This design comes from an exercise in tuning for small area on the open sky130 flow, not from production work. Function was checked by simulation only, so behaviour that the tests miss may differ from the original. Some runs may be left out. An edit can pass the tests and still lose a function that they never use.

==> flow/design.v <==
module blinky(Reset, Clk, Leds);
    input Reset;
    input Clk;
    output reg [7:0] Leds;
    reg [31:0] counter;
    reg       InternalClock;
    parameter FreqDivider = 4999_9999;
    always @(posedge Clk or negedge Reset)
    begin
        if(!Reset) begin
            counter <= 0;
            InternalClock <= 0;
            Leds <= 0;
            end
        else if(counter >= FreqDivider) begin
            counter <= 0;
            InternalClock <= ~InternalClock;
            if(!InternalClock)
                Leds <= Leds + 8'h1;
            end
        else
            counter <= counter + 32'h1;
    end
endmodule
module _7segments(Reset, Clk, Val, Seg, Seg_En);
    localparam SEG_0 = 8'b11000000;
    localparam SEG_1 = 8'b11111001;
    localparam SEG_2 = 8'b10100100;
    localparam SEG_3 = 8'b10110000;
    localparam SEG_4 = 8'b10011001;
    localparam SEG_5 = 8'b10010010;
    localparam SEG_6 = 8'b10000010;
    localparam SEG_7 = 8'b11111000;
    localparam SEG_8 = 8'b10000000;
    localparam SEG_9 = 8'b10010000;
    function [7:0] SevenSegmentDecoder(input [3:0] bcd_code);
        case(bcd_code)
            4'h0: SevenSegmentDecoder = SEG_0;
            4'h1: SevenSegmentDecoder = SEG_1;
            4'h2: SevenSegmentDecoder = SEG_2;
            4'h3: SevenSegmentDecoder = SEG_3;
            4'h4: SevenSegmentDecoder = SEG_4;
            4'h5: SevenSegmentDecoder = SEG_5;
            4'h6: SevenSegmentDecoder = SEG_6;
            4'h7: SevenSegmentDecoder = SEG_7;
            4'h8: SevenSegmentDecoder = SEG_8;
            4'h9: SevenSegmentDecoder = SEG_9;
            default: SevenSegmentDecoder = SEG_9;
        endcase
    endfunction
    input Reset;
    input Clk;
    input  [15:0] Val;
    output reg [3:0] Seg_En;
    output reg [7:0] Seg;
    reg [31:0] counter;
    reg       InternalClock;
    localparam FreqDivider = 49;
    localparam SEVEN_SEG0 = 8'h0;
    localparam SEVEN_SEG1 = 8'h1;
    localparam SEVEN_SEG2 = 8'h2;
    localparam SEVEN_SEG3 = 8'h3;
    reg [7:0] current_seven_seg;
    wire InternalClockRise = (counter >= FreqDivider) && !InternalClock;
    always @(posedge Clk or negedge Reset)
    begin
        if(!Reset)
            begin
                counter <= 0;
                InternalClock <= 0;
            end
        else if(counter >= FreqDivider)
            begin
                InternalClock <= ~InternalClock;
                counter <= 0;
            end
        else
            counter <= counter + 32'h1;
    end
    always @(posedge Clk or negedge Reset)
    begin
        if(!Reset)
            begin
                Seg_En <= 4'b1111;
                Seg    <= 8'hff;
                current_seven_seg <= SEVEN_SEG0;
            end
        else if(InternalClockRise)
            case(current_seven_seg)
                SEVEN_SEG0:
                begin
                    Seg <= SevenSegmentDecoder(Val[3:0]);
                    Seg_En <= 4'b1110;
                    current_seven_seg <= SEVEN_SEG1;
                end
                SEVEN_SEG1:
                begin
                    if(Val[15:4] != 0) begin
                        Seg <= SevenSegmentDecoder(Val[7:4]);
                        Seg_En <= 4'b1101;
                        current_seven_seg <= SEVEN_SEG2;
                    end
                    else
                        current_seven_seg <= SEVEN_SEG0;
                end
                SEVEN_SEG2:
                begin
                    if(Val[15:8] != 0) begin
                        Seg <= SevenSegmentDecoder(Val[11:8]);
                        Seg_En <= 4'b1011;
                        current_seven_seg <= SEVEN_SEG3;
                    end
                    else
                        current_seven_seg <= SEVEN_SEG0;
                end
                SEVEN_SEG3:
                begin
                    if(Val[15:12] != 0) begin
                        Seg <= SevenSegmentDecoder(Val[15:12]);
                        Seg_En <= 4'b0111;
                        current_seven_seg <= SEVEN_SEG0;
                    end
                    else
                        current_seven_seg <= SEVEN_SEG0;
                end
            endcase
    end
endmodule
module bcd_counter(Reset, Clk, Sw, BCDCount);
    input Reset;
    input Clk;
    input [4:0] Sw;
    output reg [15:0] BCDCount;
    reg [15:0] _16bit_temp_bcd;
    reg [31:0] counter;
    reg [31:0] MaxCount;
    always @(posedge Clk or negedge Reset)
    begin
        if(!Reset)
            begin
                counter <= 0;
                _16bit_temp_bcd <= 0;
                BCDCount <= 0;
                MaxCount <= 9999;
            end
        else if (Sw != 0)begin
          if(Sw[1] == 1)
           MaxCount <= 9999;
          if(Sw[3] == 1)
           MaxCount <= 99;
          if(Sw[4] == 1)
           MaxCount <= 999;
        end            
        else if(counter >= MaxCount) begin
            _16bit_temp_bcd <= _16bit_temp_bcd + 16'h1;
            BCDCount <= _16bit_temp_bcd;
            counter <= 0;
        end
        else
            begin
                counter <= counter + 32'h1;
                if(_16bit_temp_bcd[3:0] > 9)
                    _16bit_temp_bcd <= _16bit_temp_bcd + 16'h6;
                if(_16bit_temp_bcd[7:4] > 9)
                    _16bit_temp_bcd <= _16bit_temp_bcd + 16'h60;
                if(_16bit_temp_bcd[11:8] > 9)
                    _16bit_temp_bcd <= _16bit_temp_bcd + 16'h600;
                if(_16bit_temp_bcd[15:12] > 9)
                    _16bit_temp_bcd <= _16bit_temp_bcd + 16'h6000;
            end
    end
endmodule
module UartTx(Reset, Clk, Tx);
input Reset,Clk;
output reg Tx;
    localparam CLK_RATE = 100000000;  
    localparam SERIAL_BAUD_RATE = 115200;
    localparam UartTxCounterMax = CLK_RATE/SERIAL_BAUD_RATE;
    localparam [7:0] UartTxData = "A";
    reg [31:0] UartTxBaudCounter;
    reg [7:0]  UartTxCurrentBitPosition;
    reg        UartTxIsActive;
    always @(posedge Clk or negedge Reset)
    begin
        if(!Reset)
            begin
                UartTxBaudCounter <= 0;
                Tx <= 1;
                UartTxCurrentBitPosition <= 0;
                UartTxIsActive <= 1;
            end
        else if(UartTxBaudCounter >= UartTxCounterMax)
            begin
                if(UartTxIsActive == 1)
                begin
                    case(UartTxCurrentBitPosition)
                        0: Tx <= 0;  
                        1: Tx <= UartTxData[UartTxCurrentBitPosition-1];
                        2: Tx <= UartTxData[UartTxCurrentBitPosition-1];
                        3: Tx <= UartTxData[UartTxCurrentBitPosition-1];
                        4: Tx <= UartTxData[UartTxCurrentBitPosition-1];
                        5: Tx <= UartTxData[UartTxCurrentBitPosition-1];
                        6: Tx <= UartTxData[UartTxCurrentBitPosition-1];
                        7: Tx <= UartTxData[UartTxCurrentBitPosition-1];
                        8: Tx <= UartTxData[UartTxCurrentBitPosition-1];
                        9: Tx <= 1;  
                        default: Tx <= 1;
                    endcase
                    UartTxCurrentBitPosition <= UartTxCurrentBitPosition + 8'h1;
                    if (UartTxCurrentBitPosition > 9)
                    begin
                        UartTxIsActive <= 0;
                        UartTxCurrentBitPosition <= 0;
                    end
                end
                UartTxBaudCounter <= 32'h0;
            end
        else
            UartTxBaudCounter <= UartTxBaudCounter + 32'h1;
    end    
endmodule
module UartRx(Reset, Clk, Rx, LLedEx);
    input Reset,Clk, Rx;
    output reg [23:0] LLedEx;
    localparam CLK_RATE = 100000000;  
    localparam SERIAL_BAUD_RATE = 115200;
    localparam UartRxCounterMax = (CLK_RATE/SERIAL_BAUD_RATE) - 10;
    reg [7:0]  UartRxData;
    reg [31:0] UartRxBaudCounter;
    reg [7:0]  UartRxCurrentBitPosition;
    reg        UartRxStartBitIsDetected;
    reg        UartRxIdleIsDetected;
    reg        UartRxStartbitValue;
    reg        UartRxStopbitValue;
    always @(posedge Clk or negedge Reset) begin
        if(!Reset) begin
            UartRxData <= 0;
            UartRxBaudCounter <= 0;
            UartRxCurrentBitPosition <= 0;
            UartRxStartBitIsDetected <= 0;
            UartRxIdleIsDetected <= 0;
            UartRxStartbitValue <= 0;
            UartRxStopbitValue <= 0;
            LLedEx <= 0;
        end
        else begin
        LLedEx[16] <= Rx;
        if(UartRxStartBitIsDetected == 1) begin
            if(UartRxBaudCounter >= UartRxCounterMax) begin
                case(UartRxCurrentBitPosition)
                    0: UartRxStartbitValue <= Rx;
                    1: UartRxData[UartRxCurrentBitPosition-1] <= Rx;
                    2: UartRxData[UartRxCurrentBitPosition-1] <= Rx;
                    3: UartRxData[UartRxCurrentBitPosition-1] <= Rx;
                    4: UartRxData[UartRxCurrentBitPosition-1] <= Rx;
                    5: UartRxData[UartRxCurrentBitPosition-1] <= Rx;
                    6: UartRxData[UartRxCurrentBitPosition-1] <= Rx;
                    7: UartRxData[UartRxCurrentBitPosition-1] <= Rx;
                    8: UartRxData[UartRxCurrentBitPosition-1] <= Rx;
                    9: UartRxStopbitValue <= Rx;
                endcase
                UartRxBaudCounter <= 0;
                UartRxCurrentBitPosition <= UartRxCurrentBitPosition + 8'h1;
                if((UartRxCurrentBitPosition > 9)) begin
                    LLedEx[0] <= UartRxStartbitValue;
                    LLedEx[1] <= UartRxData[0];
                    LLedEx[2] <= UartRxData[1];
                    LLedEx[3] <= UartRxData[2];
                    LLedEx[4] <= UartRxData[3];
                    LLedEx[5] <= UartRxData[4];
                    LLedEx[6] <= UartRxData[5];
                    LLedEx[7] <= UartRxData[6];
                    LLedEx[8] <= UartRxData[7];
                    LLedEx[9] <= UartRxStopbitValue;
                    UartRxStartBitIsDetected <= 0;
                    UartRxIdleIsDetected     <= 0;
                    UartRxCurrentBitPosition <= 0;
                end
            end
            else
                UartRxBaudCounter <= UartRxBaudCounter + 32'h1;
        end
        else if ((Rx == 1) && (UartRxIdleIsDetected == 0) && (UartRxCurrentBitPosition == 0))
            UartRxIdleIsDetected <= 1;
        else if ((Rx == 0) && (UartRxIdleIsDetected == 1) && (UartRxCurrentBitPosition == 0)) begin
            UartRxStartBitIsDetected <= 1;
            LLedEx[23] <= 1;
        end
        end
    end
endmodule
module UartCom(Reset, Clk, Tx, Rx, OutLed);
input Reset,Clk, Rx;
output Tx;
output [23:0] OutLed;
UartTx UartTxInst(Reset, Clk, Tx);
UartRx UartRxInst(Reset, Clk, Rx, OutLed);
endmodule
module toplevel(S, DIP, LedEx, SEG, AN, reset, clk, led, usb_tx, usb_rx);
    input reset;
    input clk;
    output [7:0] led;
    output [3:0] AN;
    output [7:0] SEG;
    output [23:0] LedEx;
    input [23:0] DIP;
    input [4:0] S;
    input usb_rx;
    output usb_tx;
    wire [4:0] S_State;
    wire [15:0] _16bit_bcd;
    assign S_State = ~S;  
    blinky #(.FreqDivider(999)) LEDsCount(.Reset(reset), .Clk(clk), .Leds(led));
    _7segments SevenSegmentDriver(.Reset(reset), .Clk(clk), .Val(_16bit_bcd), .Seg(SEG), .Seg_En(AN));
    bcd_counter BCDCounterRegister(.Reset(reset), .Clk(clk), .Sw(S), .BCDCount(_16bit_bcd));
    UartCom Uart(.Reset(reset), .Clk(clk), .Tx(usb_tx), .Rx(usb_rx), .OutLed(LedEx));
endmodule
==> flow/run.sh <==
#!/bin/bash
# synth_recipe.tcl (not shown) runs the flow's synth.tcl, then flattens the netlist and writes it again
# the make line also repeats each setting of config.mk as NAME=value (left out here)
make -C /OpenROAD-flow-scripts/flow DESIGN_CONFIG=/design/flow/config.mk WORK_HOME=/design/flow/orfs CLKGATE_MAP_FILE= SYNTH_SCRIPT=/design/flow/synth_recipe.tcl finish
==> flow/config.mk <==
export PLATFORM = sky130hd
export DESIGN_NAME = toplevel
export DESIGN_NICKNAME = toplevel
export VERILOG_FILES = /design/flow/design.v
export SDC_FILE = /design/flow/constraint.sdc
export NUM_CORES = 4
export LEC_CHECK = 0
export ABC_AREA = 1
export CAP_MARGIN = 20
export CORE_MARGIN = 2
export CORE_UTILIZATION = 40
export SLEW_MARGIN = 20
==> flow/constraint.sdc <==
create_clock -name core_clock -period 10.0 [get_ports {clk}]
set_input_delay 2.0000 -clock core_clock [delete_from_list [all_inputs] [get_ports {clk}]]
set_output_delay 2.0000 -clock core_clock [all_outputs]
set_load 0.01 [all_outputs]
**Run 1: CTS result over the die**

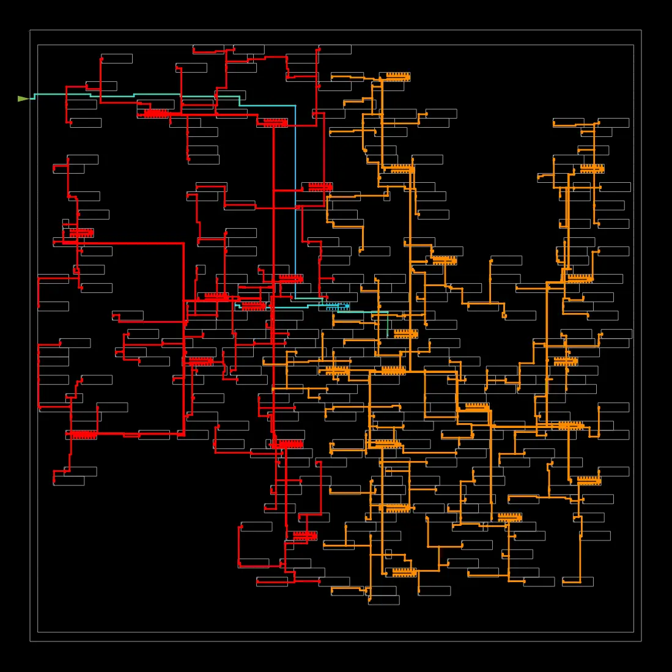
FFs & Latches: 261
Max H-tree Level: 1
Sink Count: 261
Root Buffer: clkbuf_16

**Run 1: cells coloured by class**

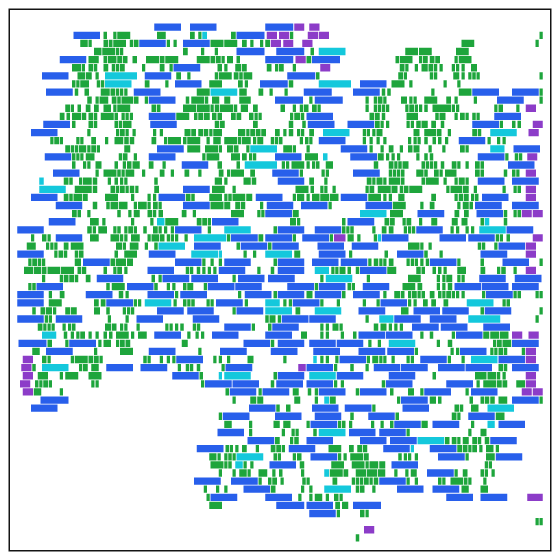
Key: blue = flip-flops [cells 261]; green = all other logic [cells 1215]; purple = other buffers and delay cells [cells 41]; cyan = clock drivers and dummy loads [cells 52]
register fraction of the total cell area: 0.449
Core ar.: 0.0307 mm^2

==> metrics.log, run 1 <==
INFO  metric placementRows = 64
INFO  metric worst_r2r_path_depth = 22
INFO  metric max_cap_violations = 0
INFO  metric nFillCells = 2958
INFO  metric hold_end = Uart.UartTxInst.UartTxIsActive
INFO  metric slew_headroom = 0.358
INFO  metric tritoncts.num_buffers = 28
INFO  metric timing.final.crit_period = 4040 ps
INFO  metric global_route.overflow_total = 0
INFO  metric sequential_cell_area = 0.00655 mm^2
INFO  metric yosysWarningCount = 5
INFO  metric place.detailed.hpwl = 15500 um
INFO  metric synth_top_area_cell = dfrtp_1
INFO  metric cp_cell_sequence = clkdlybuf4s50_1 -> nor2_1 -> nand3_2 -> nor4_1 -> nand2_1 -> nor2_1 -> inv_1 -> nor2_1 -> nand2_1 -> nor2_1 -> nor3_1
INFO  metric clkTransAtPathRegs = 60 ps
INFO  metric grt_start_max_net_pins = 111
INFO  metric global_route.usage.total = 0.142
INFO  metric fin_skew = 9.02 ps
INFO  metric routed_wirelength = 22400 um
INFO  metric most-common-layout-cells = nand2_1, dfrtp_1, inv_1
INFO  metric placement.io_buffers = 39
INFO  metric finalSetupTns = 0 ps
INFO  metric via_per_inst = 4.63
INFO  metric cp.arrival = 4450 ps
INFO  metric timing.final.hold_violations = 0
INFO  metric crit-reg2reg-launch = Uart.UartRxInst.UartRxCurrentBitPosition[0]
INFO  metric timing.critical_path.required = 10410 ps
INFO  metric synth_top_family_by_area = simple AND/OR/NAND/NOR gates
INFO  metric worstHoldPathType = reg -> reg
INFO  metric synth_xor_xnor_area_share = 0.0244
INFO  metric synth_top_flop_cell = dfrtp_1
INFO  metric dieHeight = 181 um
INFO  metric routedWlPerCell = 11.4 um
INFO  metric antennaDiodeCount = 0
INFO  metric synthesis.area_per_instance = 8.82 um^2
INFO  metric synth_edf_count = 0
INFO  metric cp-end-kind = flip-flop
INFO  metric initial_core_util = 0.409
INFO  metric maxClockFrequency = 248 MHz
INFO  metric r2r_end = Uart.UartRxInst.UartRxData[1]
INFO  metric drtAntennaViolNets = 0
INFO  metric worst_setup_path_start_kind = input port
INFO  metric worst-slew-pin-transition = 963 ps
INFO  metric grt_pass1_vias = 8834
INFO  metric multi_input_area = 0.00543 mm^2
INFO  metric post_synthesis_sequential_element_count = 261
INFO  metric cpMaxStageDelayCell = nor4_1
INFO  metric post-synth-top-area-fraction = 0.490
INFO  metric timing.setup.critical_path_class = in -> reg
INFO  metric setup-violations-final = 0
INFO  metric asyncSetResetFlopFracSynth = 1.00
INFO  metric holdCritStartpoint = Uart.UartTxInst.UartTxIsActive
INFO  metric compound_cell_area_share_of_the_yosys_netlist = 0.0818
INFO  metric layout_cells_sized_above_1 = 0.0688
INFO  metric clockBufferDepth = 3
INFO  metric synthCells = 1425
INFO  metric gp_routability_congestion = 0.846
INFO  metric synthMostInstantiatedCell = nand2_1
INFO  metric nets = 1651
INFO  metric seq_area_frac_synth = 0.521
INFO  metric crit_path_frequent_cell = nor2_1
INFO  metric r2r_setup_slack = 6550 ps
INFO  metric synth_area = 0.0126 mm^2
INFO  metric synth_adder_area_share = 0.0725
INFO  metric tritoncts = yes
INFO  metric worst_skew_pair.late_latency = 550 ps
INFO  metric dieWidth = 181 um
INFO  metric min_path_cells = 2
INFO  metric yosys.cell_types.count = 53
INFO  metric report.final.slew_viol_count = 0
INFO  metric synth.mux.area_fraction = 0.000896
INFO  metric grt_pass1_wl = 40500 um
INFO  metric post-cts-setup-buffer-count = 0
INFO  metric timing.critical_path.slowest_cell_delay = 590 ps
INFO  metric top_level_ports = 77
INFO  metric grt_setup_unrepaired = no
INFO  metric area.growth.synth_to_final = 16.2%
INFO  metric first_pass_iteration_count_of_the_detailed_router = 5
INFO  metric initialDrtViolationCount = 399
INFO  metric post_synth_and_or_nand_nor_area_fraction = 0.227
INFO  metric critPathCapture = BCDCounterRegister.counter[12]
INFO  metric outcome = finished clean
INFO  metric timing.critical_path.fanout_max = 24
INFO  metric grt_antenna_before_repair = 0
INFO  metric yosys-top-cells-area = dfrtp_1, nand2_1, ha_1
INFO  metric cts-resized-gates = 0
INFO  metric dr_total_vias = 9095
INFO  metric period_utilisation_layout = 0.404
INFO  metric cp-startpoint = S[3]
INFO  metric mostFrequentLayoutCell = nand2_1
INFO  metric cts_hold_repair.buffers = 0
INFO  metric drc = 0
INFO  metric netlist_top_cells_count = nand2_1, dfrtp_1, inv_1
**Run 1: flops by top-level scope**

Bar = 50 um.
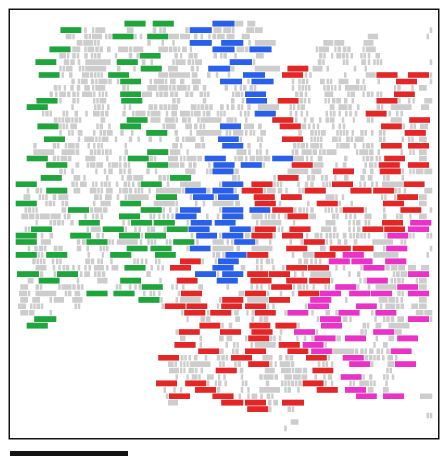
Key: red = Uart [flops 106]; blue = SevenSegmentDriver [flops 46]; magenta = LEDsCount [flops 41]; green = BCDCounterRegister [flops 68]
count of non-filler cells in the finished layout: 1965
area of the die: 0.0328 mm^2

==> run 1: metrics by stage <==
step / hold WS (ps) / utilization / instances / cell area (um^2) / setup WS [ps]
2_1_floorplan: 431 / - / 1506 / 12900 / 6610
3_3_place_gp: 438 / 0.442 / 1913 / 13600 / 5480
3_5_place_dp: 447 / 0.442 / 1913 / 13600 / 5460
4_1_cts: 457 / 0.475 / 1965 / 14600 / 6020
5_1_grt: 471 / 0.475 / 1965 / 14600 / 5720
6_report: 453 / 0.475 / 1965 / 14600 / 5960
==> run 1: state kept, by name, summed over array words and instances, names as in the netlist, 2 cells and up <==
| register | flops |
|---|---|
| BCDCounterRegister.BCDCount | 16 |
| BCDCounterRegister.MaxCount | 4 |
| BCDCounterRegister._16bit_temp_bcd | 16 |
| BCDCounterRegister.counter | 32 |
| LEDsCount.Leds | 8 |
| LEDsCount.counter | 32 |
| SevenSegmentDriver.Seg | 7 |
| SevenSegmentDriver.Seg_En | 4 |
| SevenSegmentDriver.counter | 32 |
| SevenSegmentDriver.current_seven_seg | 2 |
| Uart.UartRxInst.LLedEx | 12 |
| Uart.UartRxInst.UartRxBaudCounter | 32 |
| Uart.UartRxInst.UartRxCurrentBitPosition | 8 |
| Uart.UartRxInst.UartRxData | 8 |
| Uart.UartTxInst.UartTxBaudCounter | 32 |
| Uart.UartTxInst.UartTxCurrentBitPosition | 8 |
==> run 1: layer usage <==
layer	track usage	up-vias	part of all wire
met3	0.0194	37	0.029
li1	-	4735	-
met5	0	-	0
met4	0.0332	0	0.024
met1	0.194	4215	0.49
met2	0.242	108	0.46
==> run 1: cell type report <==
type | instances | area share
tap | 396 | 0.0339
inverter | 192 | 0.0494
multi-input combinational | 1023 | 0.372
clock inverter | 14 | 0.0139
sequential | 261 | 0.449
clock buffer | 38 | 0.0540
timing repair buffer | 41 | 0.0284
==> run 1: worst max-delay path: cells and delay by family <==
kind,cells,cell delay (ps)
AND/OR/NAND/NOR,9,1940
buffers and inverters,2,490
==> run 1: kinds of logic after synthesis <==
logic type / count (synthesis)
AO/OA/AOI/OAI: 180
XOR/XNOR: 35
adder cells (fa/ha/maj): 73
buffers and inverters: 222
flip-flops: 261
multiplexers: 1
other: 2
AND/OR/NAND/NOR: 651
==> run 2: a larger rewrite; changed files in full <==
==> flow/design.v <==
module toplevel(S, DIP, LedEx, SEG, AN, reset, clk, led, usb_tx, usb_rx);
    input reset;
    input clk;
    output reg [7:0] led;
    output [3:0] AN;
    output [7:0] SEG;
    output [23:0] LedEx;
    input [23:0] DIP;
    input [4:0] S;
    input usb_rx;
    output reg usb_tx;
    localparam [6:0] C49 = 7'b0101011;
    localparam [6:0] C99 = 7'b1001011;
    localparam [6:0] C68 = 7'b0011101;
    localparam [6:0] C37 = 7'b0111010;
    localparam [6:0] C06 = 7'b0111111;
    localparam [6:0] C51 = 7'b0101100;
    localparam [6:0] C20 = 7'b0111101;
    localparam [6:0] C89 = 7'b1000010;
    localparam [9:0] B858 = 10'b0100000110;
    reg [6:0] c;         
    reg [4:0] C;         
    wire c_end  = (c == C99);
    wire c_mid  = (c == C49);
    always @(posedge clk or negedge reset)
        if (!reset) begin
            c <= 0;
            C <= 0;
            led <= 0;
        end else begin
            c <= c_end ? 7'd0 : {c[5:0], ~(c[6] ^ c[5])};
            if (c_end) begin
                C <= (C == 5'd19) ? 5'd0 : C + 5'd1;
                if (C == 5'd9)
                    led <= led + 8'h1;
            end
        end
    reg tx_done;
    wire tx_last = (led[2:0] == 3'd4) && (C == 5'd6)  && (c == C89);
    wire tx_edge = !tx_done && (
                   ((led[2:0] == 3'd0) && (C == 5'd8)  && (c == C68)) ||
                   ((led[2:0] == 3'd1) && (C == 5'd17) && (c == C37)) ||
                   ((led[2:0] == 3'd1) && (C == 5'd6)  && (c == C06)) ||
                   ((led[2:0] == 3'd3) && (C == 5'd9)  && (c == C51)) ||
                   ((led[2:0] == 3'd4) && (C == 5'd18) && (c == C20)) ||
                   tx_last);
    always @(posedge clk or negedge reset)
        if (!reset) begin
            usb_tx <= 1;
            tx_done <= 0;
        end else begin
            if (tx_edge)
                usb_tx <= ~usb_tx;
            if (tx_last)
                tx_done <= 1;
        end
    reg [15:0] bcd;      
    reg        fired;    
    reg [13:0] K;        
    reg [1:0]  mx;       
    wire active = (S == 5'd0);
    wire k_ge = (mx == 2'd1) ? (K >= 14'd99) : (mx == 2'd2) ? (K >= 14'd999) : (K >= 14'd9999);
    wire fire = active && k_ge;
    wire cy0 = fire & fired;
    wire cy1 = cy0 & (bcd[3:0] == 4'd9);
    wire cy2 = cy1 & (bcd[7:4] == 4'd9);
    wire cy3 = cy2 & (bcd[11:8] == 4'd9);
    function [3:0] dinc(input [3:0] d, input ci);
        dinc = !ci ? d : (d == 4'd9) ? 4'd0 : d + 4'd1;
    endfunction
    always @(posedge clk or negedge reset)
        if (!reset) begin
            bcd <= 0;
            fired <= 0;
            K <= 0;
            mx <= 0;
        end else begin
            if (!active) begin
                if (S[4])      mx <= 2'd2;
                else if (S[3]) mx <= 2'd1;
                else if (S[1]) mx <= 2'd0;
            end else if (fire) begin
                K <= 0;
                fired <= 1;
            end else
                K <= K + 14'd1;
            bcd <= {dinc(bcd[15:12], cy3), dinc(bcd[11:8], cy2), dinc(bcd[7:4], cy1), dinc(bcd[3:0], cy0)};
        end
    reg [3:0] dig;       
    reg [1:0] sidx;      
    reg       back;      
    wire [1:0] cur = back ? 2'd0 : sidx + 2'd1;
    wire show = (cur == 2'd0) ||
                (cur == 2'd1 && bcd[15:4] != 0) ||
                (cur == 2'd2 && bcd[15:8] != 0) ||
                (cur == 2'd3 && bcd[15:12] != 0);
    wire [3:0] curdig = (cur == 2'd0) ? bcd[3:0] : (cur == 2'd1) ? bcd[7:4] : (cur == 2'd2) ? bcd[11:8] : bcd[15:12];
    always @(posedge clk or negedge reset)
        if (!reset) begin
            dig <= 4'hf;
            sidx <= 2'd3;
            back <= 0;
        end else if (c_mid) begin
            if (show) begin
                dig <= curdig;
                sidx <= cur;
                back <= 0;
            end else
                back <= 1;
        end
    wire blank = (dig == 4'hf);
    assign AN = blank ? 4'b1111 : ~(4'b0001 << sidx);
    reg [7:0] seg_r;
    always @(*)
        case (dig)
            4'h0: seg_r = 8'hc0;
            4'h1: seg_r = 8'hf9;
            4'h2: seg_r = 8'ha4;
            4'h3: seg_r = 8'hb0;
            4'h4: seg_r = 8'h99;
            4'h5: seg_r = 8'h92;
            4'h6: seg_r = 8'h82;
            4'h7: seg_r = 8'hf8;
            4'h8: seg_r = 8'h80;
            4'h9: seg_r = 8'h90;
            default: seg_r = 8'hff;
        endcase
    assign SEG = seg_r;
    reg [3:0] rs;        
    reg [9:0] rb;        
    reg [9:0] sh;        
    reg [9:0] frame;
    reg       rx_d;
    reg       seen;
    wire rcv  = (rs >= 4'd2);
    wire tick = rcv && (rb == B858);
    always @(posedge clk)
        if (tick)
            sh <= {usb_rx, sh[9:1]};
    always @(posedge clk or negedge reset)
        if (!reset) begin
            rs <= 0;
            rb <= 0;
            frame <= 0;
            rx_d <= 0;
            seen <= 0;
        end else begin
            rx_d <= usb_rx;
            rb <= (!rcv || tick) ? 10'd0 : {rb[8:0], ~(rb[9] ^ rb[6])};
            if (rs == 4'd0) begin
                if (usb_rx) rs <= 4'd1;
            end else if (rs == 4'd1) begin
                if (!usb_rx) begin
                    rs <= 4'd2;
                    seen <= 1;
                end
            end else if (tick) begin
                if (rs == 4'd12) begin
                    rs <= 4'd0;
                    frame <= sh;
                end else
                    rs <= rs + 4'd1;
            end
        end
    assign LedEx = {seen, 6'd0, rx_d, 6'd0, frame};
endmodule
**Run 2: wires at chosen ports, followed through buffers**

Bar = 20 um.
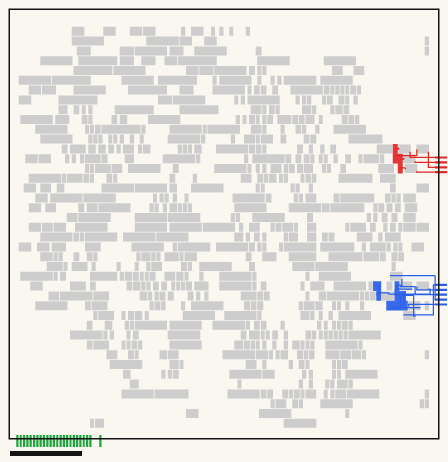
Key: red = AN [direction output, edge right, end cells 4, buffers 4, wire 38.3 um]; blue = S [direction input, edge right, end cells 6, buffers 5, wire 116 um]; green = DIP [direction input, edge bottom, end cells 0, buffers 0]

**Run 2: wiring by layer**

Two of the layers only.
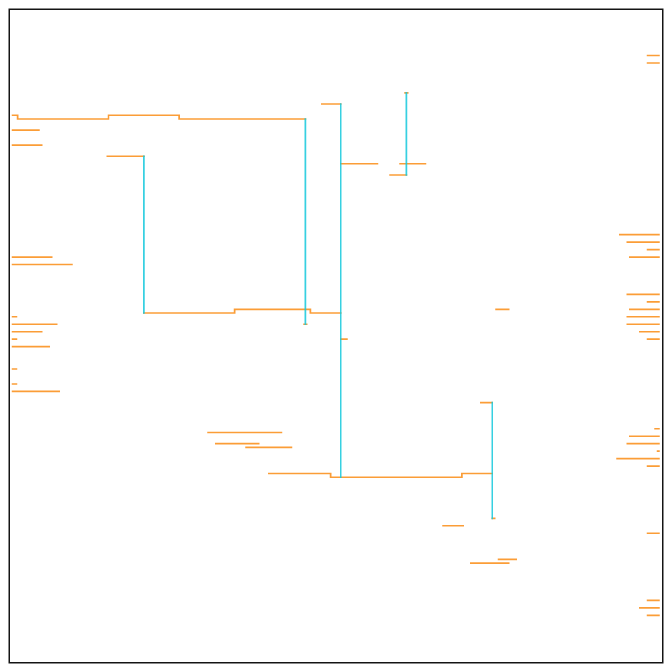
Key: cyan = met4 [wire length 170 um]; orange = met3 [wire length 354 um]

==> run 2 against run 1 <==
  * Still clean
  * Setup slack worse by 91 ps
  * Maximum frequency is 2.2% lower
  * Core utilization up 0.16 points
  * Sequential share of layout area decreased by 3.4 points
==> metrics.log, run 2 <==
INFO  metric top_regs = bcd (16), K (14)
INFO  metric worst-slew-pin-transition = 843 ps
INFO  metric fin_skew = 4.70 ps
INFO  metric min_path_cells = 0
INFO  metric synthesis.area_per_instance = 8.74 um^2
INFO  metric post-cts-setup-buffer-count = 0
INFO  metric synthMostInstantiatedCell = nand2_1
INFO  metric drtAntennaViolNets = 0
INFO  metric synth_top_area_cell = dfrtp_1
INFO  metric worst_slack = 5870 ps
INFO  metric global_route.overflow_total = 0
INFO  metric timing.critical_path.fanout_max = 5
INFO  metric first_pass_iteration_count_of_the_detailed_router = 4
INFO  metric timing.final.hold_violations = 0
INFO  metric drc = 0
INFO  metric yosys.cell_types.count = 43
INFO  metric tritoncts.num_buffers = 9
INFO  metric grt_antenna_before_repair = 0
INFO  metric grt_start_max_net_pins = 69
INFO  metric post-synth-top-area-fraction = 0.385
INFO  metric report.final.slew_viol_count = 0
INFO  metric post_synthesis_sequential_element_count = 98
INFO  metric timing.setup.critical_path_class = reg -> out
INFO  metric slew_headroom = 0.438
INFO  metric dp_slack = 6180 ps
INFO  metric cp.arrival = 2130 ps
INFO  metric place.detailed.hpwl = 6940 um
INFO  metric numClockSinks = 98
INFO  metric cts_hold_repair.buffers = 0
INFO  metric via_per_inst = 4.82
INFO  metric r2r_setup_slack = 7860 ps
INFO  metric synth_top_flop_cell = dfrtp_1
INFO  metric outcome = finished clean
INFO  metric clkTransAtPathRegs = 70 ps
INFO  metric layout_cells_sized_above_1 = 0.0986
INFO  metric hold_end = sh[2]
INFO  metric cts-htree-levels = 3
INFO  metric worst_skew_pair.late_latency = 350 ps
INFO  metric initial_core_util = 0.414
INFO  metric setup-violations-final = 0
INFO  metric registers.top_by_ff_count = bcd
INFO  metric crit_path_frequent_cell = inv_1
INFO  metric seq_area_frac_synth = 0.476
INFO  metric placeableCoreArea = 0.0127 mm^2
INFO  metric top_level_ports = 77
INFO  metric holdCritStartpoint = sh[3]
INFO  metric area.growth.synth_to_final = 15.0%
INFO  metric yosysWarningCount = 1
INFO  metric dieWidth = 119 um
INFO  metric placement.io_buffers = 39
INFO  metric grt_setup_unrepaired = no
INFO  metric r2r_end = dig[1]
INFO  metric worst_r2r_path_depth = 10
INFO  metric fp.dieArea = 0.0141 mm^2
INFO  metric cpMaxStageDelayCell = dfstp_2
INFO  metric cts_root_buf = clkbuf_16
INFO  metric dieHeight = 119 um
INFO  metric synth_area = 0.00527 mm^2
INFO  metric placementRows = 41
INFO  metric maxClockFrequency = 242 MHz
INFO  metric antennaDiodeCount = 0
INFO  metric cts-resized-gates = 0
INFO  metric crit-reg2reg-launch = sidx[0]
INFO  metric timing.critical_path.slowest_cell_delay = 560 ps
INFO  metric timing.final.crit_period = 4130 ps
INFO  metric asyncSetResetFlopFracSynth = 0.898
INFO  metric worst_setup_path_start_kind = flip-flop
INFO  metric most-common-layout-cells = nand2_1, inv_1, dfrtp_1
INFO  metric finalSetupTns = 0 ps
INFO  metric clockBufferDepth = 2
INFO  metric grt_pass1_wl = 17200 um
INFO  metric largest_register_ff_count = 16
INFO  metric mostFrequentLayoutCell = nand2_1
INFO  metric final.hold.worst_slack = 451 ps
INFO  metric timing.critical_path.required = 8000 ps
**Run 2: cells coloured by class**

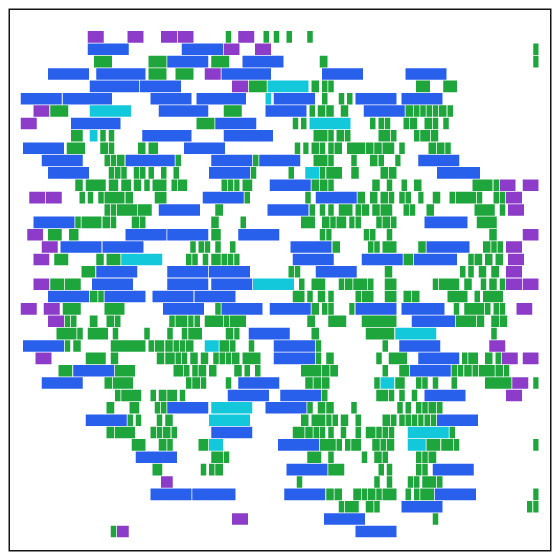
Key: blue = flip-flops [cells 98]; cyan = clock drivers and dummy loads [cells 16]; green = all other logic [cells 495]; purple = other buffers and delay cells [cells 40]

**Run 2: routed metal per tile**

Bar = 20 um. 24 x 24 tiles, from white (low) to dark blue (high), scaled to the fullest tile. Values are wire area over tile area, all layers added.
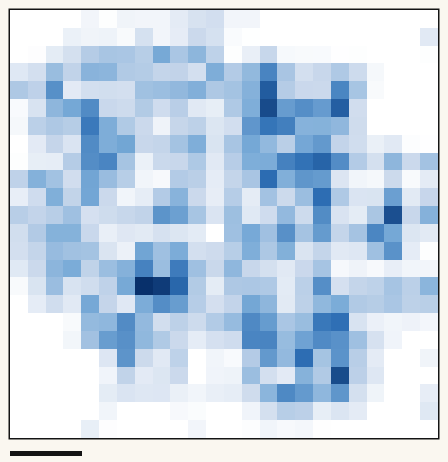
The densest ninth of the die: middle. The fullest tile reaches 0.45. 21% of the tiles are nearly empty. The mean over all tiles is 0.11. 13% of the tiles are over half the peak.
routed length per instance: 11.9 um
Final Routed Wirelength: 9750 um
combined global-route utilization of all metal layers: 0.148
total number of vias: 3958

## run 2: final cells by class
| type | count | area, um^2 |
|---|---|---|
| sequential | 98 | 2510 |
| clock inverter | 6 | 51.3 |
| fill | 1245 | 6660 |
| tap | 172 | 215 |
| timing repair buffer | 40 | 395 |
| clock buffer | 10 | 229 |
| multi-input combinational | 402 | 2310 |
| inverter | 93 | 349 |
## run 2: how the worst max path moves through the flow
stage / depth (start not counted) / slack (ps) / to / start
3_3_place_gp: 9 / 6210 / K[10] / S[4]
4_1_cts: 6 / 5850 / SEG[3] / dig[1]
6_report: 6 / 5870 / SEG[3] / dig[1]
5_1_grt: 6 / 5770 / SEG[3] / dig[1]
2_1_floorplan: 5 / 6730 / SEG[3] / dig[0]
3_5_place_dp: 8 / 6180 / K[9] / S[0]
## run 2: cell families after synthesis
group           share of synthesized area
compound gates                     0.0805
flops                               0.476
fa+ha+maj                          0.0522
other cells                       0.00142
simple gates                        0.233
buf+inv                            0.0935
mux                                0.0214
xor+xnor                           0.0415
## run 2: through the flow
stage                      util  instances  instance area [um^2]
after global routing      0.476        821                  6060
after floorplan               -        614                  5310
final                     0.476        821                  6060
after detailed placement  0.454        805                  5780
after global placement    0.454        805                  5780
after CTS                 0.476        821                  6060
## run 2: routing by layer
| metal | track usage | vias up | wire length [um] |
|---|---|---|---|
| met5 | 0 | - | 0 |
| met1 | 0.199 | 1888 | 4810 |
| li1 | - | 1993 | - |
| met3 | 0.0314 | 14 | 353 |
| met4 | 0.0543 | 0 | 170 |
| met2 | 0.234 | 63 | 4410 |
## run 2: worst max-delay path: cells and delay by family (launching register included)
| kind | cells | cell delay [ps] |
|---|---|---|
| fa+ha+maj | 1 | 280 |
| compound gates | 1 | 150 |
| flops | 1 | 560 |
| simple gates | 1 | 90 |
| buf+inv | 3 | 710 |
--- run 3 (changed files replaced; the others as in run 2) ---
==> flow/design.v <==
module toplevel(S, DIP, LedEx, SEG, AN, reset, clk, led, usb_tx, usb_rx);
    input reset;
    input clk;
    output reg [7:0] led;
    output [3:0] AN;
    output [7:0] SEG;
    output [23:0] LedEx;
    input [23:0] DIP;
    input [4:0] S;
    input usb_rx;
    output reg usb_tx;
    localparam [6:0] C49 = 7'b0101011;
    localparam [6:0] C99 = 7'b1001011;
    localparam [9:0] B858 = 10'b0100000110;
    reg [6:0] c;         
    reg [4:0] C;         
    wire c_end  = (c == C99);
    wire c_mid  = (c == C49);
    always @(posedge clk or negedge reset)
        if (!reset) begin
            c <= 0;
            C <= 0;
            led <= 0;
        end else begin
            c <= c_end ? 7'd0 : {c[5:0], ~(c[6] ^ c[5])};
            if (c_end) begin
                C <= (C[4] & C[1] & C[0]) ? 5'd0 : C + 5'd1;
                if (C[3] & ~C[2] & ~C[1] & C[0])
                    led <= led + 8'h1;
            end
        end
    reg tx_done;
    wire tx_edge = ~tx_done & ((c[0] & ~c[1] & c[3] & c[4] & ~c[5] & ~c[6] & ~C[0] & C[3] & ~led[0] & ~led[1] & ~led[2]) |
        (~c[0] & c[1] & ~c[2] & c[3] & c[4] & ~c[6] & C[0] & ~C[1] & C[4] & ~led[1] & ~led[2]) |
        (c[0] & c[1] & c[2] & c[3] & c[4] & c[5] & ~C[0] & C[1] & C[2] & ~C[3] & led[0] & ~led[1] & ~led[2]) |
        (~c[0] & ~c[1] & c[3] & ~c[4] & ~c[6] & C[0] & ~C[1] & ~C[2] & C[3] & led[0] & led[1] & ~led[2]) |
        (c[0] & ~c[1] & c[2] & c[3] & c[5] & ~c[6] & ~C[0] & C[1] & C[4] & ~led[0] & ~led[1]) |
        (~c[0] & ~c[3] & ~c[4] & ~c[5] & c[6] & ~C[0] & C[1] & C[2] & ~C[3] & ~led[0] & ~led[1] & led[2]));
    always @(posedge clk or negedge reset)
        if (!reset) begin
            usb_tx <= 1;
            tx_done <= 0;
        end else begin
            if (tx_edge)
                usb_tx <= ~usb_tx;
            if (led[3])
                tx_done <= 1;
        end
    reg [15:0] bcd;      
    reg        fired;    
    reg [13:0] K;        
    reg [1:0]  mx;       
    wire active = ~|S;
    wire ge99   = (|K[13:7]) | (K[6] & K[5] & (K[4] | K[3] | K[2] | (K[1] & K[0])));
    wire ge999  = (|K[13:10]) | (&K[9:5] & (K[4] | K[3] | (&K[2:0])));
    wire ge9999 = K[13] & K[10] & K[9] & K[8] & (&K[3:0]);
    wire fire = active & (mx[0] ? ge99 : mx[1] ? ge999 : ge9999);
    wire n0 = bcd[3] & bcd[0];       
    wire n1 = bcd[7] & bcd[4];
    wire n2 = bcd[11] & bcd[8];
    wire n3 = bcd[15] & bcd[12];
    wire cy0 = fire & fired;
    wire cy1 = cy0 & n0;
    wire cy2 = cy1 & n1;
    wire cy3 = cy2 & n2;
    function [3:0] dinc(input [3:0] d, input ci, input nine);
        dinc = !ci ? d : nine ? 4'd0 : d + 4'd1;
    endfunction
    always @(posedge clk or negedge reset)
        if (!reset) begin
            bcd <= 0;
            fired <= 0;
            K <= 0;
            mx <= 0;
        end else begin
            if (!active) begin
                if (S[4])      mx <= 2'd2;
                else if (S[3]) mx <= 2'd1;
                else if (S[1]) mx <= 2'd0;
            end
            K <= fire ? 14'd0 : K + {13'd0, active};
            fired <= fired | fire;
            bcd <= {dinc(bcd[15:12], cy3, n3), dinc(bcd[11:8], cy2, n2), dinc(bcd[7:4], cy1, n1), dinc(bcd[3:0], cy0, n0)};
        end
    reg [3:0] dig;       
    reg [1:0] sidx;      
    reg       back;      
    wire nz3 = |bcd[15:12];
    wire nz2 = nz3 | (|bcd[11:8]);
    wire nz1 = nz2 | (|bcd[7:4]);
    wire [1:0] cur = back ? 2'd0 : sidx + 2'd1;
    wire show = cur[1] ? (cur[0] ? nz3 : nz2) : (cur[0] ? nz1 : 1'b1);
    wire [3:0] curdig = cur[1] ? (cur[0] ? bcd[15:12] : bcd[11:8]) : (cur[0] ? bcd[7:4] : bcd[3:0]);
    always @(posedge clk or negedge reset)
        if (!reset) begin
            dig <= 4'hf;
            sidx <= 2'd3;
            back <= 0;
        end else if (c_mid) begin
            if (show) begin
                dig <= curdig;
                sidx <= cur;
            end
            back <= ~show;
        end
    wire blank = &dig;
    assign AN = {~(~blank & sidx == 2'd3), ~(~blank & sidx == 2'd2), ~(~blank & sidx == 2'd1), ~(~blank & sidx == 2'd0)};
    reg [7:0] seg_r;
    always @(*)
        case (dig)
            4'h0: seg_r = 8'hc0;
            4'h1: seg_r = 8'hf9;
            4'h2: seg_r = 8'ha4;
            4'h3: seg_r = 8'hb0;
            4'h4: seg_r = 8'h99;
            4'h5: seg_r = 8'h92;
            4'h6: seg_r = 8'h82;
            4'h7: seg_r = 8'hf8;
            4'h8: seg_r = 8'h80;
            4'h9: seg_r = 8'h90;
            default: seg_r = 8'hff;
        endcase
    assign SEG = seg_r;
    reg [3:0] rs;        
    reg [9:0] rb;        
    reg [9:0] sh;        
    reg [9:0] frame;
    reg       rx_d;
    reg       seen;
    wire rcv  = |rs[3:1];
    wire tick = rcv & (rb == B858);
    always @(posedge clk) begin
        rb <= (!rcv || tick) ? 10'd0 : {rb[8:0], ~(rb[9] ^ rb[6])};
        if (tick)
            sh <= {usb_rx, sh[9:1]};
    end
    always @(posedge clk or negedge reset)
        if (!reset) begin
            rs <= 0;
            frame <= 0;
            rx_d <= 0;
            seen <= 0;
        end else begin
            rx_d <= usb_rx;
            if (rs == 4'd0) begin
                if (usb_rx) rs <= 4'd1;
            end else if (rs == 4'd1) begin
                if (!usb_rx) begin
                    rs <= 4'd2;
                    seen <= 1;
                end
            end else if (tick) begin
                if (rs[3] & rs[2]) begin
                    rs <= 4'd0;
                    frame <= sh;
                end else
                    rs <= rs + 4'd1;
            end
        end
    assign LedEx = {seen, 6'd0, rx_d, 6'd0, frame};
endmodule
**Run 3: wires at chosen ports, followed through buffers**

Bar = 20 um.
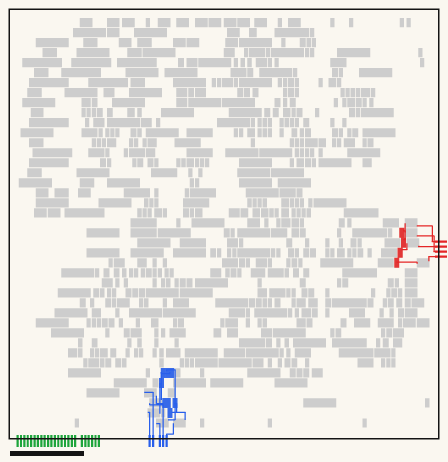
Key: red = AN [direction output, edge right, end cells 4, buffers 4, wire 42.3 um]; blue = S [direction input, edge bottom, end cells 6, buffers 5, wire 93.5 um]; green = DIP [direction input, edge bottom, end cells 0, buffers 0]

**Run 3: CTS result over the die**

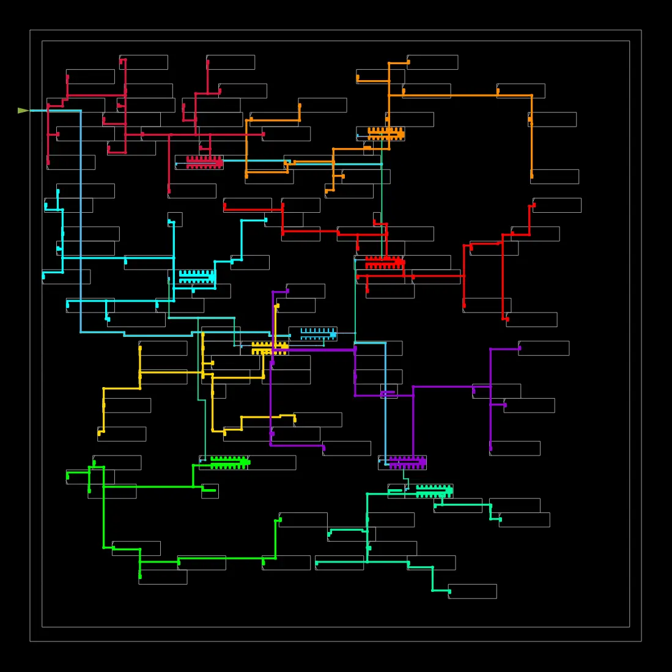
CTS buffer count: 9
Max H-tree Level: 3
FFs & Latches: 98
Sink Count: 98

==> run 3 against run 2 <==
  * Critical endpoint is now K[12]
  * Area after synthesis decreased by 4.3%
  * Wire length shrank 7.8%
  * Design area is 3.9% lower
  * Highest routed layer unchanged
  * Register-to-register slack got worse by 50 ps
  * Non-clock buffer count fell by 1
==> metrics.log, run 3 <==
INFO  metric outcome = finished clean
INFO  metric cts_root_buf = clkbuf_16
INFO  metric most-common-layout-cells = nand2_1, inv_1, dfrtp_1
INFO  metric fin_skew = 9.60 ps
INFO  metric setup-violations-final = 0
INFO  metric r2r_end = rs[3]
INFO  metric slew_headroom = 0.334
INFO  metric timing.final.crit_period = 4120 ps
INFO  metric cpMaxStageDelayCell = clkdlybuf4s50_1
INFO  metric drc = 0
INFO  metric nFillCells = 1207
INFO  metric clkTransAtPathRegs = 70 ps
INFO  metric crit_path_buf_inv_count = 3
INFO  metric post_synthesis_sequential_element_count = 98
INFO  metric critical-path-top-delay-family = simple AND/OR/NAND/NOR gates
INFO  metric synth_top_flop_cell = dfrtp_1
INFO  metric grt_antenna_before_repair = 0
INFO  metric initialDrtViolationCount = 158
INFO  metric final.hold.worst_slack = 427 ps
INFO  metric grt_pass1_vias = 3528
INFO  metric max_cap_violations = 0
INFO  metric dr_total_vias = 3647
INFO  metric via_per_inst = 4.58
INFO  metric yosysWarningCount = 1
INFO  metric cp-end-kind = flip-flop
INFO  metric netlist_top_cells_count = nand2_1, inv_1, dfrtp_1
INFO  metric synth_top_area_cell = dfrtp_1
INFO  metric finalSetupTns = 0 ps
INFO  metric worst_slack = 5880 ps
INFO  metric routedWlPerCell = 11.3 um
INFO  metric top_regs = bcd (16), K (14)
INFO  metric grt_pass1_wl = 15500 um
INFO  metric cts-resized-gates = 0
INFO  metric dieWidth = 116 um
INFO  metric grt_setup_unrepaired = no
INFO  metric largest_register_ff_count = 16
INFO  metric dp_slack = 5520 ps
INFO  metric mostFrequentLayoutCell = nand2_1
INFO  metric drtAntennaViolNets = 0
INFO  metric tritoncts = yes
INFO  metric synthCells = 579
INFO  metric area.growth.synth_to_final = 15.4%
INFO  metric clockBufferDepth = 2
INFO  metric worstHoldPathType = reg -> reg
INFO  metric r2r_setup_slack = 7810 ps
INFO  metric worst-slew-pin-transition = 995 ps
INFO  metric critPathCapture = K[12]
INFO  metric crit-reg2reg-launch = rb[6]
INFO  metric initial_core_util = 0.405
INFO  metric synth_area = 0.00505 mm^2
INFO  metric report.final.slew_viol_count = 0
INFO  metric cts_hold_repair.buffers = 0
INFO  metric global_route.overflow_total = 0
INFO  metric asyncSetResetFlopFracSynth = 0.796
INFO  metric placement.io_buffers = 39
INFO  metric nets = 675
INFO  metric cp-startpoint = S[3]
INFO  metric worst_setup_path_start_kind = input port
INFO  metric synthesis.area_per_instance = 8.72 um^2
INFO  metric cp_cell_sequence = clkdlybuf4s50_1 -> or2_1 -> nor2_1 -> inv_1 -> nor2_2 -> nand2_2 -> inv_1 -> ha_1 -> ha_1 -> nand2_1 -> nor2_1 -> nand2_1 -> nor2_1 -> nand2_1 -> nor3_1 -> nor2_1 -> nor3b_1
INFO  metric maxClockFrequency = 243 MHz
INFO  metric antennaDiodeCount = 0
INFO  metric yosys.cell_types.count = 45
INFO  metric place.detailed.hpwl = 6450 um
INFO  metric timing.setup.critical_path_class = in -> reg
INFO  metric top_level_ports = 77
INFO  metric timing.final.hold_violations = 0
INFO  metric registers.top_by_ff_count = bcd
INFO  metric post-synth-top-area-fraction = 0.352
INFO  metric gp_routability_congestion = 0.815
INFO  metric synthMostInstantiatedCell = nand2_1
INFO  metric layout_cells_sized_above_1 = 0.0944
INFO  metric crit_cells = 17
INFO  metric fp.dieArea = 0.0135 mm^2
INFO  metric grt_start_max_net_pins = 79
INFO  metric timing.critical_path.required = 10250 ps
INFO  metric timing.critical_path.fanout_max = 3
INFO  metric worst_skew_pair.late_latency = 340 ps
INFO  metric yosys-top-cells-area = dfrtp_1, nand2_1, inv_1
INFO  metric first_pass_iteration_count_of_the_detailed_router = 4
INFO  metric post-cts-setup-buffer-count = 0
INFO  metric cp.arrival = 4370 ps
INFO  metric dieHeight = 116 um
INFO  metric synth_edf_count = 10
INFO  metric worst_r2r_path_depth = 7
INFO  metric period_utilisation_layout = 0.412
INFO  metric timing.critical_path.slowest_cell_delay = 420 ps
INFO  metric crit_path_frequent_cell = nor2_1
INFO  metric seq_area_frac_synth = 0.488
**Run 3: routed metal per tile**

Bar = 20 um. 23 x 23 tiles, from white (low) to dark blue (high), scaled to the fullest tile. Values are wire area over tile area, all layers added.
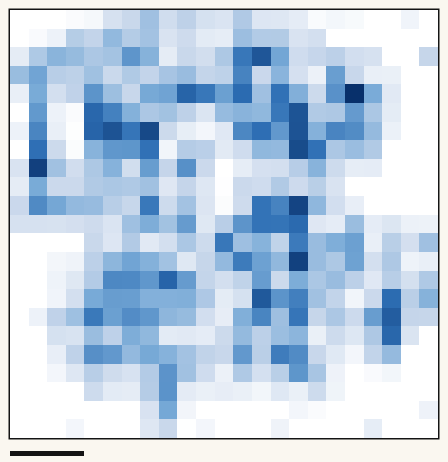
The mean over all tiles is 0.10. The fullest tile reaches 0.38. 18% of the tiles are over half the peak. 21% of the tiles are nearly empty.
Final Routed Wirelength: 8990 um
combined global-route utilization of all metal layers: 0.143

**Run 3: cells coloured by class**

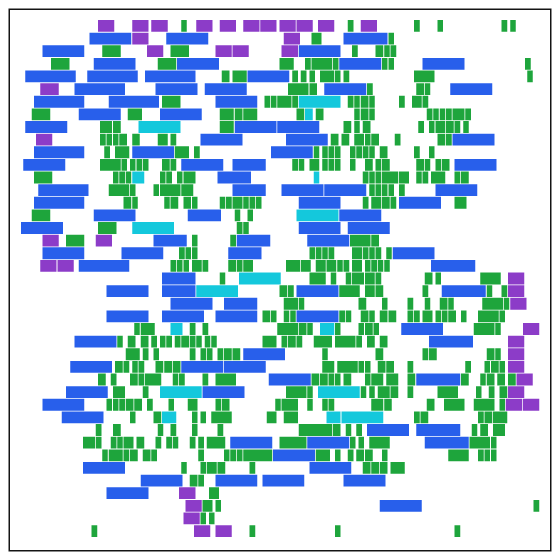
Key: green = all other logic [cells 472]; cyan = clock drivers and dummy loads [cells 16]; purple = other buffers and delay cells [cells 39]; blue = flip-flops [cells 98]
final design utilization: 0.467
register fraction of the total cell area: 0.423
Core ar.: 0.0125 mm^2
design area: 0.00582 mm^2
number of rows created at floorplan: 41

==> run 3: cell types whose count changed in the layout (fill, tap and decap cells not counted), moves of 4 or more <==
cell / change
nand3_1: -14
o21ai_0: -14
nand2_1: +13
dfrtp_1: -10
dfxtp_1: +10
nor2_1: -8
xor2_1: -7
a21oi_1: +5
inv_1: +5
nor2_4: -4
==> run 3: per-layer routing <==
layer | vias to the layer above | wire length, um | global-route usage
met4 | 0 | 65 | 0.0381
met3 | 4 | 243 | 0.0379
met2 | 47 | 4340 | 0.240
met5 | - | 0 | 0
met1 | 1693 | 4340 | 0.186
li1 | 1903 | - | -
==> run 3: area by class of cell <==
cell class	instances	area [um^2]	area share
Inverter	95	357	0.0613
Sequential cell	98	2460	0.423
Multi-Input combinational cell	377	2120	0.364
Clock inverter	7	50.0	0.00860
Timing Repair Buffer	39	392	0.0673
Clock buffer	9	225	0.0387
Tap cell	172	215	0.0370
==> run 3: worst register-to-register path: stages (launching register included) <==
cell and delay (ps):
dfxtp_1 320, or2_1 240, nor2_1 150, nand2_1 90, nor2_1 770, o21ai_2 230
o21bai_1 190, o21a_1 130
==> run 3: how the worst min path moves through the flow <==
stage,slack (ps),start,end,depth (start not counted)
floorplan,410,rb[2],rb[3],2
global route,440,rb[5],rb[6],2
finish,430,rb[5],rb[6],2
CTS,430,rb[5],rb[6],2
detailed placement,410,c[2],c[3],0
global placement,410,c[2],c[3],0
==> run 3: logic make-up after synthesis <==
| family | count (synthesis) | share of synthesized area |
|---|---|---|
| AND/OR/NAND/NOR | 239 | 0.216 |
| buffers and inverters | 115 | 0.0999 |
| flip-flops | 98 | 0.488 |
| AO/OA/AOI/OAI | 74 | 0.0828 |
| adder cells (fa/ha/maj) | 23 | 0.0570 |
| XOR/XNOR | 18 | 0.0327 |
| multiplexers | 10 | 0.0223 |
| other | 2 | 0.00149 |
==> run 3: through the flow <==
step           cells  utilization  instance area, um^2
4_1_cts          797        0.467                 5820
2_1_floorplan    590            -                 5090
6_report         797        0.467                 5820
3_3_place_gp     781        0.445                 5540
3_5_place_dp     781        0.445                 5540
5_1_grt          797        0.467                 5820
==> run 4: changes to the inputs <==
--- a/flow/config.mk
+++ b/flow/config.mk
@@ -9,4 +9,5 @@
 export CAP_MARGIN = 20
 export CORE_MARGIN = 2
 export CORE_UTILIZATION = 40
+export CTS_BUF_LIST = sky130_fd_sc_hd__clkbuf_8
 export SLEW_MARGIN = 20
**Run 4: CTS result over the die**

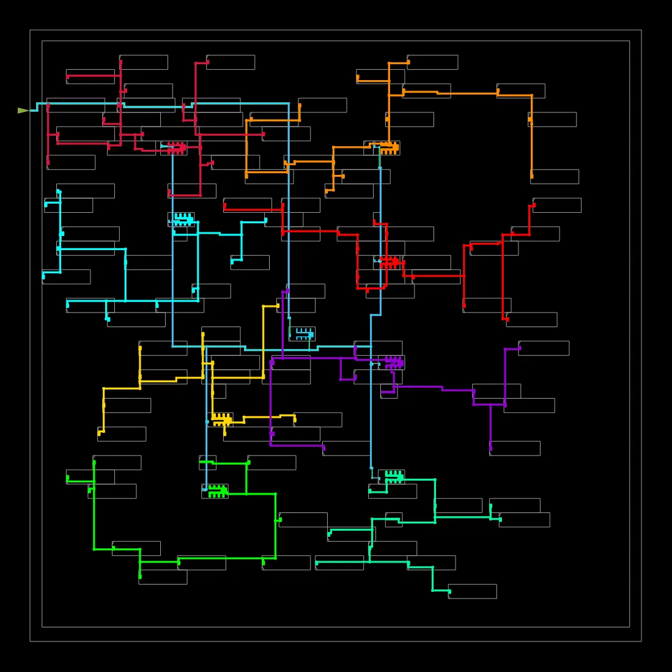
Root Buffer: clkbuf_8

**Run 4: wires at chosen ports, followed through buffers**

Bar = 20 um.
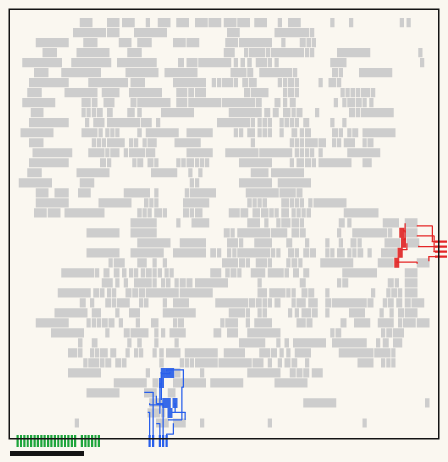
Key: red = AN [direction output, edge right, end cells 4, buffers 4, wire 42.3 um]; blue = S [direction input, edge bottom, end cells 6, buffers 5, wire 97.6 um]; green = DIP [direction input, edge bottom, end cells 0, buffers 0]

==> run 4 against run 3 <==
  * Non-clock buffer count unchanged
  * Sequential share of layout area increased by 0.75 points
  * Global-route usage decreased by 0.15 points
  * Maximum frequency hardly changed
  * Final cell count is the same
  * Clock skew rose by 0.54 ps
  * Wire length fell by 1.6%
  * Register-to-register slack hardly changed
  * Critical endpoint is now SEG[3]
  * Largest cell class unchanged
  * Highest routed layer unchanged
==> metrics.log, run 4 <==
INFO  metric most-common-layout-cells = nand2_1, inv_1, dfrtp_1
INFO  metric post-synth-top-area-fraction = 0.352
INFO  metric holdCritStartpoint = rb[5]
INFO  metric r2r_end = rs[3]
INFO  metric dieWidth = 116 um
INFO  metric synthesis.area_per_instance = 8.72 um^2
INFO  metric final.hold.worst_slack = 431 ps
INFO  metric tritoncts = yes
INFO  metric placement.io_buffers = 39
INFO  metric worst-slew-pin-transition = 981 ps
INFO  metric netlist_top_cells_count = nand2_1, inv_1, dfrtp_1
INFO  metric drc = 0
INFO  metric timing.setup.critical_path_class = reg -> out
INFO  metric timing.final.crit_period = 4120 ps
INFO  metric initialDrtViolationCount = 153
INFO  metric asyncSetResetFlopFracSynth = 0.796
INFO  metric grt_pass1_vias = 3549
INFO  metric synth_edf_count = 10
INFO  metric gp_routability_congestion = 0.815
INFO  metric drtAntennaViolNets = 0
INFO  metric timing.critical_path.fanout_max = 4
INFO  metric fp.dieArea = 0.0135 mm^2
INFO  metric cp.arrival = 2120 ps
INFO  metric placeableCoreArea = 0.0125 mm^2
INFO  metric cts_hold_repair.buffers = 0
INFO  metric setup-violations-final = 0
INFO  metric numClockSinks = 98
INFO  metric mostFrequentLayoutCell = nand2_1
INFO  metric min_path_cells = 2
INFO  metric report.final.slew_viol_count = 0
INFO  metric max_cap_violations = 0
INFO  metric area.growth.synth_to_final = 13.4%
INFO  metric grt_pass1_wl = 15500 um
INFO  metric yosysWarningCount = 1
INFO  metric hold_end = rb[6]
INFO  metric routedWlPerCell = 11.1 um
INFO  metric finalSetupTns = 0 ps
INFO  metric cts-htree-levels = 3
INFO  metric synth_top_area_cell = dfrtp_1
INFO  metric post-cts-setup-buffer-count = 0
INFO  metric initial_core_util = 0.405
INFO  metric worst_r2r_path_depth = 7
INFO  metric clkTransAtPathRegs = 100 ps
INFO  metric tritoncts.num_buffers = 9
INFO  metric place.detailed.hpwl = 6450 um
INFO  metric outcome = finished clean
INFO  metric worstHoldPathType = reg -> reg
INFO  metric yosys-top-cells-area = dfrtp_1, nand2_1, inv_1
INFO  metric grt_setup_unrepaired = no
INFO  metric dieHeight = 116 um
INFO  metric synthMostInstantiatedCell = nand2_1
INFO  metric global_route.usage.total = 0.142
INFO  metric worst_setup_path_start_kind = flip-flop
INFO  metric maxClockFrequency = 242 MHz
INFO  metric timing.critical_path.required = 8000 ps
INFO  metric largest_register_ff_count = 16
INFO  metric timing.final.hold_violations = 0
INFO  metric synthCells = 579
INFO  metric top_regs = bcd (16), K (14)
INFO  metric top_level_ports = 77
INFO  metric nFillCells = 1213
INFO  metric global_route.overflow_total = 0
INFO  metric grt_antenna_before_repair = 0
INFO  metric placementRows = 41
INFO  metric cp-end-kind = output port
INFO  metric r2r_setup_slack = 7810 ps
INFO  metric cts-resized-gates = 0
INFO  metric crit-reg2reg-launch = rb[6]
INFO  metric post_synthesis_sequential_element_count = 98
INFO  metric seq_area_frac_synth = 0.488
INFO  metric yosys.cell_types.count = 45
INFO  metric fin_skew = 10.1 ps
INFO  metric clockBufferDepth = 2
INFO  metric via_per_inst = 4.57
INFO  metric nets = 675
INFO  metric first_pass_iteration_count_of_the_detailed_router = 4
INFO  metric period_utilisation_layout = 0.412
INFO  metric synth_area = 0.00505 mm^2
INFO  metric layout_cells_sized_above_1 = 0.0944
INFO  metric synth_top_flop_cell = dfrtp_1
INFO  metric slew_headroom = 0.343
INFO  metric antennaDiodeCount = 0
INFO  metric grt_start_max_net_pins = 79
INFO  metric registers.top_by_ff_count = bcd
INFO  metric worst_skew_pair.late_latency = 360 ps
**Run 4: wiring by layer**

Two of the layers only.
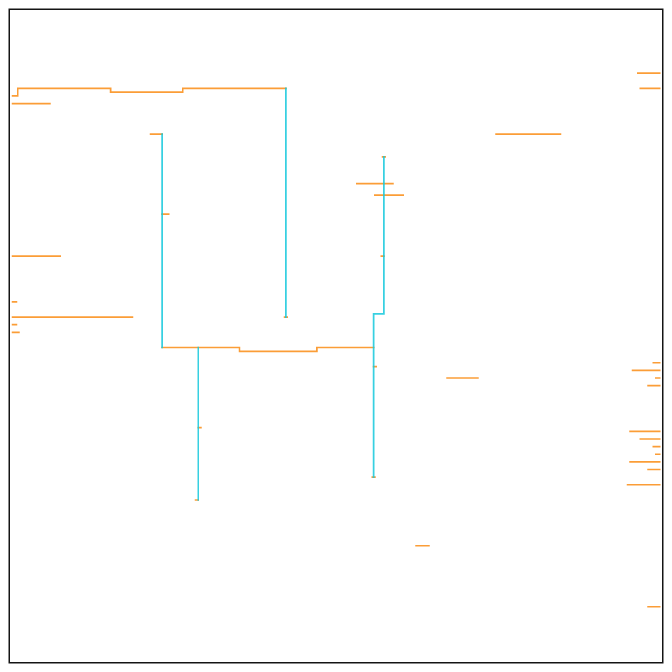
Key: cyan = met4 [wire length 165 um]; orange = met3 [wire length 207 um]
Final Routed Wirelength: 8850 um
total number of vias: 3645

**Run 4: cells coloured by class**

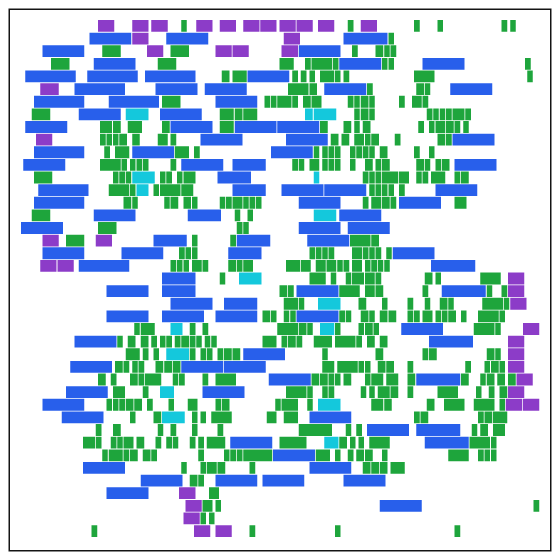
Key: cyan = clock drivers and dummy loads [cells 16]; green = all other logic [cells 472]; blue = flip-flops [cells 98]; purple = other buffers and delay cells [cells 39]

==> run 4: through the flow <==
step | instances | cell area [um^2] | worst slack, ps | utilization
after floorplan | 590 | 5090 | 6210 | -
after global placement | 781 | 5540 | 5560 | 0.445
after detailed placement | 781 | 5540 | 5520 | 0.445
after CTS | 797 | 5720 | 5850 | 0.459
after global routing | 797 | 5720 | 5620 | 0.459
final | 797 | 5720 | 5880 | 0.459
==> run 4: worst max-delay path by stage <==
stage | from | end | slack (ps)
final | dig[0] | SEG[3] | 5880
after global routing | S[3] | K[12] | 5620
after CTS | dig[0] | SEG[3] | 5850
after detailed placement | S[3] | K[12] | 5520
after global placement | S[3] | K[12] | 5560
after floorplan | S[3] | K[12] | 6210
==> run 4: critical path, stage by stage, from the launching register on <==
cell,delay [ps]
dfstp_2,570
inv_1,90
ha_1,300
nand2_1,80
inv_1,40
o21ai_0,140
clkdlybuf4s50_1,550
==> run 4: cell type report <==
type	count	area, um^2	share of cell area
Sequential cell	98	2460	0.430
Multi-Input combinational cell	377	2120	0.371
Timing Repair Buffer	39	392	0.0685
Inverter	95	357	0.0623
Tap cell	172	215	0.0376
Clock buffer	9	124	0.0217
Clock inverter	7	50.0	0.00875
==> run 4: metal layers <==
metal | routed length, um | track usage | vias up
li1 | - | - | 1903
met1 | 4310 | 0.185 | 1687
met2 | 4160 | 0.237 | 42
met3 | 207 | 0.0223 | 13
met4 | 165 | 0.0587 | 0
met5 | 0 | 0 | -
==> run 4: logic make-up after synthesis <==
| group | Yosys count | share of synthesized area |
|---|---|---|
| muxes | 10 | 0.0223 |
| DFF | 98 | 0.488 |
| AOI/OAI and AO/OA | 74 | 0.0828 |
| adders and majority gates | 23 | 0.0570 |
| and+or+nand+nor | 239 | 0.216 |
| buffers and inverters | 115 | 0.0999 |
| xor gates and xnor gates | 18 | 0.0327 |
| other | 2 | 0.00149 |
==> run 5: changes to the inputs <==
==> flow/flow/run.sh (new file) <==
#!/bin/bash
# Own flow: the standard layout with three changes
#  - synthesis without the half/full-adder extraction and with a stronger area-only ABC script
#    (flow/abc_area.script); registers are mapped exactly as in the standard synthesis
#  - after floorplan every logic cell is swapped for its smallest size (flow/downsize.tcl)
#  - ports are buffered with sky130_fd_sc_hd__buf_1
set -euo pipefail
W=$(pwd)
cp -r "$FLOW_HOME/scripts" "$W/myscripts"
cp "$W/flow/abc_area.script" "$W/myscripts/abc_area.script"
bash standard.sh synth SCRIPTS_DIR="$W/myscripts" ADDER_MAP_FILE= > "$W/synth.log" 2>&1
bash standard.sh finish "POST_FLOORPLAN_TCL=$W/flow/downsize.tcl" "BUFFER_PORTS_ARGS=-buffer_cell sky130_fd_sc_hd__buf_1" > "$W/layout.log" 2>&1
==> flow/flow/abc_area.script (new file) <==
strash
&get -n
&deepsyn -T 30
&put
dch -f
amap
topo
==> flow/flow/downsize.tcl (new file) <==
# Swap every logic cell for the smallest cell of the same function (timing is far from critical);
# later repair steps upsize where slew or capacitance need it.
set db [ord::get_db]
set lib [lindex [$db getLibs] 0]
set n 0
foreach inst [[ord::get_db_block] getInsts] {
  set m [$inst getMaster]
  set name [$m getName]
  if {![regexp {^(sky130_fd_sc_hd__\w+?)_(\d+)$} $name -> base drive]} { continue }
  if {[string match "*tap*" $base] || [string match "*conb*" $base] || [string match "*fill*" $base] || [string match "*decap*" $base]} { continue }
  set best $m
  foreach d {0 1 2} {
    set cand [$db findMaster "${base}_$d"]
    if {$cand eq "NULL" || $cand eq ""} { continue }
    if {[$cand getWidth] < [$best getWidth]} { set best $cand }
  }
  if {$best ne $m} {
    set lc [get_lib_cells */[$best getName]]
    if {[llength $lc] == 0 || [get_property [lindex $lc 0] dont_use]} { continue }
    replace_cell [get_cells [$inst getName]] [lindex $lc 0]
    incr n
  }
}
puts "downsize: replaced $n cells"
==> flow/standard.sh (new file) <==
#!/bin/bash
# synth_recipe.tcl (not shown) runs the flow's synth.tcl, then flattens the netlist and writes it again
# the make line also repeats each setting of config.mk as NAME=value (left out here)
make -C /OpenROAD-flow-scripts/flow DESIGN_CONFIG=/design/flow/config.mk WORK_HOME=/design/flow/orfs CLKGATE_MAP_FILE= SYNTH_SCRIPT=/design/flow/synth_recipe.tcl "${@:-finish}"
--- a/flow/config.mk
+++ b/flow/config.mk
@@ -9,5 +9,4 @@
 export CAP_MARGIN = 20
 export CORE_MARGIN = 2
 export CORE_UTILIZATION = 40
-export CTS_BUF_LIST = sky130_fd_sc_hd__clkbuf_8
 export SLEW_MARGIN = 20
removed: flow/run.sh
**Run 5: wires at chosen ports, followed through buffers**

Bar = 20 um.
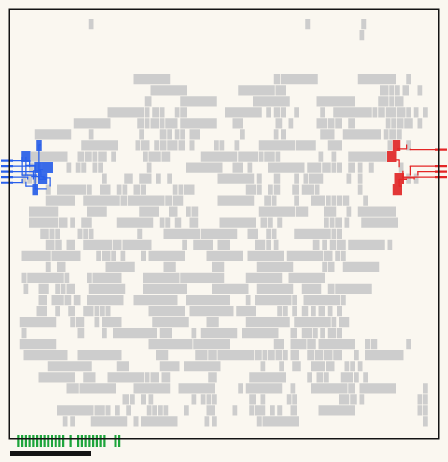
Key: green = DIP [direction input, edge bottom, end cells 0, buffers 0]; blue = S [direction input, edge left, end cells 6, buffers 5, wire 74.6 um]; red = AN [direction output, edge right, end cells 4, buffers 4, wire 43.7 um]

**Run 5: CTS result over the die**

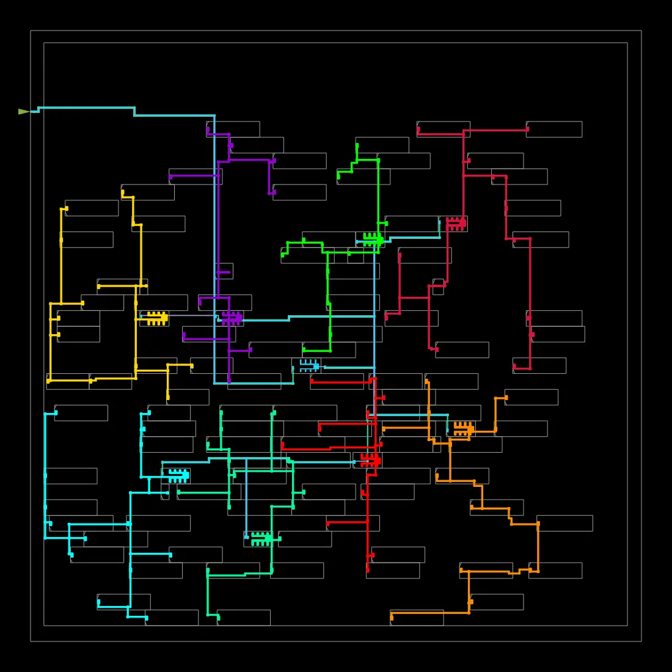

==> run 5 against run 4 <==
  * Still clean on timing, DRC and antenna
  * First-iteration DRC count down 17%
  * Sequential cell count did not move
  * Sequential share of layout area up 11 points
  * Register-to-register slack lost 1300 ps
  * Global-route usage down 0.15 points
  * Synthesized cell count down 28%
==> metrics.log, run 5 <==
INFO  metric worst_r2r_path_depth = 18
INFO  metric synthMostInstantiatedCell = nor2_1
INFO  metric yosysWarningCount = 1
INFO  metric synth_top_area_cell = dfrtp_1
INFO  metric drc = 0
INFO  metric antennaDiodeCount = 0
INFO  metric seq_area_frac_synth = 0.598
INFO  metric r2r_setup_slack = 6560 ps
INFO  metric post_synthesis_sequential_element_count = 98
INFO  metric first_pass_iteration_count_of_the_detailed_router = 5
INFO  metric top_regs = bcd (16), K (14)
INFO  metric timing.final.hold_violations = 0
INFO  metric synth_area = 0.00412 mm^2
INFO  metric drtAntennaViolNets = 0
INFO  metric mostFrequentLayoutCell = nor2_1
INFO  metric worst-slew-pin-transition = 957 ps
INFO  metric tritoncts.num_buffers = 9
INFO  metric crit-reg2reg-launch = K[0]
INFO  metric clockBufferDepth = 2
INFO  metric tritoncts = yes
INFO  metric period_utilisation_layout = 0.556
INFO  metric dieHeight = 105 um
INFO  metric cp.arrival = 5840 ps
INFO  metric initial_core_util = 0.406
INFO  metric grt_util_met1 = 0.174
INFO  metric most-common-layout-cells = nor2_1, dfrtp_1, clkinv_1
INFO  metric post-cts-setup-buffer-count = 0
INFO  metric fp.dieArea = 0.0111 mm^2
INFO  metric worst_skew_pair.late_latency = 360 ps
INFO  metric via_per_inst = 4.96
INFO  metric post_dp_cell_area = 0.00436 mm^2
INFO  metric layout_cells_sized_above_1 = 0.0450
INFO  metric timing.setup.critical_path_class = in -> reg
INFO  metric fin_skew = 13.2 ps
INFO  metric place.detailed.hpwl = 5220 um
INFO  metric synth_edf_count = 10
INFO  metric timing.critical_path.required = 10280 ps
INFO  metric max_cap_violations = 0
INFO  metric grt_pass1_vias = 2843
INFO  metric grtUsageMet3 = 0.0451
INFO  metric slew_headroom = 0.362
INFO  metric yosys.cell_types.count = 39
INFO  metric synthesis.area_per_instance = 9.83 um^2
INFO  metric clkTransAtPathRegs = 90 ps
INFO  metric global_route.overflow_total = 0
INFO  metric dr_total_vias = 2992
INFO  metric grt_setup_unrepaired = no
INFO  metric post-synth-top-area-fraction = 0.431
INFO  metric grt_antenna_before_repair = 0
INFO  metric area.growth.synth_to_final = 10.3%
INFO  metric timing.final.crit_period = 5560 ps
INFO  metric worst_slack = 4440 ps
INFO  metric grt_start_max_net_pins = 79
INFO  metric cts-htree-levels = 3
INFO  metric r2r_end = bcd[15]
INFO  metric worstHoldPathType = reg -> reg
INFO  metric routed_wirelength = 7290 um
INFO  metric gp_routability_congestion = 0.822
INFO  metric dp_slack = 4100 ps
INFO  metric initialDrtViolationCount = 127
INFO  metric numClockSinks = 98
INFO  metric largest_register_ff_count = 16
INFO  metric min_path_cells = 2
INFO  metric synthCells = 419
INFO  metric cp-end-kind = flip-flop
INFO  metric met2_usage = 0.232
INFO  metric nets = 494
INFO  metric synth_top_flop_cell = dfrtp_1
INFO  metric setup-violations-final = 0
INFO  metric top_level_ports = 77
INFO  metric global_route.usage.total = 0.141
INFO  metric timing.critical_path.fanout_max = 4
INFO  metric cts_hold_repair.buffers = 0
INFO  metric report.final.slew_viol_count = 0
INFO  metric finalSetupTns = 0 ps
INFO  metric asyncSetResetFlopFracSynth = 0.796
INFO  metric maxClockFrequency = 180 MHz
INFO  metric outcome = finished clean
INFO  metric gr-max-usage-layer = met2
INFO  metric cts-resized-gates = 0
INFO  metric cts_root_buf = clkbuf_8
INFO  metric registers.top_by_ff_count = bcd
INFO  metric routedWlPerCell = 12.1 um
INFO  metric hold_end = rb[2]
**Run 5: routed metal per tile**

Bar = 20 um. 21 x 21 tiles, from white (low) to dark blue (high), scaled to the fullest tile. Values are wire area over tile area, all layers added.
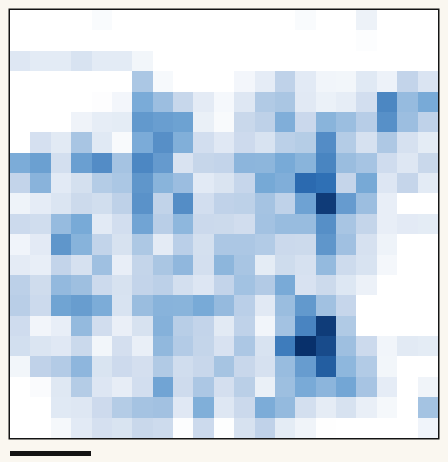
The fullest tile reaches 0.47. 9.3% of the tiles are over half the peak. The mean over all tiles is 0.10. 24% of the tiles are nearly empty. The emptiest ninth of the die: top left.

**Run 5: cells coloured by class**

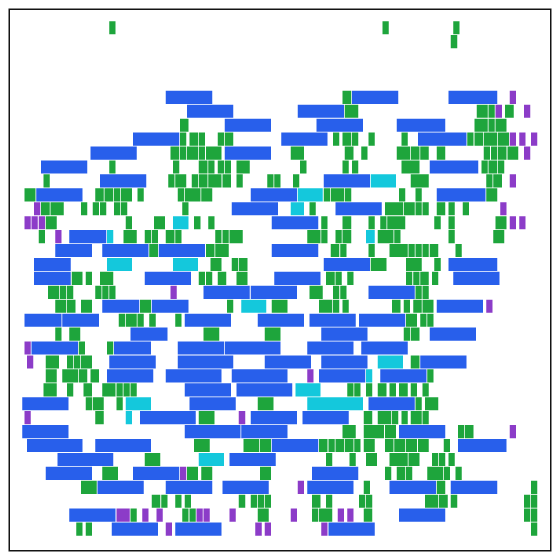
Key: blue = flip-flops [cells 98]; green = all other logic [cells 314]; purple = other buffers and delay cells [cells 39]; cyan = clock drivers and dummy loads [cells 16]
number of rows created at floorplan: 37
Core ar.: 0.0101 mm^2
design area: 0.00454 mm^2
register fraction of the total cell area: 0.542
final design utilization: 0.448

==> run 5: cell count changes after synthesis, moves of 11 or more <==
cell and delta:
clkinv_1 +51, nor2_1 +23, nand3_1 -17, o21a_1 +11, o21ai_0 -19, xor2_1 -14, inv_1 -90, nand2_1 -85
ha_1 -23
==> run 5: how the worst max path moves through the flow <==
stage	startpoint	depth (start not counted)	end	slack (ps)
after floorplan	S[3]	21	bcd[14]	4870
after global placement	S[3]	22	bcd[15]	4220
after detailed placement	S[3]	22	bcd[15]	4100
after CTS	S[3]	22	bcd[15]	4460
after global routing	S[3]	22	bcd[14]	3820
final	S[3]	22	bcd[15]	4440
==> run 5: worst max-delay path: stages <==
cell      delay, ps
buf_1            80
or2_0           240
nor4_1          340
clkinv_1        190
nor2b_1         210
nand2_1         110
nor2_1          170
and2_0          260
nand3_1         110
o22ai_1         150
o21ai_0         170
nor2_1          170
nand2_1         140
nor2_1          210
clkinv_1        140
nor2_1          210
nand2_1         120
nor2_1          200
nand2_1         150
nor2_1          220
nand3_1         130
o22ai_1         120
==> run 5: cells by family after synthesis <==
logic type / after synthesis / share of synthesized area
other: 2 / 0.00182
buffers and inverters: 69 / 0.0766
DFF: 98 / 0.598
and+or+nand+nor: 170 / 0.188
AOI/OAI and AO/OA: 80 / 0.136
==> run 5: through the flow <==
step | instances | utilization | hold WS (ps)
4_1_cts | 603 | 0.448 | 434
6_report | 603 | 0.448 | 430
2_1_floorplan | 430 | - | 403
3_5_place_dp | 587 | 0.430 | 419
5_1_grt | 603 | 0.448 | 450
3_3_place_gp | 587 | 0.430 | 410
==> run 5: final cells by class <==
type / count / area, um^2
Multi-Input combinational cell: 263 / 1380
Tap cell: 136 / 170
Clock inverter: 5 / 55.1
Inverter: 51 / 191
Clock buffer: 11 / 131
Sequential cell: 98 / 2460
Timing Repair Buffer: 39 / 150
Fill cell: 1005 / 5600
==> run 5: layer usage <==
layer / vias to the layer above / part of all wire
li1: 1500 / -
met1: 1429 / 0.47
met2: 53 / 0.47
met3: 10 / 0.047
met4: 0 / 0.014
met5: - / 0
--- run 6 (changed files replaced; the others as in run 5) ---
==> flow/design.v <==
module toplevel(S, DIP, LedEx, SEG, AN, reset, clk, led, usb_tx, usb_rx);
    input reset;
    input clk;
    output reg [7:0] led;
    output [3:0] AN;
    output [7:0] SEG;
    output [23:0] LedEx;
    input [23:0] DIP;
    input [4:0] S;
    input usb_rx;
    output reg usb_tx;
    localparam [6:0] C49 = 7'b0101011;
    localparam [6:0] C99 = 7'b1001011;
    localparam [9:0] B858 = 10'b0100000110;
    reg [6:0] c;         
    reg [4:0] C;         
    wire c_end  = (c == C99);
    wire c_mid  = (c == C49);
    always @(posedge clk or negedge reset)
        if (!reset) begin
            c <= 0;
            C <= 0;
            led <= 0;
        end else begin
            c <= c_end ? 7'd0 : {c[5:0], ~(c[6] ^ c[5])};
            if (c_end) begin
                C <= (C[4] & C[1] & C[0]) ? 5'd0 : C + 5'd1;
                if (C[3] & ~C[2] & ~C[1] & C[0])
                    led <= led + 8'h1;
            end
        end
    reg tx_done;
    wire tx_u868 = c[0] & ~c[1] & c[3] & c[4] & ~c[5] & ~c[6] & ~C[0] & C[3] & ~led[0] & ~led[1] & ~led[2];
    wire tx_u1737 = ~c[0] & c[1] & ~c[2] & c[3] & c[4] & ~c[6] & C[0] & ~C[1] & C[4] & led[0] & ~led[1];
    wire tx_u2606 = c[0] & c[1] & c[2] & c[3] & c[4] & c[5] & ~C[0] & C[1] & C[2] & ~C[3] & led[0] & ~led[1];
    wire tx_u6951 = ~c[0] & ~c[1] & c[3] & ~c[4] & ~c[6] & C[0] & ~C[1] & ~C[2] & C[3] & led[0] & led[1];
    wire tx_u7820 = c[0] & ~c[1] & c[2] & c[3] & c[5] & ~c[6] & ~C[0] & C[1] & C[4] & led[2];
    wire tx_u8689 = ~c[0] & ~c[3] & ~c[4] & ~c[5] & c[6] & C[1] & C[2] & ~C[3] & led[2];
    wire tx_edge = ~tx_done & (tx_u868 | tx_u1737 | tx_u2606 | tx_u6951 | tx_u7820 | tx_u8689);
    always @(posedge clk or negedge reset)
        if (!reset) begin
            usb_tx <= 1;
            tx_done <= 0;
        end else begin
            if (tx_edge)
                usb_tx <= ~usb_tx;
            if (tx_edge & tx_u8689)
                tx_done <= 1;
        end
    reg [15:0] bcd;      
    reg [13:0] K;        
    reg [1:0]  mx;       
    wire active = ~|S;
    wire ge99   = (|K[13:7]) | (K[6] & K[5] & (K[4] | K[3] | K[2] | (K[1] & K[0])));
    wire ge999  = (|K[13:10]) | (&K[9:5] & (K[4] | K[3] | (&K[2:0])));
    wire ge9999 = K[13] & K[10] & K[9] & K[8] & (&K[3:0]);
    wire fire = active & (mx[0] ? ge99 : mx[1] ? ge999 : ge9999);
    wire n0 = bcd[3] & bcd[0];       
    wire n1 = bcd[7] & bcd[4];
    wire n2 = bcd[11] & bcd[8];
    wire n3 = bcd[15] & bcd[12];
    wire cy0 = fire;
    wire cy1 = cy0 & n0;
    wire cy2 = cy1 & n1;
    wire cy3 = cy2 & n2;
    function [3:0] dinc(input [3:0] d, input ci, input nine);
        dinc = !ci ? d : nine ? 4'd0 : d + 4'd1;
    endfunction
    wire [3:0] d0 = (bcd[3] & bcd[1]) ? 4'd0 : bcd[3:0] + 4'd1;    
    always @(posedge clk or negedge reset)
        if (!reset) begin
            bcd <= 16'h000a;
            K <= 0;
            mx <= 0;
        end else begin
            if (!active) begin
                if (S[4])      mx <= 2'd2;
                else if (S[3]) mx <= 2'd1;
                else if (S[1]) mx <= 2'd0;
            end
            K <= fire ? 14'd0 : K + {13'd0, active};
            bcd <= {dinc(bcd[15:12], cy3, n3), dinc(bcd[11:8], cy2, n2), dinc(bcd[7:4], cy1, n1), (cy0 ? (n0 ? 4'd0 : d0) : bcd[3:0])};
        end
    reg [3:0] dig;       
    reg [1:0] sidx;      
    reg       back;      
    wire nz3 = |bcd[15:12];
    wire nz2 = nz3 | (|bcd[11:8]);
    wire nz1 = nz2 | (|bcd[7:4]);
    wire blank = &dig;
    wire [1:0] cur = (back | blank) ? 2'd0 : sidx + 2'd1;
    wire show = cur[1] ? (cur[0] ? nz3 : nz2) : (cur[0] ? nz1 : 1'b1);
    wire [3:0] curdig = cur[1] ? (cur[0] ? bcd[15:12] : bcd[11:8]) : (cur[0] ? bcd[7:4] : bcd[3:0]);
    always @(posedge clk or negedge reset)
        if (!reset)
            dig <= 4'hf;
        else if (c_mid & show)
            dig <= curdig;
    always @(posedge clk)
        if (c_mid) begin
            if (show)
                sidx <= cur;
            back <= ~show;
        end
    assign AN = {~(~blank & sidx == 2'd3), ~(~blank & sidx == 2'd2), ~(~blank & sidx == 2'd1), ~(~blank & sidx == 2'd0)};
    reg [7:0] seg_r;
    always @(*)
        case (dig)
            4'h0, 4'ha: seg_r = 8'hc0;
            4'h1: seg_r = 8'hf9;
            4'h2: seg_r = 8'ha4;
            4'h3: seg_r = 8'hb0;
            4'h4: seg_r = 8'h99;
            4'h5: seg_r = 8'h92;
            4'h6: seg_r = 8'h82;
            4'h7: seg_r = 8'hf8;
            4'h8: seg_r = 8'h80;
            4'h9: seg_r = 8'h90;
            default: seg_r = 8'hff;
        endcase
    assign SEG = seg_r;
    reg [3:0] rs;        
    reg [9:0] rb;        
    reg [9:0] sh;        
    reg [9:0] frame;
    reg       rx_d;
    reg       seen;
    wire rcv  = |rs[3:1];
    wire tick = rcv & (rb == B858);
    always @(posedge clk) begin
        rb <= (!rcv || tick) ? 10'd0 : {rb[8:0], ~(rb[9] ^ rb[6])};
        if (tick)
            sh <= {usb_rx, sh[9:1]};
    end
    always @(posedge clk or negedge reset)
        if (!reset) begin
            rs <= 0;
            frame <= 0;
            rx_d <= 0;
            seen <= 0;
        end else begin
            rx_d <= usb_rx;
            if (rs == 4'd0) begin
                if (usb_rx) rs <= 4'd1;
            end else if (rs == 4'd1) begin
                if (!usb_rx) begin
                    rs <= 4'd2;
                    seen <= 1;
                end
            end else if (tick) begin
                if (rs[3] & rs[2]) begin
                    rs <= 4'd0;
                    frame <= sh;
                end else
                    rs <= rs + 4'd1;
            end
        end
    assign LedEx = {seen, 6'd0, rx_d, 6'd0, frame};
endmodule
==> flow/flow/run.sh <==
#!/bin/bash
# Own flow: the standard layout with three changes
#  - synthesis without the half/full-adder extraction and with a stronger area-only ABC script
#    (flow/abc_area.script); registers are mapped exactly as in the standard synthesis
#  - after floorplan every logic cell is swapped for its smallest size (flow/downsize.tcl)
#  - ports are buffered with sky130_fd_sc_hd__buf_1
#  - clock tree synthesis adds no dummy loads
#  - constant outputs share the synthesis's single tie cell
set -euo pipefail
W=$(pwd)
cp -r "$FLOW_HOME/scripts" "$W/myscripts"
cp "$W/flow/abc_area.script" "$W/myscripts/abc_area.script"
bash standard.sh synth SCRIPTS_DIR="$W/myscripts" ADDER_MAP_FILE= > "$W/synth.log" 2>&1
bash standard.sh finish "POST_FLOORPLAN_TCL=$W/flow/downsize.tcl" "BUFFER_PORTS_ARGS=-buffer_cell sky130_fd_sc_hd__buf_1" \
  "CTS_ARGS=-sink_clustering_enable -repair_clock_nets -dont_use_dummy_load" SKIP_REPAIR_TIE_FANOUT=1 > "$W/layout.log" 2>&1
**Run 6: cells coloured by class**

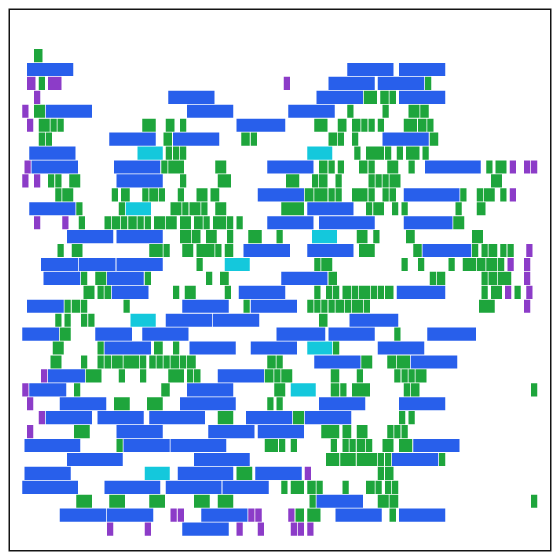
Key: cyan = cells driving clock nets [cells 9]; green = all other logic [cells 310]; blue = flip-flops [cells 97]; purple = other buffers and delay cells [cells 40]

**Run 6: CTS result over the die**

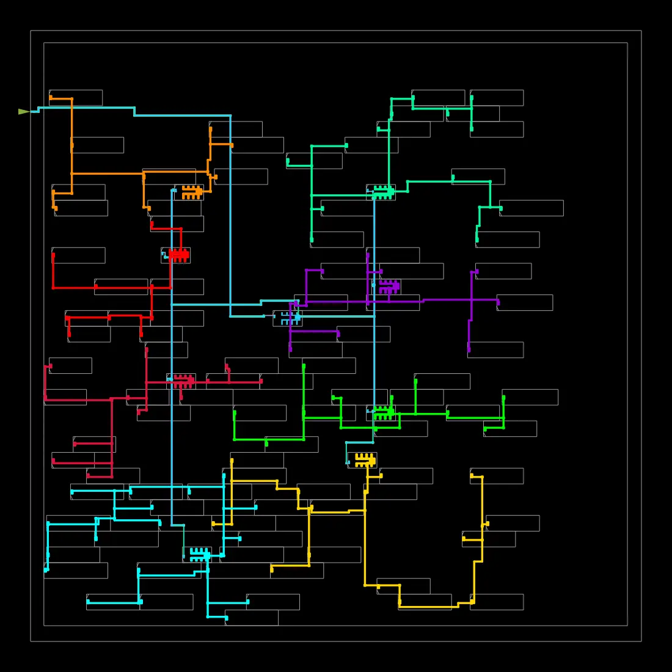
FFs & Latches: 97
Sink Count: 97

==> run 6 against run 5 <==
  * Core utilization is 0.91 points lower
  * Still clean
  * Final cell count is 1.8% lower
  * Sequential cell count is 1 lower
  * Sequential share of layout area is 0.90 points higher
  * Count of clock-buffer cells in the layout is 2 lower
  * Design area is 2.0% lower
  * Synthesized cell count is 1.4% higher
  * Register-to-register slack better by 360 ps
  * Die area stayed put
==> metrics.log, run 6 <==
INFO  metric grt_util_met1 = 0.186
INFO  metric initialDrtViolationCount = 120
INFO  metric crit_path_buf_inv_count = 1
INFO  metric synthesis.area_per_instance = 9.69 um^2
INFO  metric post-cts-setup-buffer-count = 0
INFO  metric met2_usage = 0.224
INFO  metric timing.final.crit_period = 4370 ps
INFO  metric yosys-top-cells-area = dfrtp_1, edfxtp_1, nor2_1
INFO  metric dieWidth = 105 um
INFO  metric largest_register_ff_count = 16
INFO  metric nets = 490
INFO  metric fp.dieArea = 0.0111 mm^2
INFO  metric cts-htree-levels = 3
INFO  metric clockBufferCount = 9
INFO  metric clockBufferDepth = 2
INFO  metric multi_input_area = 0.00135 mm^2
INFO  metric cts_root_buf = clkbuf_8
INFO  metric area.growth.synth_to_final = 8.05%
INFO  metric global_route.overflow_total = 0
INFO  metric worstHoldPathType = reg -> reg
INFO  metric nFillCells = 1005
INFO  metric dieHeight = 105 um
INFO  metric worst-slew-pin-transition = 932 ps
INFO  metric worst_setup_path_start_kind = input port
INFO  metric post-synth-top-area-fraction = 0.407
INFO  metric setup-violations-final = 0
INFO  metric mostFrequentLayoutCell = nor2_1
INFO  metric clkTransAtPathRegs = 80 ps
INFO  metric timing.setup.critical_path_class = in -> reg
INFO  metric sequential_cell_area = 0.00245 mm^2
INFO  metric placeableCoreArea = 0.0101 mm^2
INFO  metric cts_hold_repair.buffers = 0
INFO  metric grt_pass1_vias = 2826
INFO  metric asyncSetResetFlopFracSynth = 0.763
INFO  metric seq_area_frac_synth = 0.595
INFO  metric tap-cell-count = 136
INFO  metric max_cap_violations = 0
INFO  metric layout_cells_sized_above_1 = 0.0417
INFO  metric post_synthesis_sequential_element_count = 97
INFO  metric timing.critical_path.required = 10240 ps
INFO  metric cp_cell_sequence = buf_1 -> nor3_1 -> nor3b_1 -> o221ai_1 -> nor2_1 -> and3_1 -> nand2_1 -> nor2_1 -> nand2_1 -> nor2_1 -> o21ai_0 -> nor2_1 -> a21oi_1
INFO  metric drc = 0
INFO  metric non_clock_buffer_count = 40
INFO  metric first_pass_iteration_count_of_the_detailed_router = 4
INFO  metric via_per_inst = 4.92
INFO  metric multi_in_gates = 257
INFO  metric finalSetupTns = 0 ps
INFO  metric antennaDiodeCount = 0
INFO  metric clockNetworkAreaShare = 0.0278
INFO  metric outcome = finished clean
INFO  metric drtAntennaViolNets = 0
INFO  metric grt_setup_unrepaired = no
INFO  metric period_utilisation_layout = 0.437
INFO  metric gp_routability_congestion = 0.820
INFO  metric multi_input_area_share = 0.303
INFO  metric fin_skew = 38.1 ps
INFO  metric synth_top_flop_cell = dfrtp_1
INFO  metric registers.top_by_ff_count = bcd
INFO  metric place.detailed.hpwl = 5050 um
INFO  metric cp-end-kind = flip-flop
INFO  metric netlist_top_cells_count = nor2_1, dfrtp_1, clkinv_1
INFO  metric place.detailed.instances = 583
INFO  metric timing.final.hold_violations = 0
INFO  metric seq-cell-share = 0.551
INFO  metric top_regs = bcd (16), K (14)
INFO  metric gr-max-usage-layer = met2
INFO  metric timing.critical_path.fanout_max = 5
INFO  metric grtUsageMet3 = 0.0223
INFO  metric inverters_excl_clock = 53
INFO  metric maxClockFrequency = 229 MHz
INFO  metric cpMaxStageDelayCell = nor3b_1
INFO  metric initial_core_util = 0.406
INFO  metric synthMostInstantiatedCell = nor2_1
INFO  metric grt_antenna_before_repair = 0
INFO  metric synth_edf_count = 13
INFO  metric placementRows = 37
INFO  metric cp.arrival = 4600 ps
**Run 6: wires at chosen ports, followed through buffers**

Bar = 20 um.
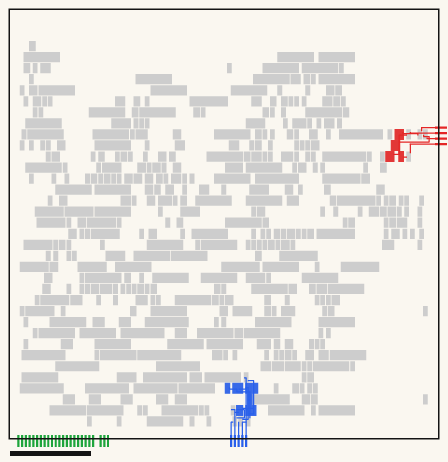
Key: red = AN [direction output, edge right, end cells 4, buffers 4, wire 45.8 um]; green = DIP [direction input, edge bottom, end cells 0, buffers 0]; blue = S [direction input, edge bottom, end cells 7, buffers 5, wire 79.9 um]
I/O Pins: 77
input/output buffers: 39

**Run 6: wiring by layer**

Two of the layers only.
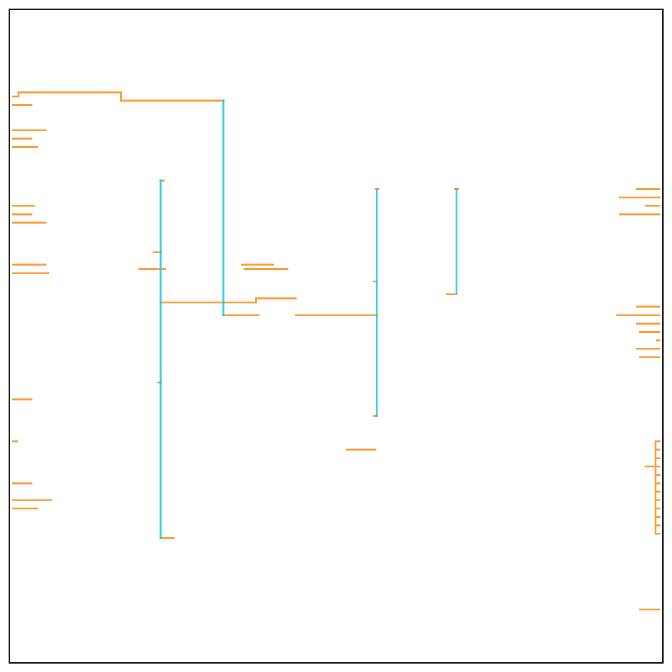
Key: cyan = met4 [wire length 146 um]; orange = met3 [wire length 230 um]
combined global-route utilization of all metal layers: 0.139
total number of vias: 2912
Final Routed Wirelength: 7010 um
routed length per instance: 11.8 um

run 6: cell count changes after synthesis, sizes merged, moves of 3 or more:
cell / previous run / this run
a222oi: 5 / 1
a31oi: 4 / 7
and3: 3 / 6
dfrtp: 71 / 67
edfxtp: 10 / 13
nand2: 22 / 37
nand3: 6 / 3
nor2: 82 / 75
o21a: 12 / 9
o22ai: 3 / 7
run 6: cell families after synthesis:
group                  after synthesis  share of synthesized area
AO/OA/AOI/OAI                       82                      0.134
buffers and inverters               71                     0.0784
flip-flops                          97                      0.595
other                                2                    0.00182
AND/OR/NAND/NOR                    173                      0.190
run 6: path summary, 6_finish.rpt:
| kind | startpoint | to | cells past startpoint | slack (ps) |
|---|---|---|---|---|
| min in group asynchronous | reset | led[7] | 2 | 1870 |
| max | S[1] | bcd[14] | 13 | 5630 |
| min reg2reg | c[5] | c[6] | 0 | 390 |
| max in group asynchronous | reset | K[5] | 2 | 7540 |
| max reg2reg | dig[0] | dig[0] | 11 | 6920 |
| min | c[5] | c[6] | 0 | 390 |
run 6: worst reg2reg max path, stage by stage (launching register included):
cell,delay [ps]
dfstp_2,550
clkinv_1,120
nor4_1,540
nor3_1,140
nor2_1,180
clkinv_1,150
a2111oi_0,620
nor4_2,190
nand2_1,190
a31oi_1,60
a31oi_1,140
o21ai_0,100
run 6: metrics by stage:
step / instance area (um^2) / hold slack [ps] / setup WS (ps) / util
2_1_floorplan: 4120 / 403 / 5870 / -
3_3_place_gp: 4320 / 374 / 5250 / 0.426
3_5_place_dp: 4320 / 383 / 5230 / 0.426
4_1_cts: 4440 / 399 / 5600 / 0.438
5_1_grt: 4450 / 406 / 5200 / 0.439
6_report: 4450 / 392 / 5630 / 0.439
run 6: layer usage:
| metal | vias to the layer above | wire length, um |
|---|---|---|
| met2 | 48 | 3080 |
| li1 | 1499 | - |
| met4 | 0 | 146 |
| met3 | 13 | 229 |
| met1 | 1352 | 3550 |
| met5 | - | 0 |
==> run 7: changes to the inputs <==
--- a/flow/flow/run.sh
+++ b/flow/flow/run.sh
@@ -1,5 +1,5 @@
 #!/bin/bash
-# Own flow: the standard layout with three changes
+# Own flow: the standard layout with these changes
 #  - synthesis without the half/full-adder extraction and with a stronger area-only ABC script
 #    (flow/abc_area.script); registers are mapped exactly as in the standard synthesis
 #  - after floorplan every logic cell is swapped for its smallest size (flow/downsize.tcl)
**Run 7: routed metal per tile**

Bar = 20 um. 21 x 21 tiles, from white (low) to dark blue (high), scaled to the fullest tile. Values are wire area over tile area, all layers added.
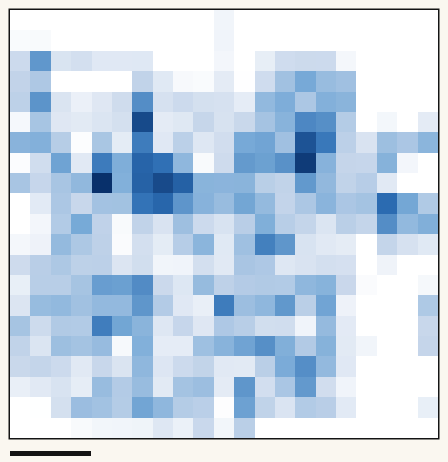
25% of the tiles are nearly empty. The densest ninth of the die: middle. The fullest tile reaches 0.42. The mean over all tiles is 0.099. The emptiest ninth of the die: bottom right.

==> run 7 against run 6 <==
  * Still clean
  * Synthesized cell count did not move
  * Count of clock-buffer cells in the layout did not move
  * Clock skew did not move
  * Sequential share of layout area did not move
  * Wire length did not move
  * Via count did not move
  * Highest routed layer unchanged
==> metrics.log, run 7 <==
INFO  metric yosys.cell_types.count = 42
INFO  metric global_route.usage.total = 0.139
INFO  metric nets = 490
INFO  metric dr_total_vias = 2912
INFO  metric cp-end-kind = flip-flop
INFO  metric placementRows = 37
INFO  metric grt_antenna_before_repair = 0
INFO  metric clkTransAtPathRegs = 80 ps
INFO  metric post_dp_cell_area = 0.00432 mm^2
INFO  metric cts-resized-gates = 0
INFO  metric synth_top_area_cell = dfrtp_1
INFO  metric antennaDiodeCount = 0
INFO  metric multi_input_area = 0.00135 mm^2
INFO  metric post-synth-top-area-fraction = 0.407
INFO  metric largest_register_ff_count = 16
INFO  metric synthesis.area_per_instance = 9.69 um^2
INFO  metric placement.io_buffers = 39
INFO  metric post-cts-setup-buffer-count = 0
INFO  metric tritoncts.num_buffers = 9
INFO  metric yosysWarningCount = 1
INFO  metric max_cap_violations = 0
INFO  metric worstHoldPathType = reg -> reg
INFO  metric gp_routability_congestion = 0.820
INFO  metric cts_hold_repair.buffers = 0
INFO  metric dieHeight = 105 um
INFO  metric worst-slew-pin-transition = 932 ps
INFO  metric tritoncts = yes
INFO  metric grt_start_max_net_pins = 75
INFO  metric synth_area = 0.00412 mm^2
INFO  metric timing.critical_path.fanout_max = 5
INFO  metric drc = 0
INFO  metric period_utilisation_layout = 0.437
INFO  metric netlist_top_cells_count = nor2_1, dfrtp_1, clkinv_1
INFO  metric drtAntennaViolNets = 0
INFO  metric timing.setup.critical_path_class = in -> reg
INFO  metric asyncSetResetFlopFracSynth = 0.763
INFO  metric first_pass_iteration_count_of_the_detailed_router = 4
INFO  metric clockBufferDepth = 2
INFO  metric report.final.slew_viol_count = 0
INFO  metric cp.arrival = 4600 ps
INFO  metric worst_skew_pair.late_latency = 370 ps
INFO  metric finalSetupTns = 0 ps
INFO  metric maxClockFrequency = 229 MHz
INFO  metric timing.critical_path.required = 10240 ps
INFO  metric cts-htree-levels = 3
INFO  metric setup-violations-final = 0
INFO  metric synthMostInstantiatedCell = nor2_1
INFO  metric placeableCoreArea = 0.0101 mm^2
INFO  metric outcome = finished clean
INFO  metric cts_root_buf = clkbuf_8
INFO  metric nFillCells = 1005
INFO  metric slew_headroom = 0.376
INFO  metric sequential_cell_area = 0.00245 mm^2
INFO  metric mostFrequentLayoutCell = nor2_1
INFO  metric grt_setup_unrepaired = no
INFO  metric numClockSinks = 97
INFO  metric seq_area_frac_synth = 0.595
INFO  metric synthCells = 425
INFO  metric global_route.overflow_total = 0
INFO  metric via_per_inst = 4.92
INFO  metric grt_pass1_vias = 2826
INFO  metric fp.dieArea = 0.0111 mm^2
INFO  metric routed_wirelength = 7010 um
INFO  metric grt_pass1_wl = 12700 um
INFO  metric synth_edf_count = 13
INFO  metric routedWlPerCell = 11.8 um
INFO  metric most-common-layout-cells = nor2_1, dfrtp_1, clkinv_1
INFO  metric dieWidth = 105 um
==> run 7: cell counts after synthesis <==
Identical to the previous run, type by type.
==> run 7: area by class of cell <==
class / count / area share
clock buffer: 9 / 0.0278
timing repair buffer: 40 / 0.0349
multi-input combinational: 257 / 0.303
tap: 136 / 0.0382
inverter: 53 / 0.0447
sequential: 97 / 0.551
==> run 7: path summary, 6_finish.rpt <==
kind / start / endpoint / slack [ps] / cells past startpoint
min: c[5] / c[6] / 390 / 0
max reg2reg: dig[0] / dig[0] / 6920 / 11
min reg2reg: c[5] / c[6] / 390 / 0
max in group asynchronous: reset / K[5] / 7540 / 2
max: S[1] / bcd[14] / 5630 / 13
min in group asynchronous: reset / led[7] / 1870 / 2
==> run 7: stage by stage <==
step	setup WS, ps	hold slack [ps]	utilization	std cells
after floorplan	5870	403	-	425
after global placement	5250	374	0.426	583
after detailed placement	5230	383	0.426	583
after CTS	5600	399	0.438	592
after global routing	5200	406	0.439	592
final	5630	392	0.439	592
==> run 7: cells by family after synthesis <==
| kind of cell | after synthesis | share of synthesized area |
|---|---|---|
| AO/OA/AOI/OAI | 82 | 0.134 |
| buffers and inverters | 71 | 0.0784 |
| flip-flops | 97 | 0.595 |
| other | 2 | 0.00182 |
| AND/OR/NAND/NOR | 173 | 0.190 |
==> run 7: metal layers <==
metal  share of wire  GRT usage
met1            0.51      0.186
met4           0.021     0.0629
met3           0.033     0.0223
met5               0          0
met2            0.44      0.224
==> run 7: worst max-delay path, stage by stage <==
cell and delay (ps):
buf_1 100, nor3_1 170, nor3b_1 440, o221ai_1 360, nor2_1 280, and3_1 260, nand2_1 110, nor2_1 200
nand2_1 130, nor2_1 230, o21ai_0 170, nor2_1 110, a21oi_1 50
==> run 8: changes to the inputs <==
--- a/flow/design.v
+++ b/flow/design.v
@@ -9,20 +9,19 @@
     input [4:0] S;
     input usb_rx;
     output reg usb_tx;
-    localparam [6:0] C49 = 7'b0101011;
-    localparam [6:0] C99 = 7'b1001011;
-    localparam [9:0] B858 = 10'b0100000110;
+    localparam [6:0] C00 = 7'b0011100;
+    localparam [9:0] B000 = 10'b1111010000;
     reg [6:0] c;         
     reg [4:0] C;         
-    wire c_end  = (c == C99);
-    wire c_mid  = (c == C49);
+    wire c_mid = c[0] & c[1] & c[2] & ~c[3] & ~c[4] & c[5];
+    wire c_end = ~c[0] & c[1] & c[2] & c[3] & ~c[4] & ~c[5];
     always @(posedge clk or negedge reset)
         if (!reset) begin
-            c <= 0;
+            c <= C00;
             C <= 0;
             led <= 0;
         end else begin
-            c <= c_end ? 7'd0 : {c[5:0], ~(c[6] ^ c[5])};
+            c <= {c[5:0], ~(c[6] ^ c[5]) ^ c_end};
             if (c_end) begin
                 C <= (C[4] & C[1] & C[0]) ? 5'd0 : C + 5'd1;
                 if (C[3] & ~C[2] & ~C[1] & C[0])
@@ -30,12 +29,12 @@
             end
         end
     reg tx_done;
-    wire tx_u868 = c[0] & ~c[1] & c[3] & c[4] & ~c[5] & ~c[6] & ~C[0] & C[3] & ~led[0] & ~led[1] & ~led[2];
-    wire tx_u1737 = ~c[0] & c[1] & ~c[2] & c[3] & c[4] & ~c[6] & C[0] & ~C[1] & C[4] & led[0] & ~led[1];
-    wire tx_u2606 = c[0] & c[1] & c[2] & c[3] & c[4] & c[5] & ~C[0] & C[1] & C[2] & ~C[3] & led[0] & ~led[1];
-    wire tx_u6951 = ~c[0] & ~c[1] & c[3] & ~c[4] & ~c[6] & C[0] & ~C[1] & ~C[2] & C[3] & led[0] & led[1];
-    wire tx_u7820 = c[0] & ~c[1] & c[2] & c[3] & c[5] & ~c[6] & ~C[0] & C[1] & C[4] & led[2];
-    wire tx_u8689 = ~c[0] & ~c[3] & ~c[4] & ~c[5] & c[6] & C[1] & C[2] & ~C[3] & led[2];
+    wire tx_u868 = c[0] & ~c[1] & c[2] & c[3] & c[4] & ~c[5] & ~C[0] & C[3] & ~led[0] & ~led[1] & ~led[2];
+    wire tx_u1737 = c[0] & c[2] & c[3] & c[4] & ~c[5] & ~c[6] & C[0] & ~C[1] & C[4] & led[0] & ~led[1];
+    wire tx_u2606 = c[0] & ~c[1] & ~c[4] & c[5] & ~c[6] & ~C[0] & C[1] & C[2] & ~C[3] & led[0] & ~led[1];
+    wire tx_u6951 = ~c[0] & c[1] & c[2] & c[3] & c[4] & ~c[5] & ~c[6] & C[0] & ~C[1] & ~C[2] & C[3] & led[0] & led[1];
+    wire tx_u7820 = ~c[0] & c[1] & c[2] & ~c[3] & c[5] & c[6] & ~C[0] & C[1] & C[4] & led[2];
+    wire tx_u8689 = ~c[1] & c[2] & ~c[3] & ~c[4] & ~c[6] & C[1] & C[2] & ~C[3] & led[2];
     wire tx_edge = ~tx_done & (tx_u868 | tx_u1737 | tx_u2606 | tx_u6951 | tx_u7820 | tx_u8689);
     always @(posedge clk or negedge reset)
         if (!reset) begin
@@ -48,12 +47,13 @@
                 tx_done <= 1;
         end
     reg [15:0] bcd;      
-    reg [13:0] K;        
+    reg [6:0]  Ka, Kb;   
     reg [1:0]  mx;       
     wire active = ~|S;
-    wire ge99   = (|K[13:7]) | (K[6] & K[5] & (K[4] | K[3] | K[2] | (K[1] & K[0])));
-    wire ge999  = (|K[13:10]) | (&K[9:5] & (K[4] | K[3] | (&K[2:0])));
-    wire ge9999 = K[13] & K[10] & K[9] & K[8] & (&K[3:0]);
+    wire b99    = Kb[6] & Kb[5] & Kb[1] & Kb[0];                     
+    wire ge99   = (|Ka) | b99;
+    wire ge999  = Ka[6] | Ka[5] | Ka[4] | (Ka[3] & (Ka[2] | Ka[1] | (Ka[0] & b99)));
+    wire ge9999 = Ka[6] & Ka[5] & Ka[1] & Ka[0] & b99;
     wire fire = active & (mx[0] ? ge99 : mx[1] ? ge999 : ge9999);
     wire n0 = bcd[3] & bcd[0];       
     wire n1 = bcd[7] & bcd[4];
@@ -70,7 +70,8 @@
     always @(posedge clk or negedge reset)
         if (!reset) begin
             bcd <= 16'h000a;
-            K <= 0;
+            Ka <= 0;
+            Kb <= 0;
             mx <= 0;
         end else begin
             if (!active) begin
@@ -78,7 +79,8 @@
                 else if (S[3]) mx <= 2'd1;
                 else if (S[1]) mx <= 2'd0;
             end
-            K <= fire ? 14'd0 : K + {13'd0, active};
+            Kb <= (fire | (active & b99)) ? 7'd0 : Kb + {6'd0, active};
+            Ka <= fire ? 7'd0 : Ka + {6'd0, active & b99};
             bcd <= {dinc(bcd[15:12], cy3, n3), dinc(bcd[11:8], cy2, n2), dinc(bcd[7:4], cy1, n1), (cy0 ? (n0 ? 4'd0 : d0) : bcd[3:0])};
         end
     reg [3:0] dig;       
@@ -126,9 +128,10 @@
     reg       rx_d;
     reg       seen;
     wire rcv  = |rs[3:1];
-    wire tick = rcv & (rb == B858);
+    wire rb_end = ~rb[0] & ~rb[1] & ~rb[2] & rb[3] & ~rb[4] & rb[5] & rb[6] & rb[7] & rb[8];   
+    wire tick = rcv & rb_end;
     always @(posedge clk) begin
-        rb <= (!rcv || tick) ? 10'd0 : {rb[8:0], ~(rb[9] ^ rb[6])};
+        rb <= !rcv ? B000 : {rb[8:0], ~(rb[9] ^ rb[6]) ^ rb_end};
         if (tick)
             sh <= {usb_rx, sh[9:1]};
     end
**Run 8: wires at chosen ports, followed through buffers**

Bar = 20 um.
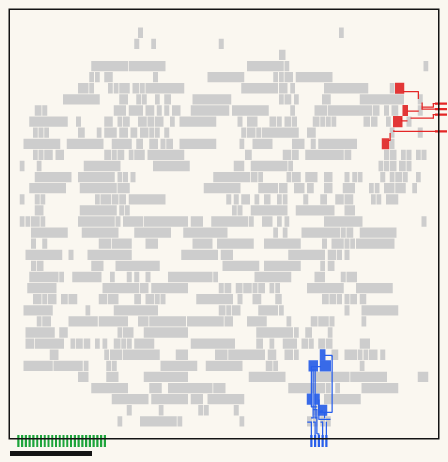
Key: green = DIP [direction input, edge bottom, end cells 0, buffers 0]; red = AN [direction output, edge right, end cells 4, buffers 4, wire 39.2 um]; blue = S [direction input, edge bottom, end cells 6, buffers 5, wire 91.7 um]

**Run 8: cells coloured by class**

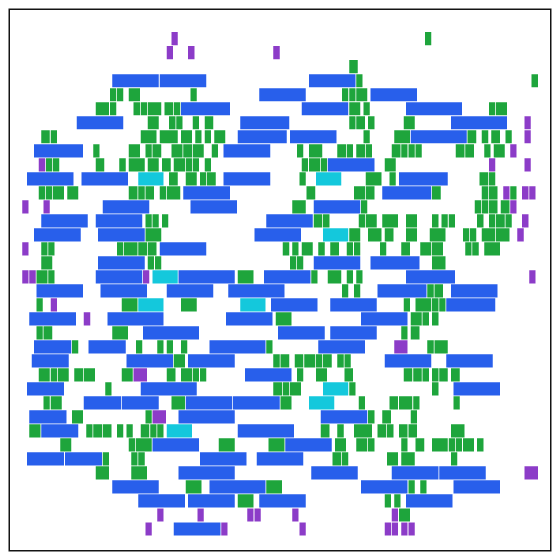
Key: green = all other logic [cells 298]; purple = other buffers and delay cells [cells 42]; blue = flip-flops [cells 97]; cyan = cells driving clock nets [cells 9]
final design utilization: 0.450
design area: 0.00442 mm^2
Core ar.: 0.00982 mm^2

==> run 8 against run 7 <==
  * Setup slack worse by 530 ps
  * Non-clock buffer count up 2
  * Count of clock-buffer cells in the layout unchanged
  * Critical endpoint unchanged
  * Largest cell class unchanged
==> metrics.log, run 8 <==
INFO  metric timing.setup.critical_path_class = in -> reg
INFO  metric synthesis.area_per_instance = 9.92 um^2
INFO  metric global_route.overflow_total = 0
INFO  metric layout_cells_sized_above_1 = 0.0516
INFO  metric placementRows = 36
INFO  metric report.final.slew_viol_count = 0
INFO  metric worst-slew-pin-transition = 916 ps
INFO  metric holdCritStartpoint = c[2]
INFO  metric post_synth_and_or_nand_nor_area_fraction = 0.187
INFO  metric gp_routability_congestion = 0.840
INFO  metric most-common-layout-cells = nor2_1, dfrtp_1, clkinv_1
INFO  metric placement.io_buffers = 39
INFO  metric registers.top_by_ff_count = bcd
INFO  metric via_per_inst = 5.00
INFO  metric grt_pass1_vias = 2936
INFO  metric post-cts-setup-buffer-count = 0
INFO  metric post_synthesis_sequential_element_count = 97
INFO  metric synthCells = 410
INFO  metric synth_xor_xnor_area_share = 0
INFO  metric synth_top_flop_cell = dfrtp_1
INFO  metric timing.final.crit_period = 4900 ps
INFO  metric place.detailed.hpwl = 5310 um
INFO  metric synth_area = 0.00407 mm^2
INFO  metric worst_skew_pair.late_latency = 360 ps
INFO  metric clkTransAtPathRegs = 100 ps
INFO  metric drc = 0
INFO  metric min_path_cells = 0
INFO  metric dr_total_vias = 2896
INFO  metric outcome = finished clean
INFO  metric nFillCells = 1006
INFO  metric worstHoldPathType = reg -> reg
INFO  metric mostFrequentLayoutCell = nor2_1
INFO  metric dieWidth = 105 um
INFO  metric asyncSetResetFlopFracSynth = 0.763
INFO  metric initial_core_util = 0.414
INFO  metric synth_adder_area_share = 0
INFO  metric netlist_top_cells_count = nor2_1, dfrtp_1, clkinv_1
INFO  metric timing.critical_path.fanout_max = 5
INFO  metric cts_root_buf = clkbuf_8
INFO  metric tritoncts = yes
INFO  metric yosys.cell_types.count = 38
INFO  metric worst_r2r_path_depth = 12
INFO  metric multi_input_area = 0.00131 mm^2
INFO  metric hold_end = c[3]
INFO  metric slew_headroom = 0.389
INFO  metric area.growth.synth_to_final = 8.61%
INFO  metric post-synth-top-area-fraction = 0.394
INFO  metric grt_pass1_wl = 12900 um
INFO  metric worst_setup_path_start_kind = input port
INFO  metric yosys-top-cells-area = dfrtp_1, edfxtp_1, nor2_1
INFO  metric period_utilisation_layout = 0.490
INFO  metric r2r_end = dig[0]
INFO  metric drtAntennaViolNets = 0
INFO  metric yosysWarningCount = 1
INFO  metric timing.final.hold_violations = 0
INFO  metric antennaDiodeCount = 0
INFO  metric first_pass_iteration_count_of_the_detailed_router = 4
INFO  metric cp-startpoint = S[3]
INFO  metric cp-end-kind = flip-flop
INFO  metric synth_top_family_by_area = simple AND/OR/NAND/NOR gates
INFO  metric synth_top_area_cell = dfrtp_1
INFO  metric grt_setup_unrepaired = no
INFO  metric dieHeight = 105 um
INFO  metric sequential_cell_area = 0.00245 mm^2
INFO  metric cp.arrival = 5150 ps
INFO  metric synth.mux.area_fraction = 0
INFO  metric nets = 480
INFO  metric synthMostInstantiatedCell = nor2_1
INFO  metric grt_start_max_net_pins = 75
INFO  metric numClockSinks = 97
INFO  metric top_level_ports = 77
INFO  metric tritoncts.num_buffers = 9
INFO  metric cts-resized-gates = 0
INFO  metric finalSetupTns = 0 ps
INFO  metric synth_edf_count = 13
INFO  metric r2r_setup_slack = 6750 ps
INFO  metric grt_antenna_before_repair = 0
INFO  metric initialDrtViolationCount = 87
INFO  metric crit-reg2reg-launch = dig[1]
INFO  metric clockBufferDepth = 2
INFO  metric compound_cell_area_share_of_the_yosys_netlist = 0.133
INFO  metric seq_area_frac_synth = 0.603
INFO  metric fin_skew = 30.8 ps
INFO  metric largest_register_ff_count = 16
INFO  metric cts-htree-levels = 3
INFO  metric cts_hold_repair.buffers = 0
INFO  metric timing.critical_path.required = 10250 ps
INFO  metric max_cap_violations = 0
INFO  metric setup-violations-final = 0
INFO  metric maxClockFrequency = 204 MHz
INFO  metric fp.dieArea = 0.0110 mm^2
**Run 8: routed metal per tile**

Bar = 20 um. 21 x 21 tiles, from white (low) to dark blue (high), scaled to the fullest tile. Values are wire area over tile area, all layers added.
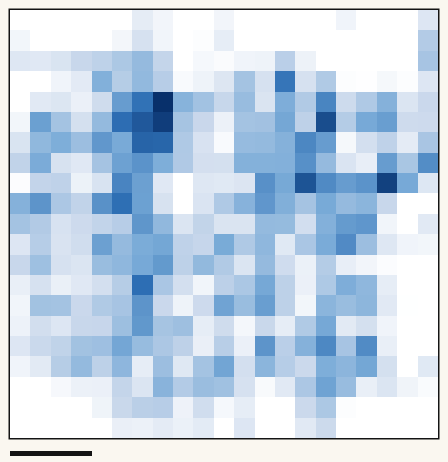
20% of the tiles are nearly empty. 14% of the tiles are over half the peak. The mean over all tiles is 0.11. The densest ninth of the die: left middle. The fullest tile reaches 0.42.
routed length per instance: 12.8 um
combined global-route utilization of all metal layers: 0.143
Final Routed Wirelength: 7420 um

**Run 8: CTS result over the die**

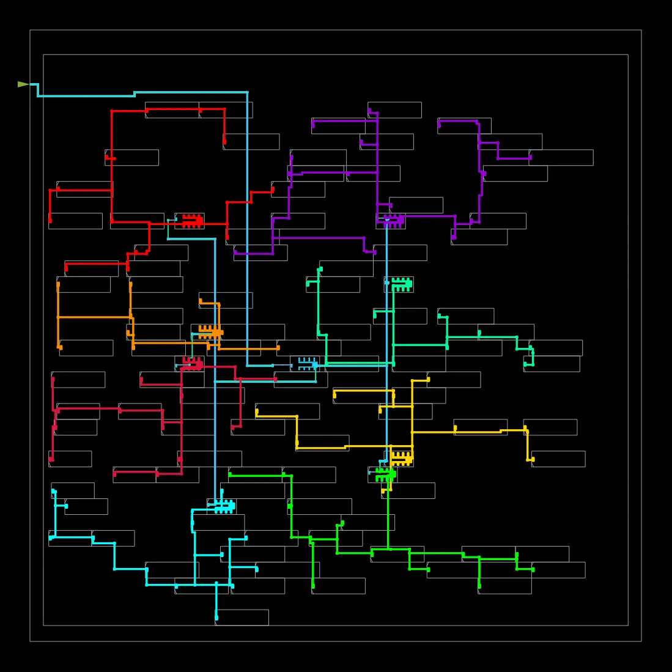

-- run 8: kinds of logic (layout without fill, tap and decap cells) --
kind of cell | after synthesis | in the layout
flip-flops | 97 | 97
AND/OR/NAND/NOR | 165 | 165
buffers and inverters | 66 | 102
other | 2 | 2
AO/OA/AOI/OAI | 80 | 80
-- run 8: critical path, stage by stage --
cell	delay, ps
buf_1	80
or2_0	240
nor4_1	360
and3_1	330
nand3_1	120
clkinv_1	80
nand2_1	90
o21ai_0	250
nand2_1	160
nor2_1	170
nand2_1	90
nor2_1	150
clkinv_1	100
nor2_1	200
nand2_1	120
nor2_1	230
clkinv_1	130
nor2_1	140
o22ai_1	90
-- run 8: layout make-up --
| type | instances | share of cell area |
|---|---|---|
| flip-flops and latches | 97 | 0.555 |
| well taps | 133 | 0.0377 |
| inverters | 51 | 0.0433 |
| repair buffers | 42 | 0.0391 |
| clock buffers | 9 | 0.0280 |
| multi-input cells | 247 | 0.296 |
-- run 8: per-stage QoR --
step                      area (um^2)  instances  utilization  setup WS [ps]  hold WS [ps]
after floorplan                  4070        410            -           4780           369
after global placement           4300        570        0.437           4710           381
after detailed placement         4300        570        0.437           4660           378
after CTS                        4420        579        0.450           5050           402
after global routing             4420        579        0.450           4600           412
final                            4420        579        0.450           5100           403
-- run 8: how the worst max path moves through the flow --
stage	to	slack, ps	depth (start not counted)
floorplan	bcd[14]	4780	18
global placement	bcd[14]	4710	19
detailed placement	bcd[14]	4660	19
CTS	bcd[14]	5050	19
global route	bcd[14]	4600	19
finish	bcd[14]	5100	19
-- run 8: metal layers --
metal,share of wire,wire length [um],up-vias,track usage
li1,-,-,1469,-
met1,0.48,3580,1375,0.184
met2,0.47,3460,42,0.238
met3,0.033,248,10,0.0268
met4,0.018,133,0,0.0590
met5,0,0,-,0

## separate check: timing with driven ports
How much do the figures lean on ideal ports? The routed layouts below were timed once more, with nothing changed but the port constraints.
Step 1 assumes that a clkbuf_16 drives the clock port and a buf_2 every other input.
Step 2 adds t to the input delays and takes it off the output delays; t is the mean of the earliest and latest rising clock arrival at the registers after step 1. Input paths then give back, and output paths get back, about the clock's delay inside the block.
Three values: no drivers, after step 1, after step 2; two values: the first two.
run | t (ns) | setup slack, ns | worst setup path at the end | clock arrival spread, ns | worst data-port slew with drivers (ns)
run 1 | 0.590 | 5.963 / 5.990 / 5.400 | input to register | 0.012 / 0.012 | 0.05
run 2 | 0.381 | 5.872 / 5.835 / 6.165 | input to register | 0.006 / 0.007 | 0.03
run 3 | 0.372 | 5.878 / 5.872 / 5.516 | input to register | 0.010 / 0.011 | 0.04
run 4 | 0.394 | 5.876 / 5.843 / 5.524 | input to register | 0.012 / 0.011 | 0.04
run 5 | 0.382 | 4.438 / 4.448 / 4.067 | input to register | 0.013 / 0.013 | 0.03
run 6 | 0.377 | 5.635 / 5.637 / 5.260 | input to register | 0.039 / 0.039 | 0.03
run 7 | 0.377 | 5.635 / 5.637 / 5.260 | input to register | 0.039 / 0.039 | 0.03
run 8 | 0.377 | 5.104 / 5.116 / 4.740 | input to register | 0.031 / 0.031 | 0.03
After both steps setup and hold are still met in every run listed. The setup slack of run 1, which loses most, moves by +0.027 ns with the drivers and by -0.563 ns with both steps.
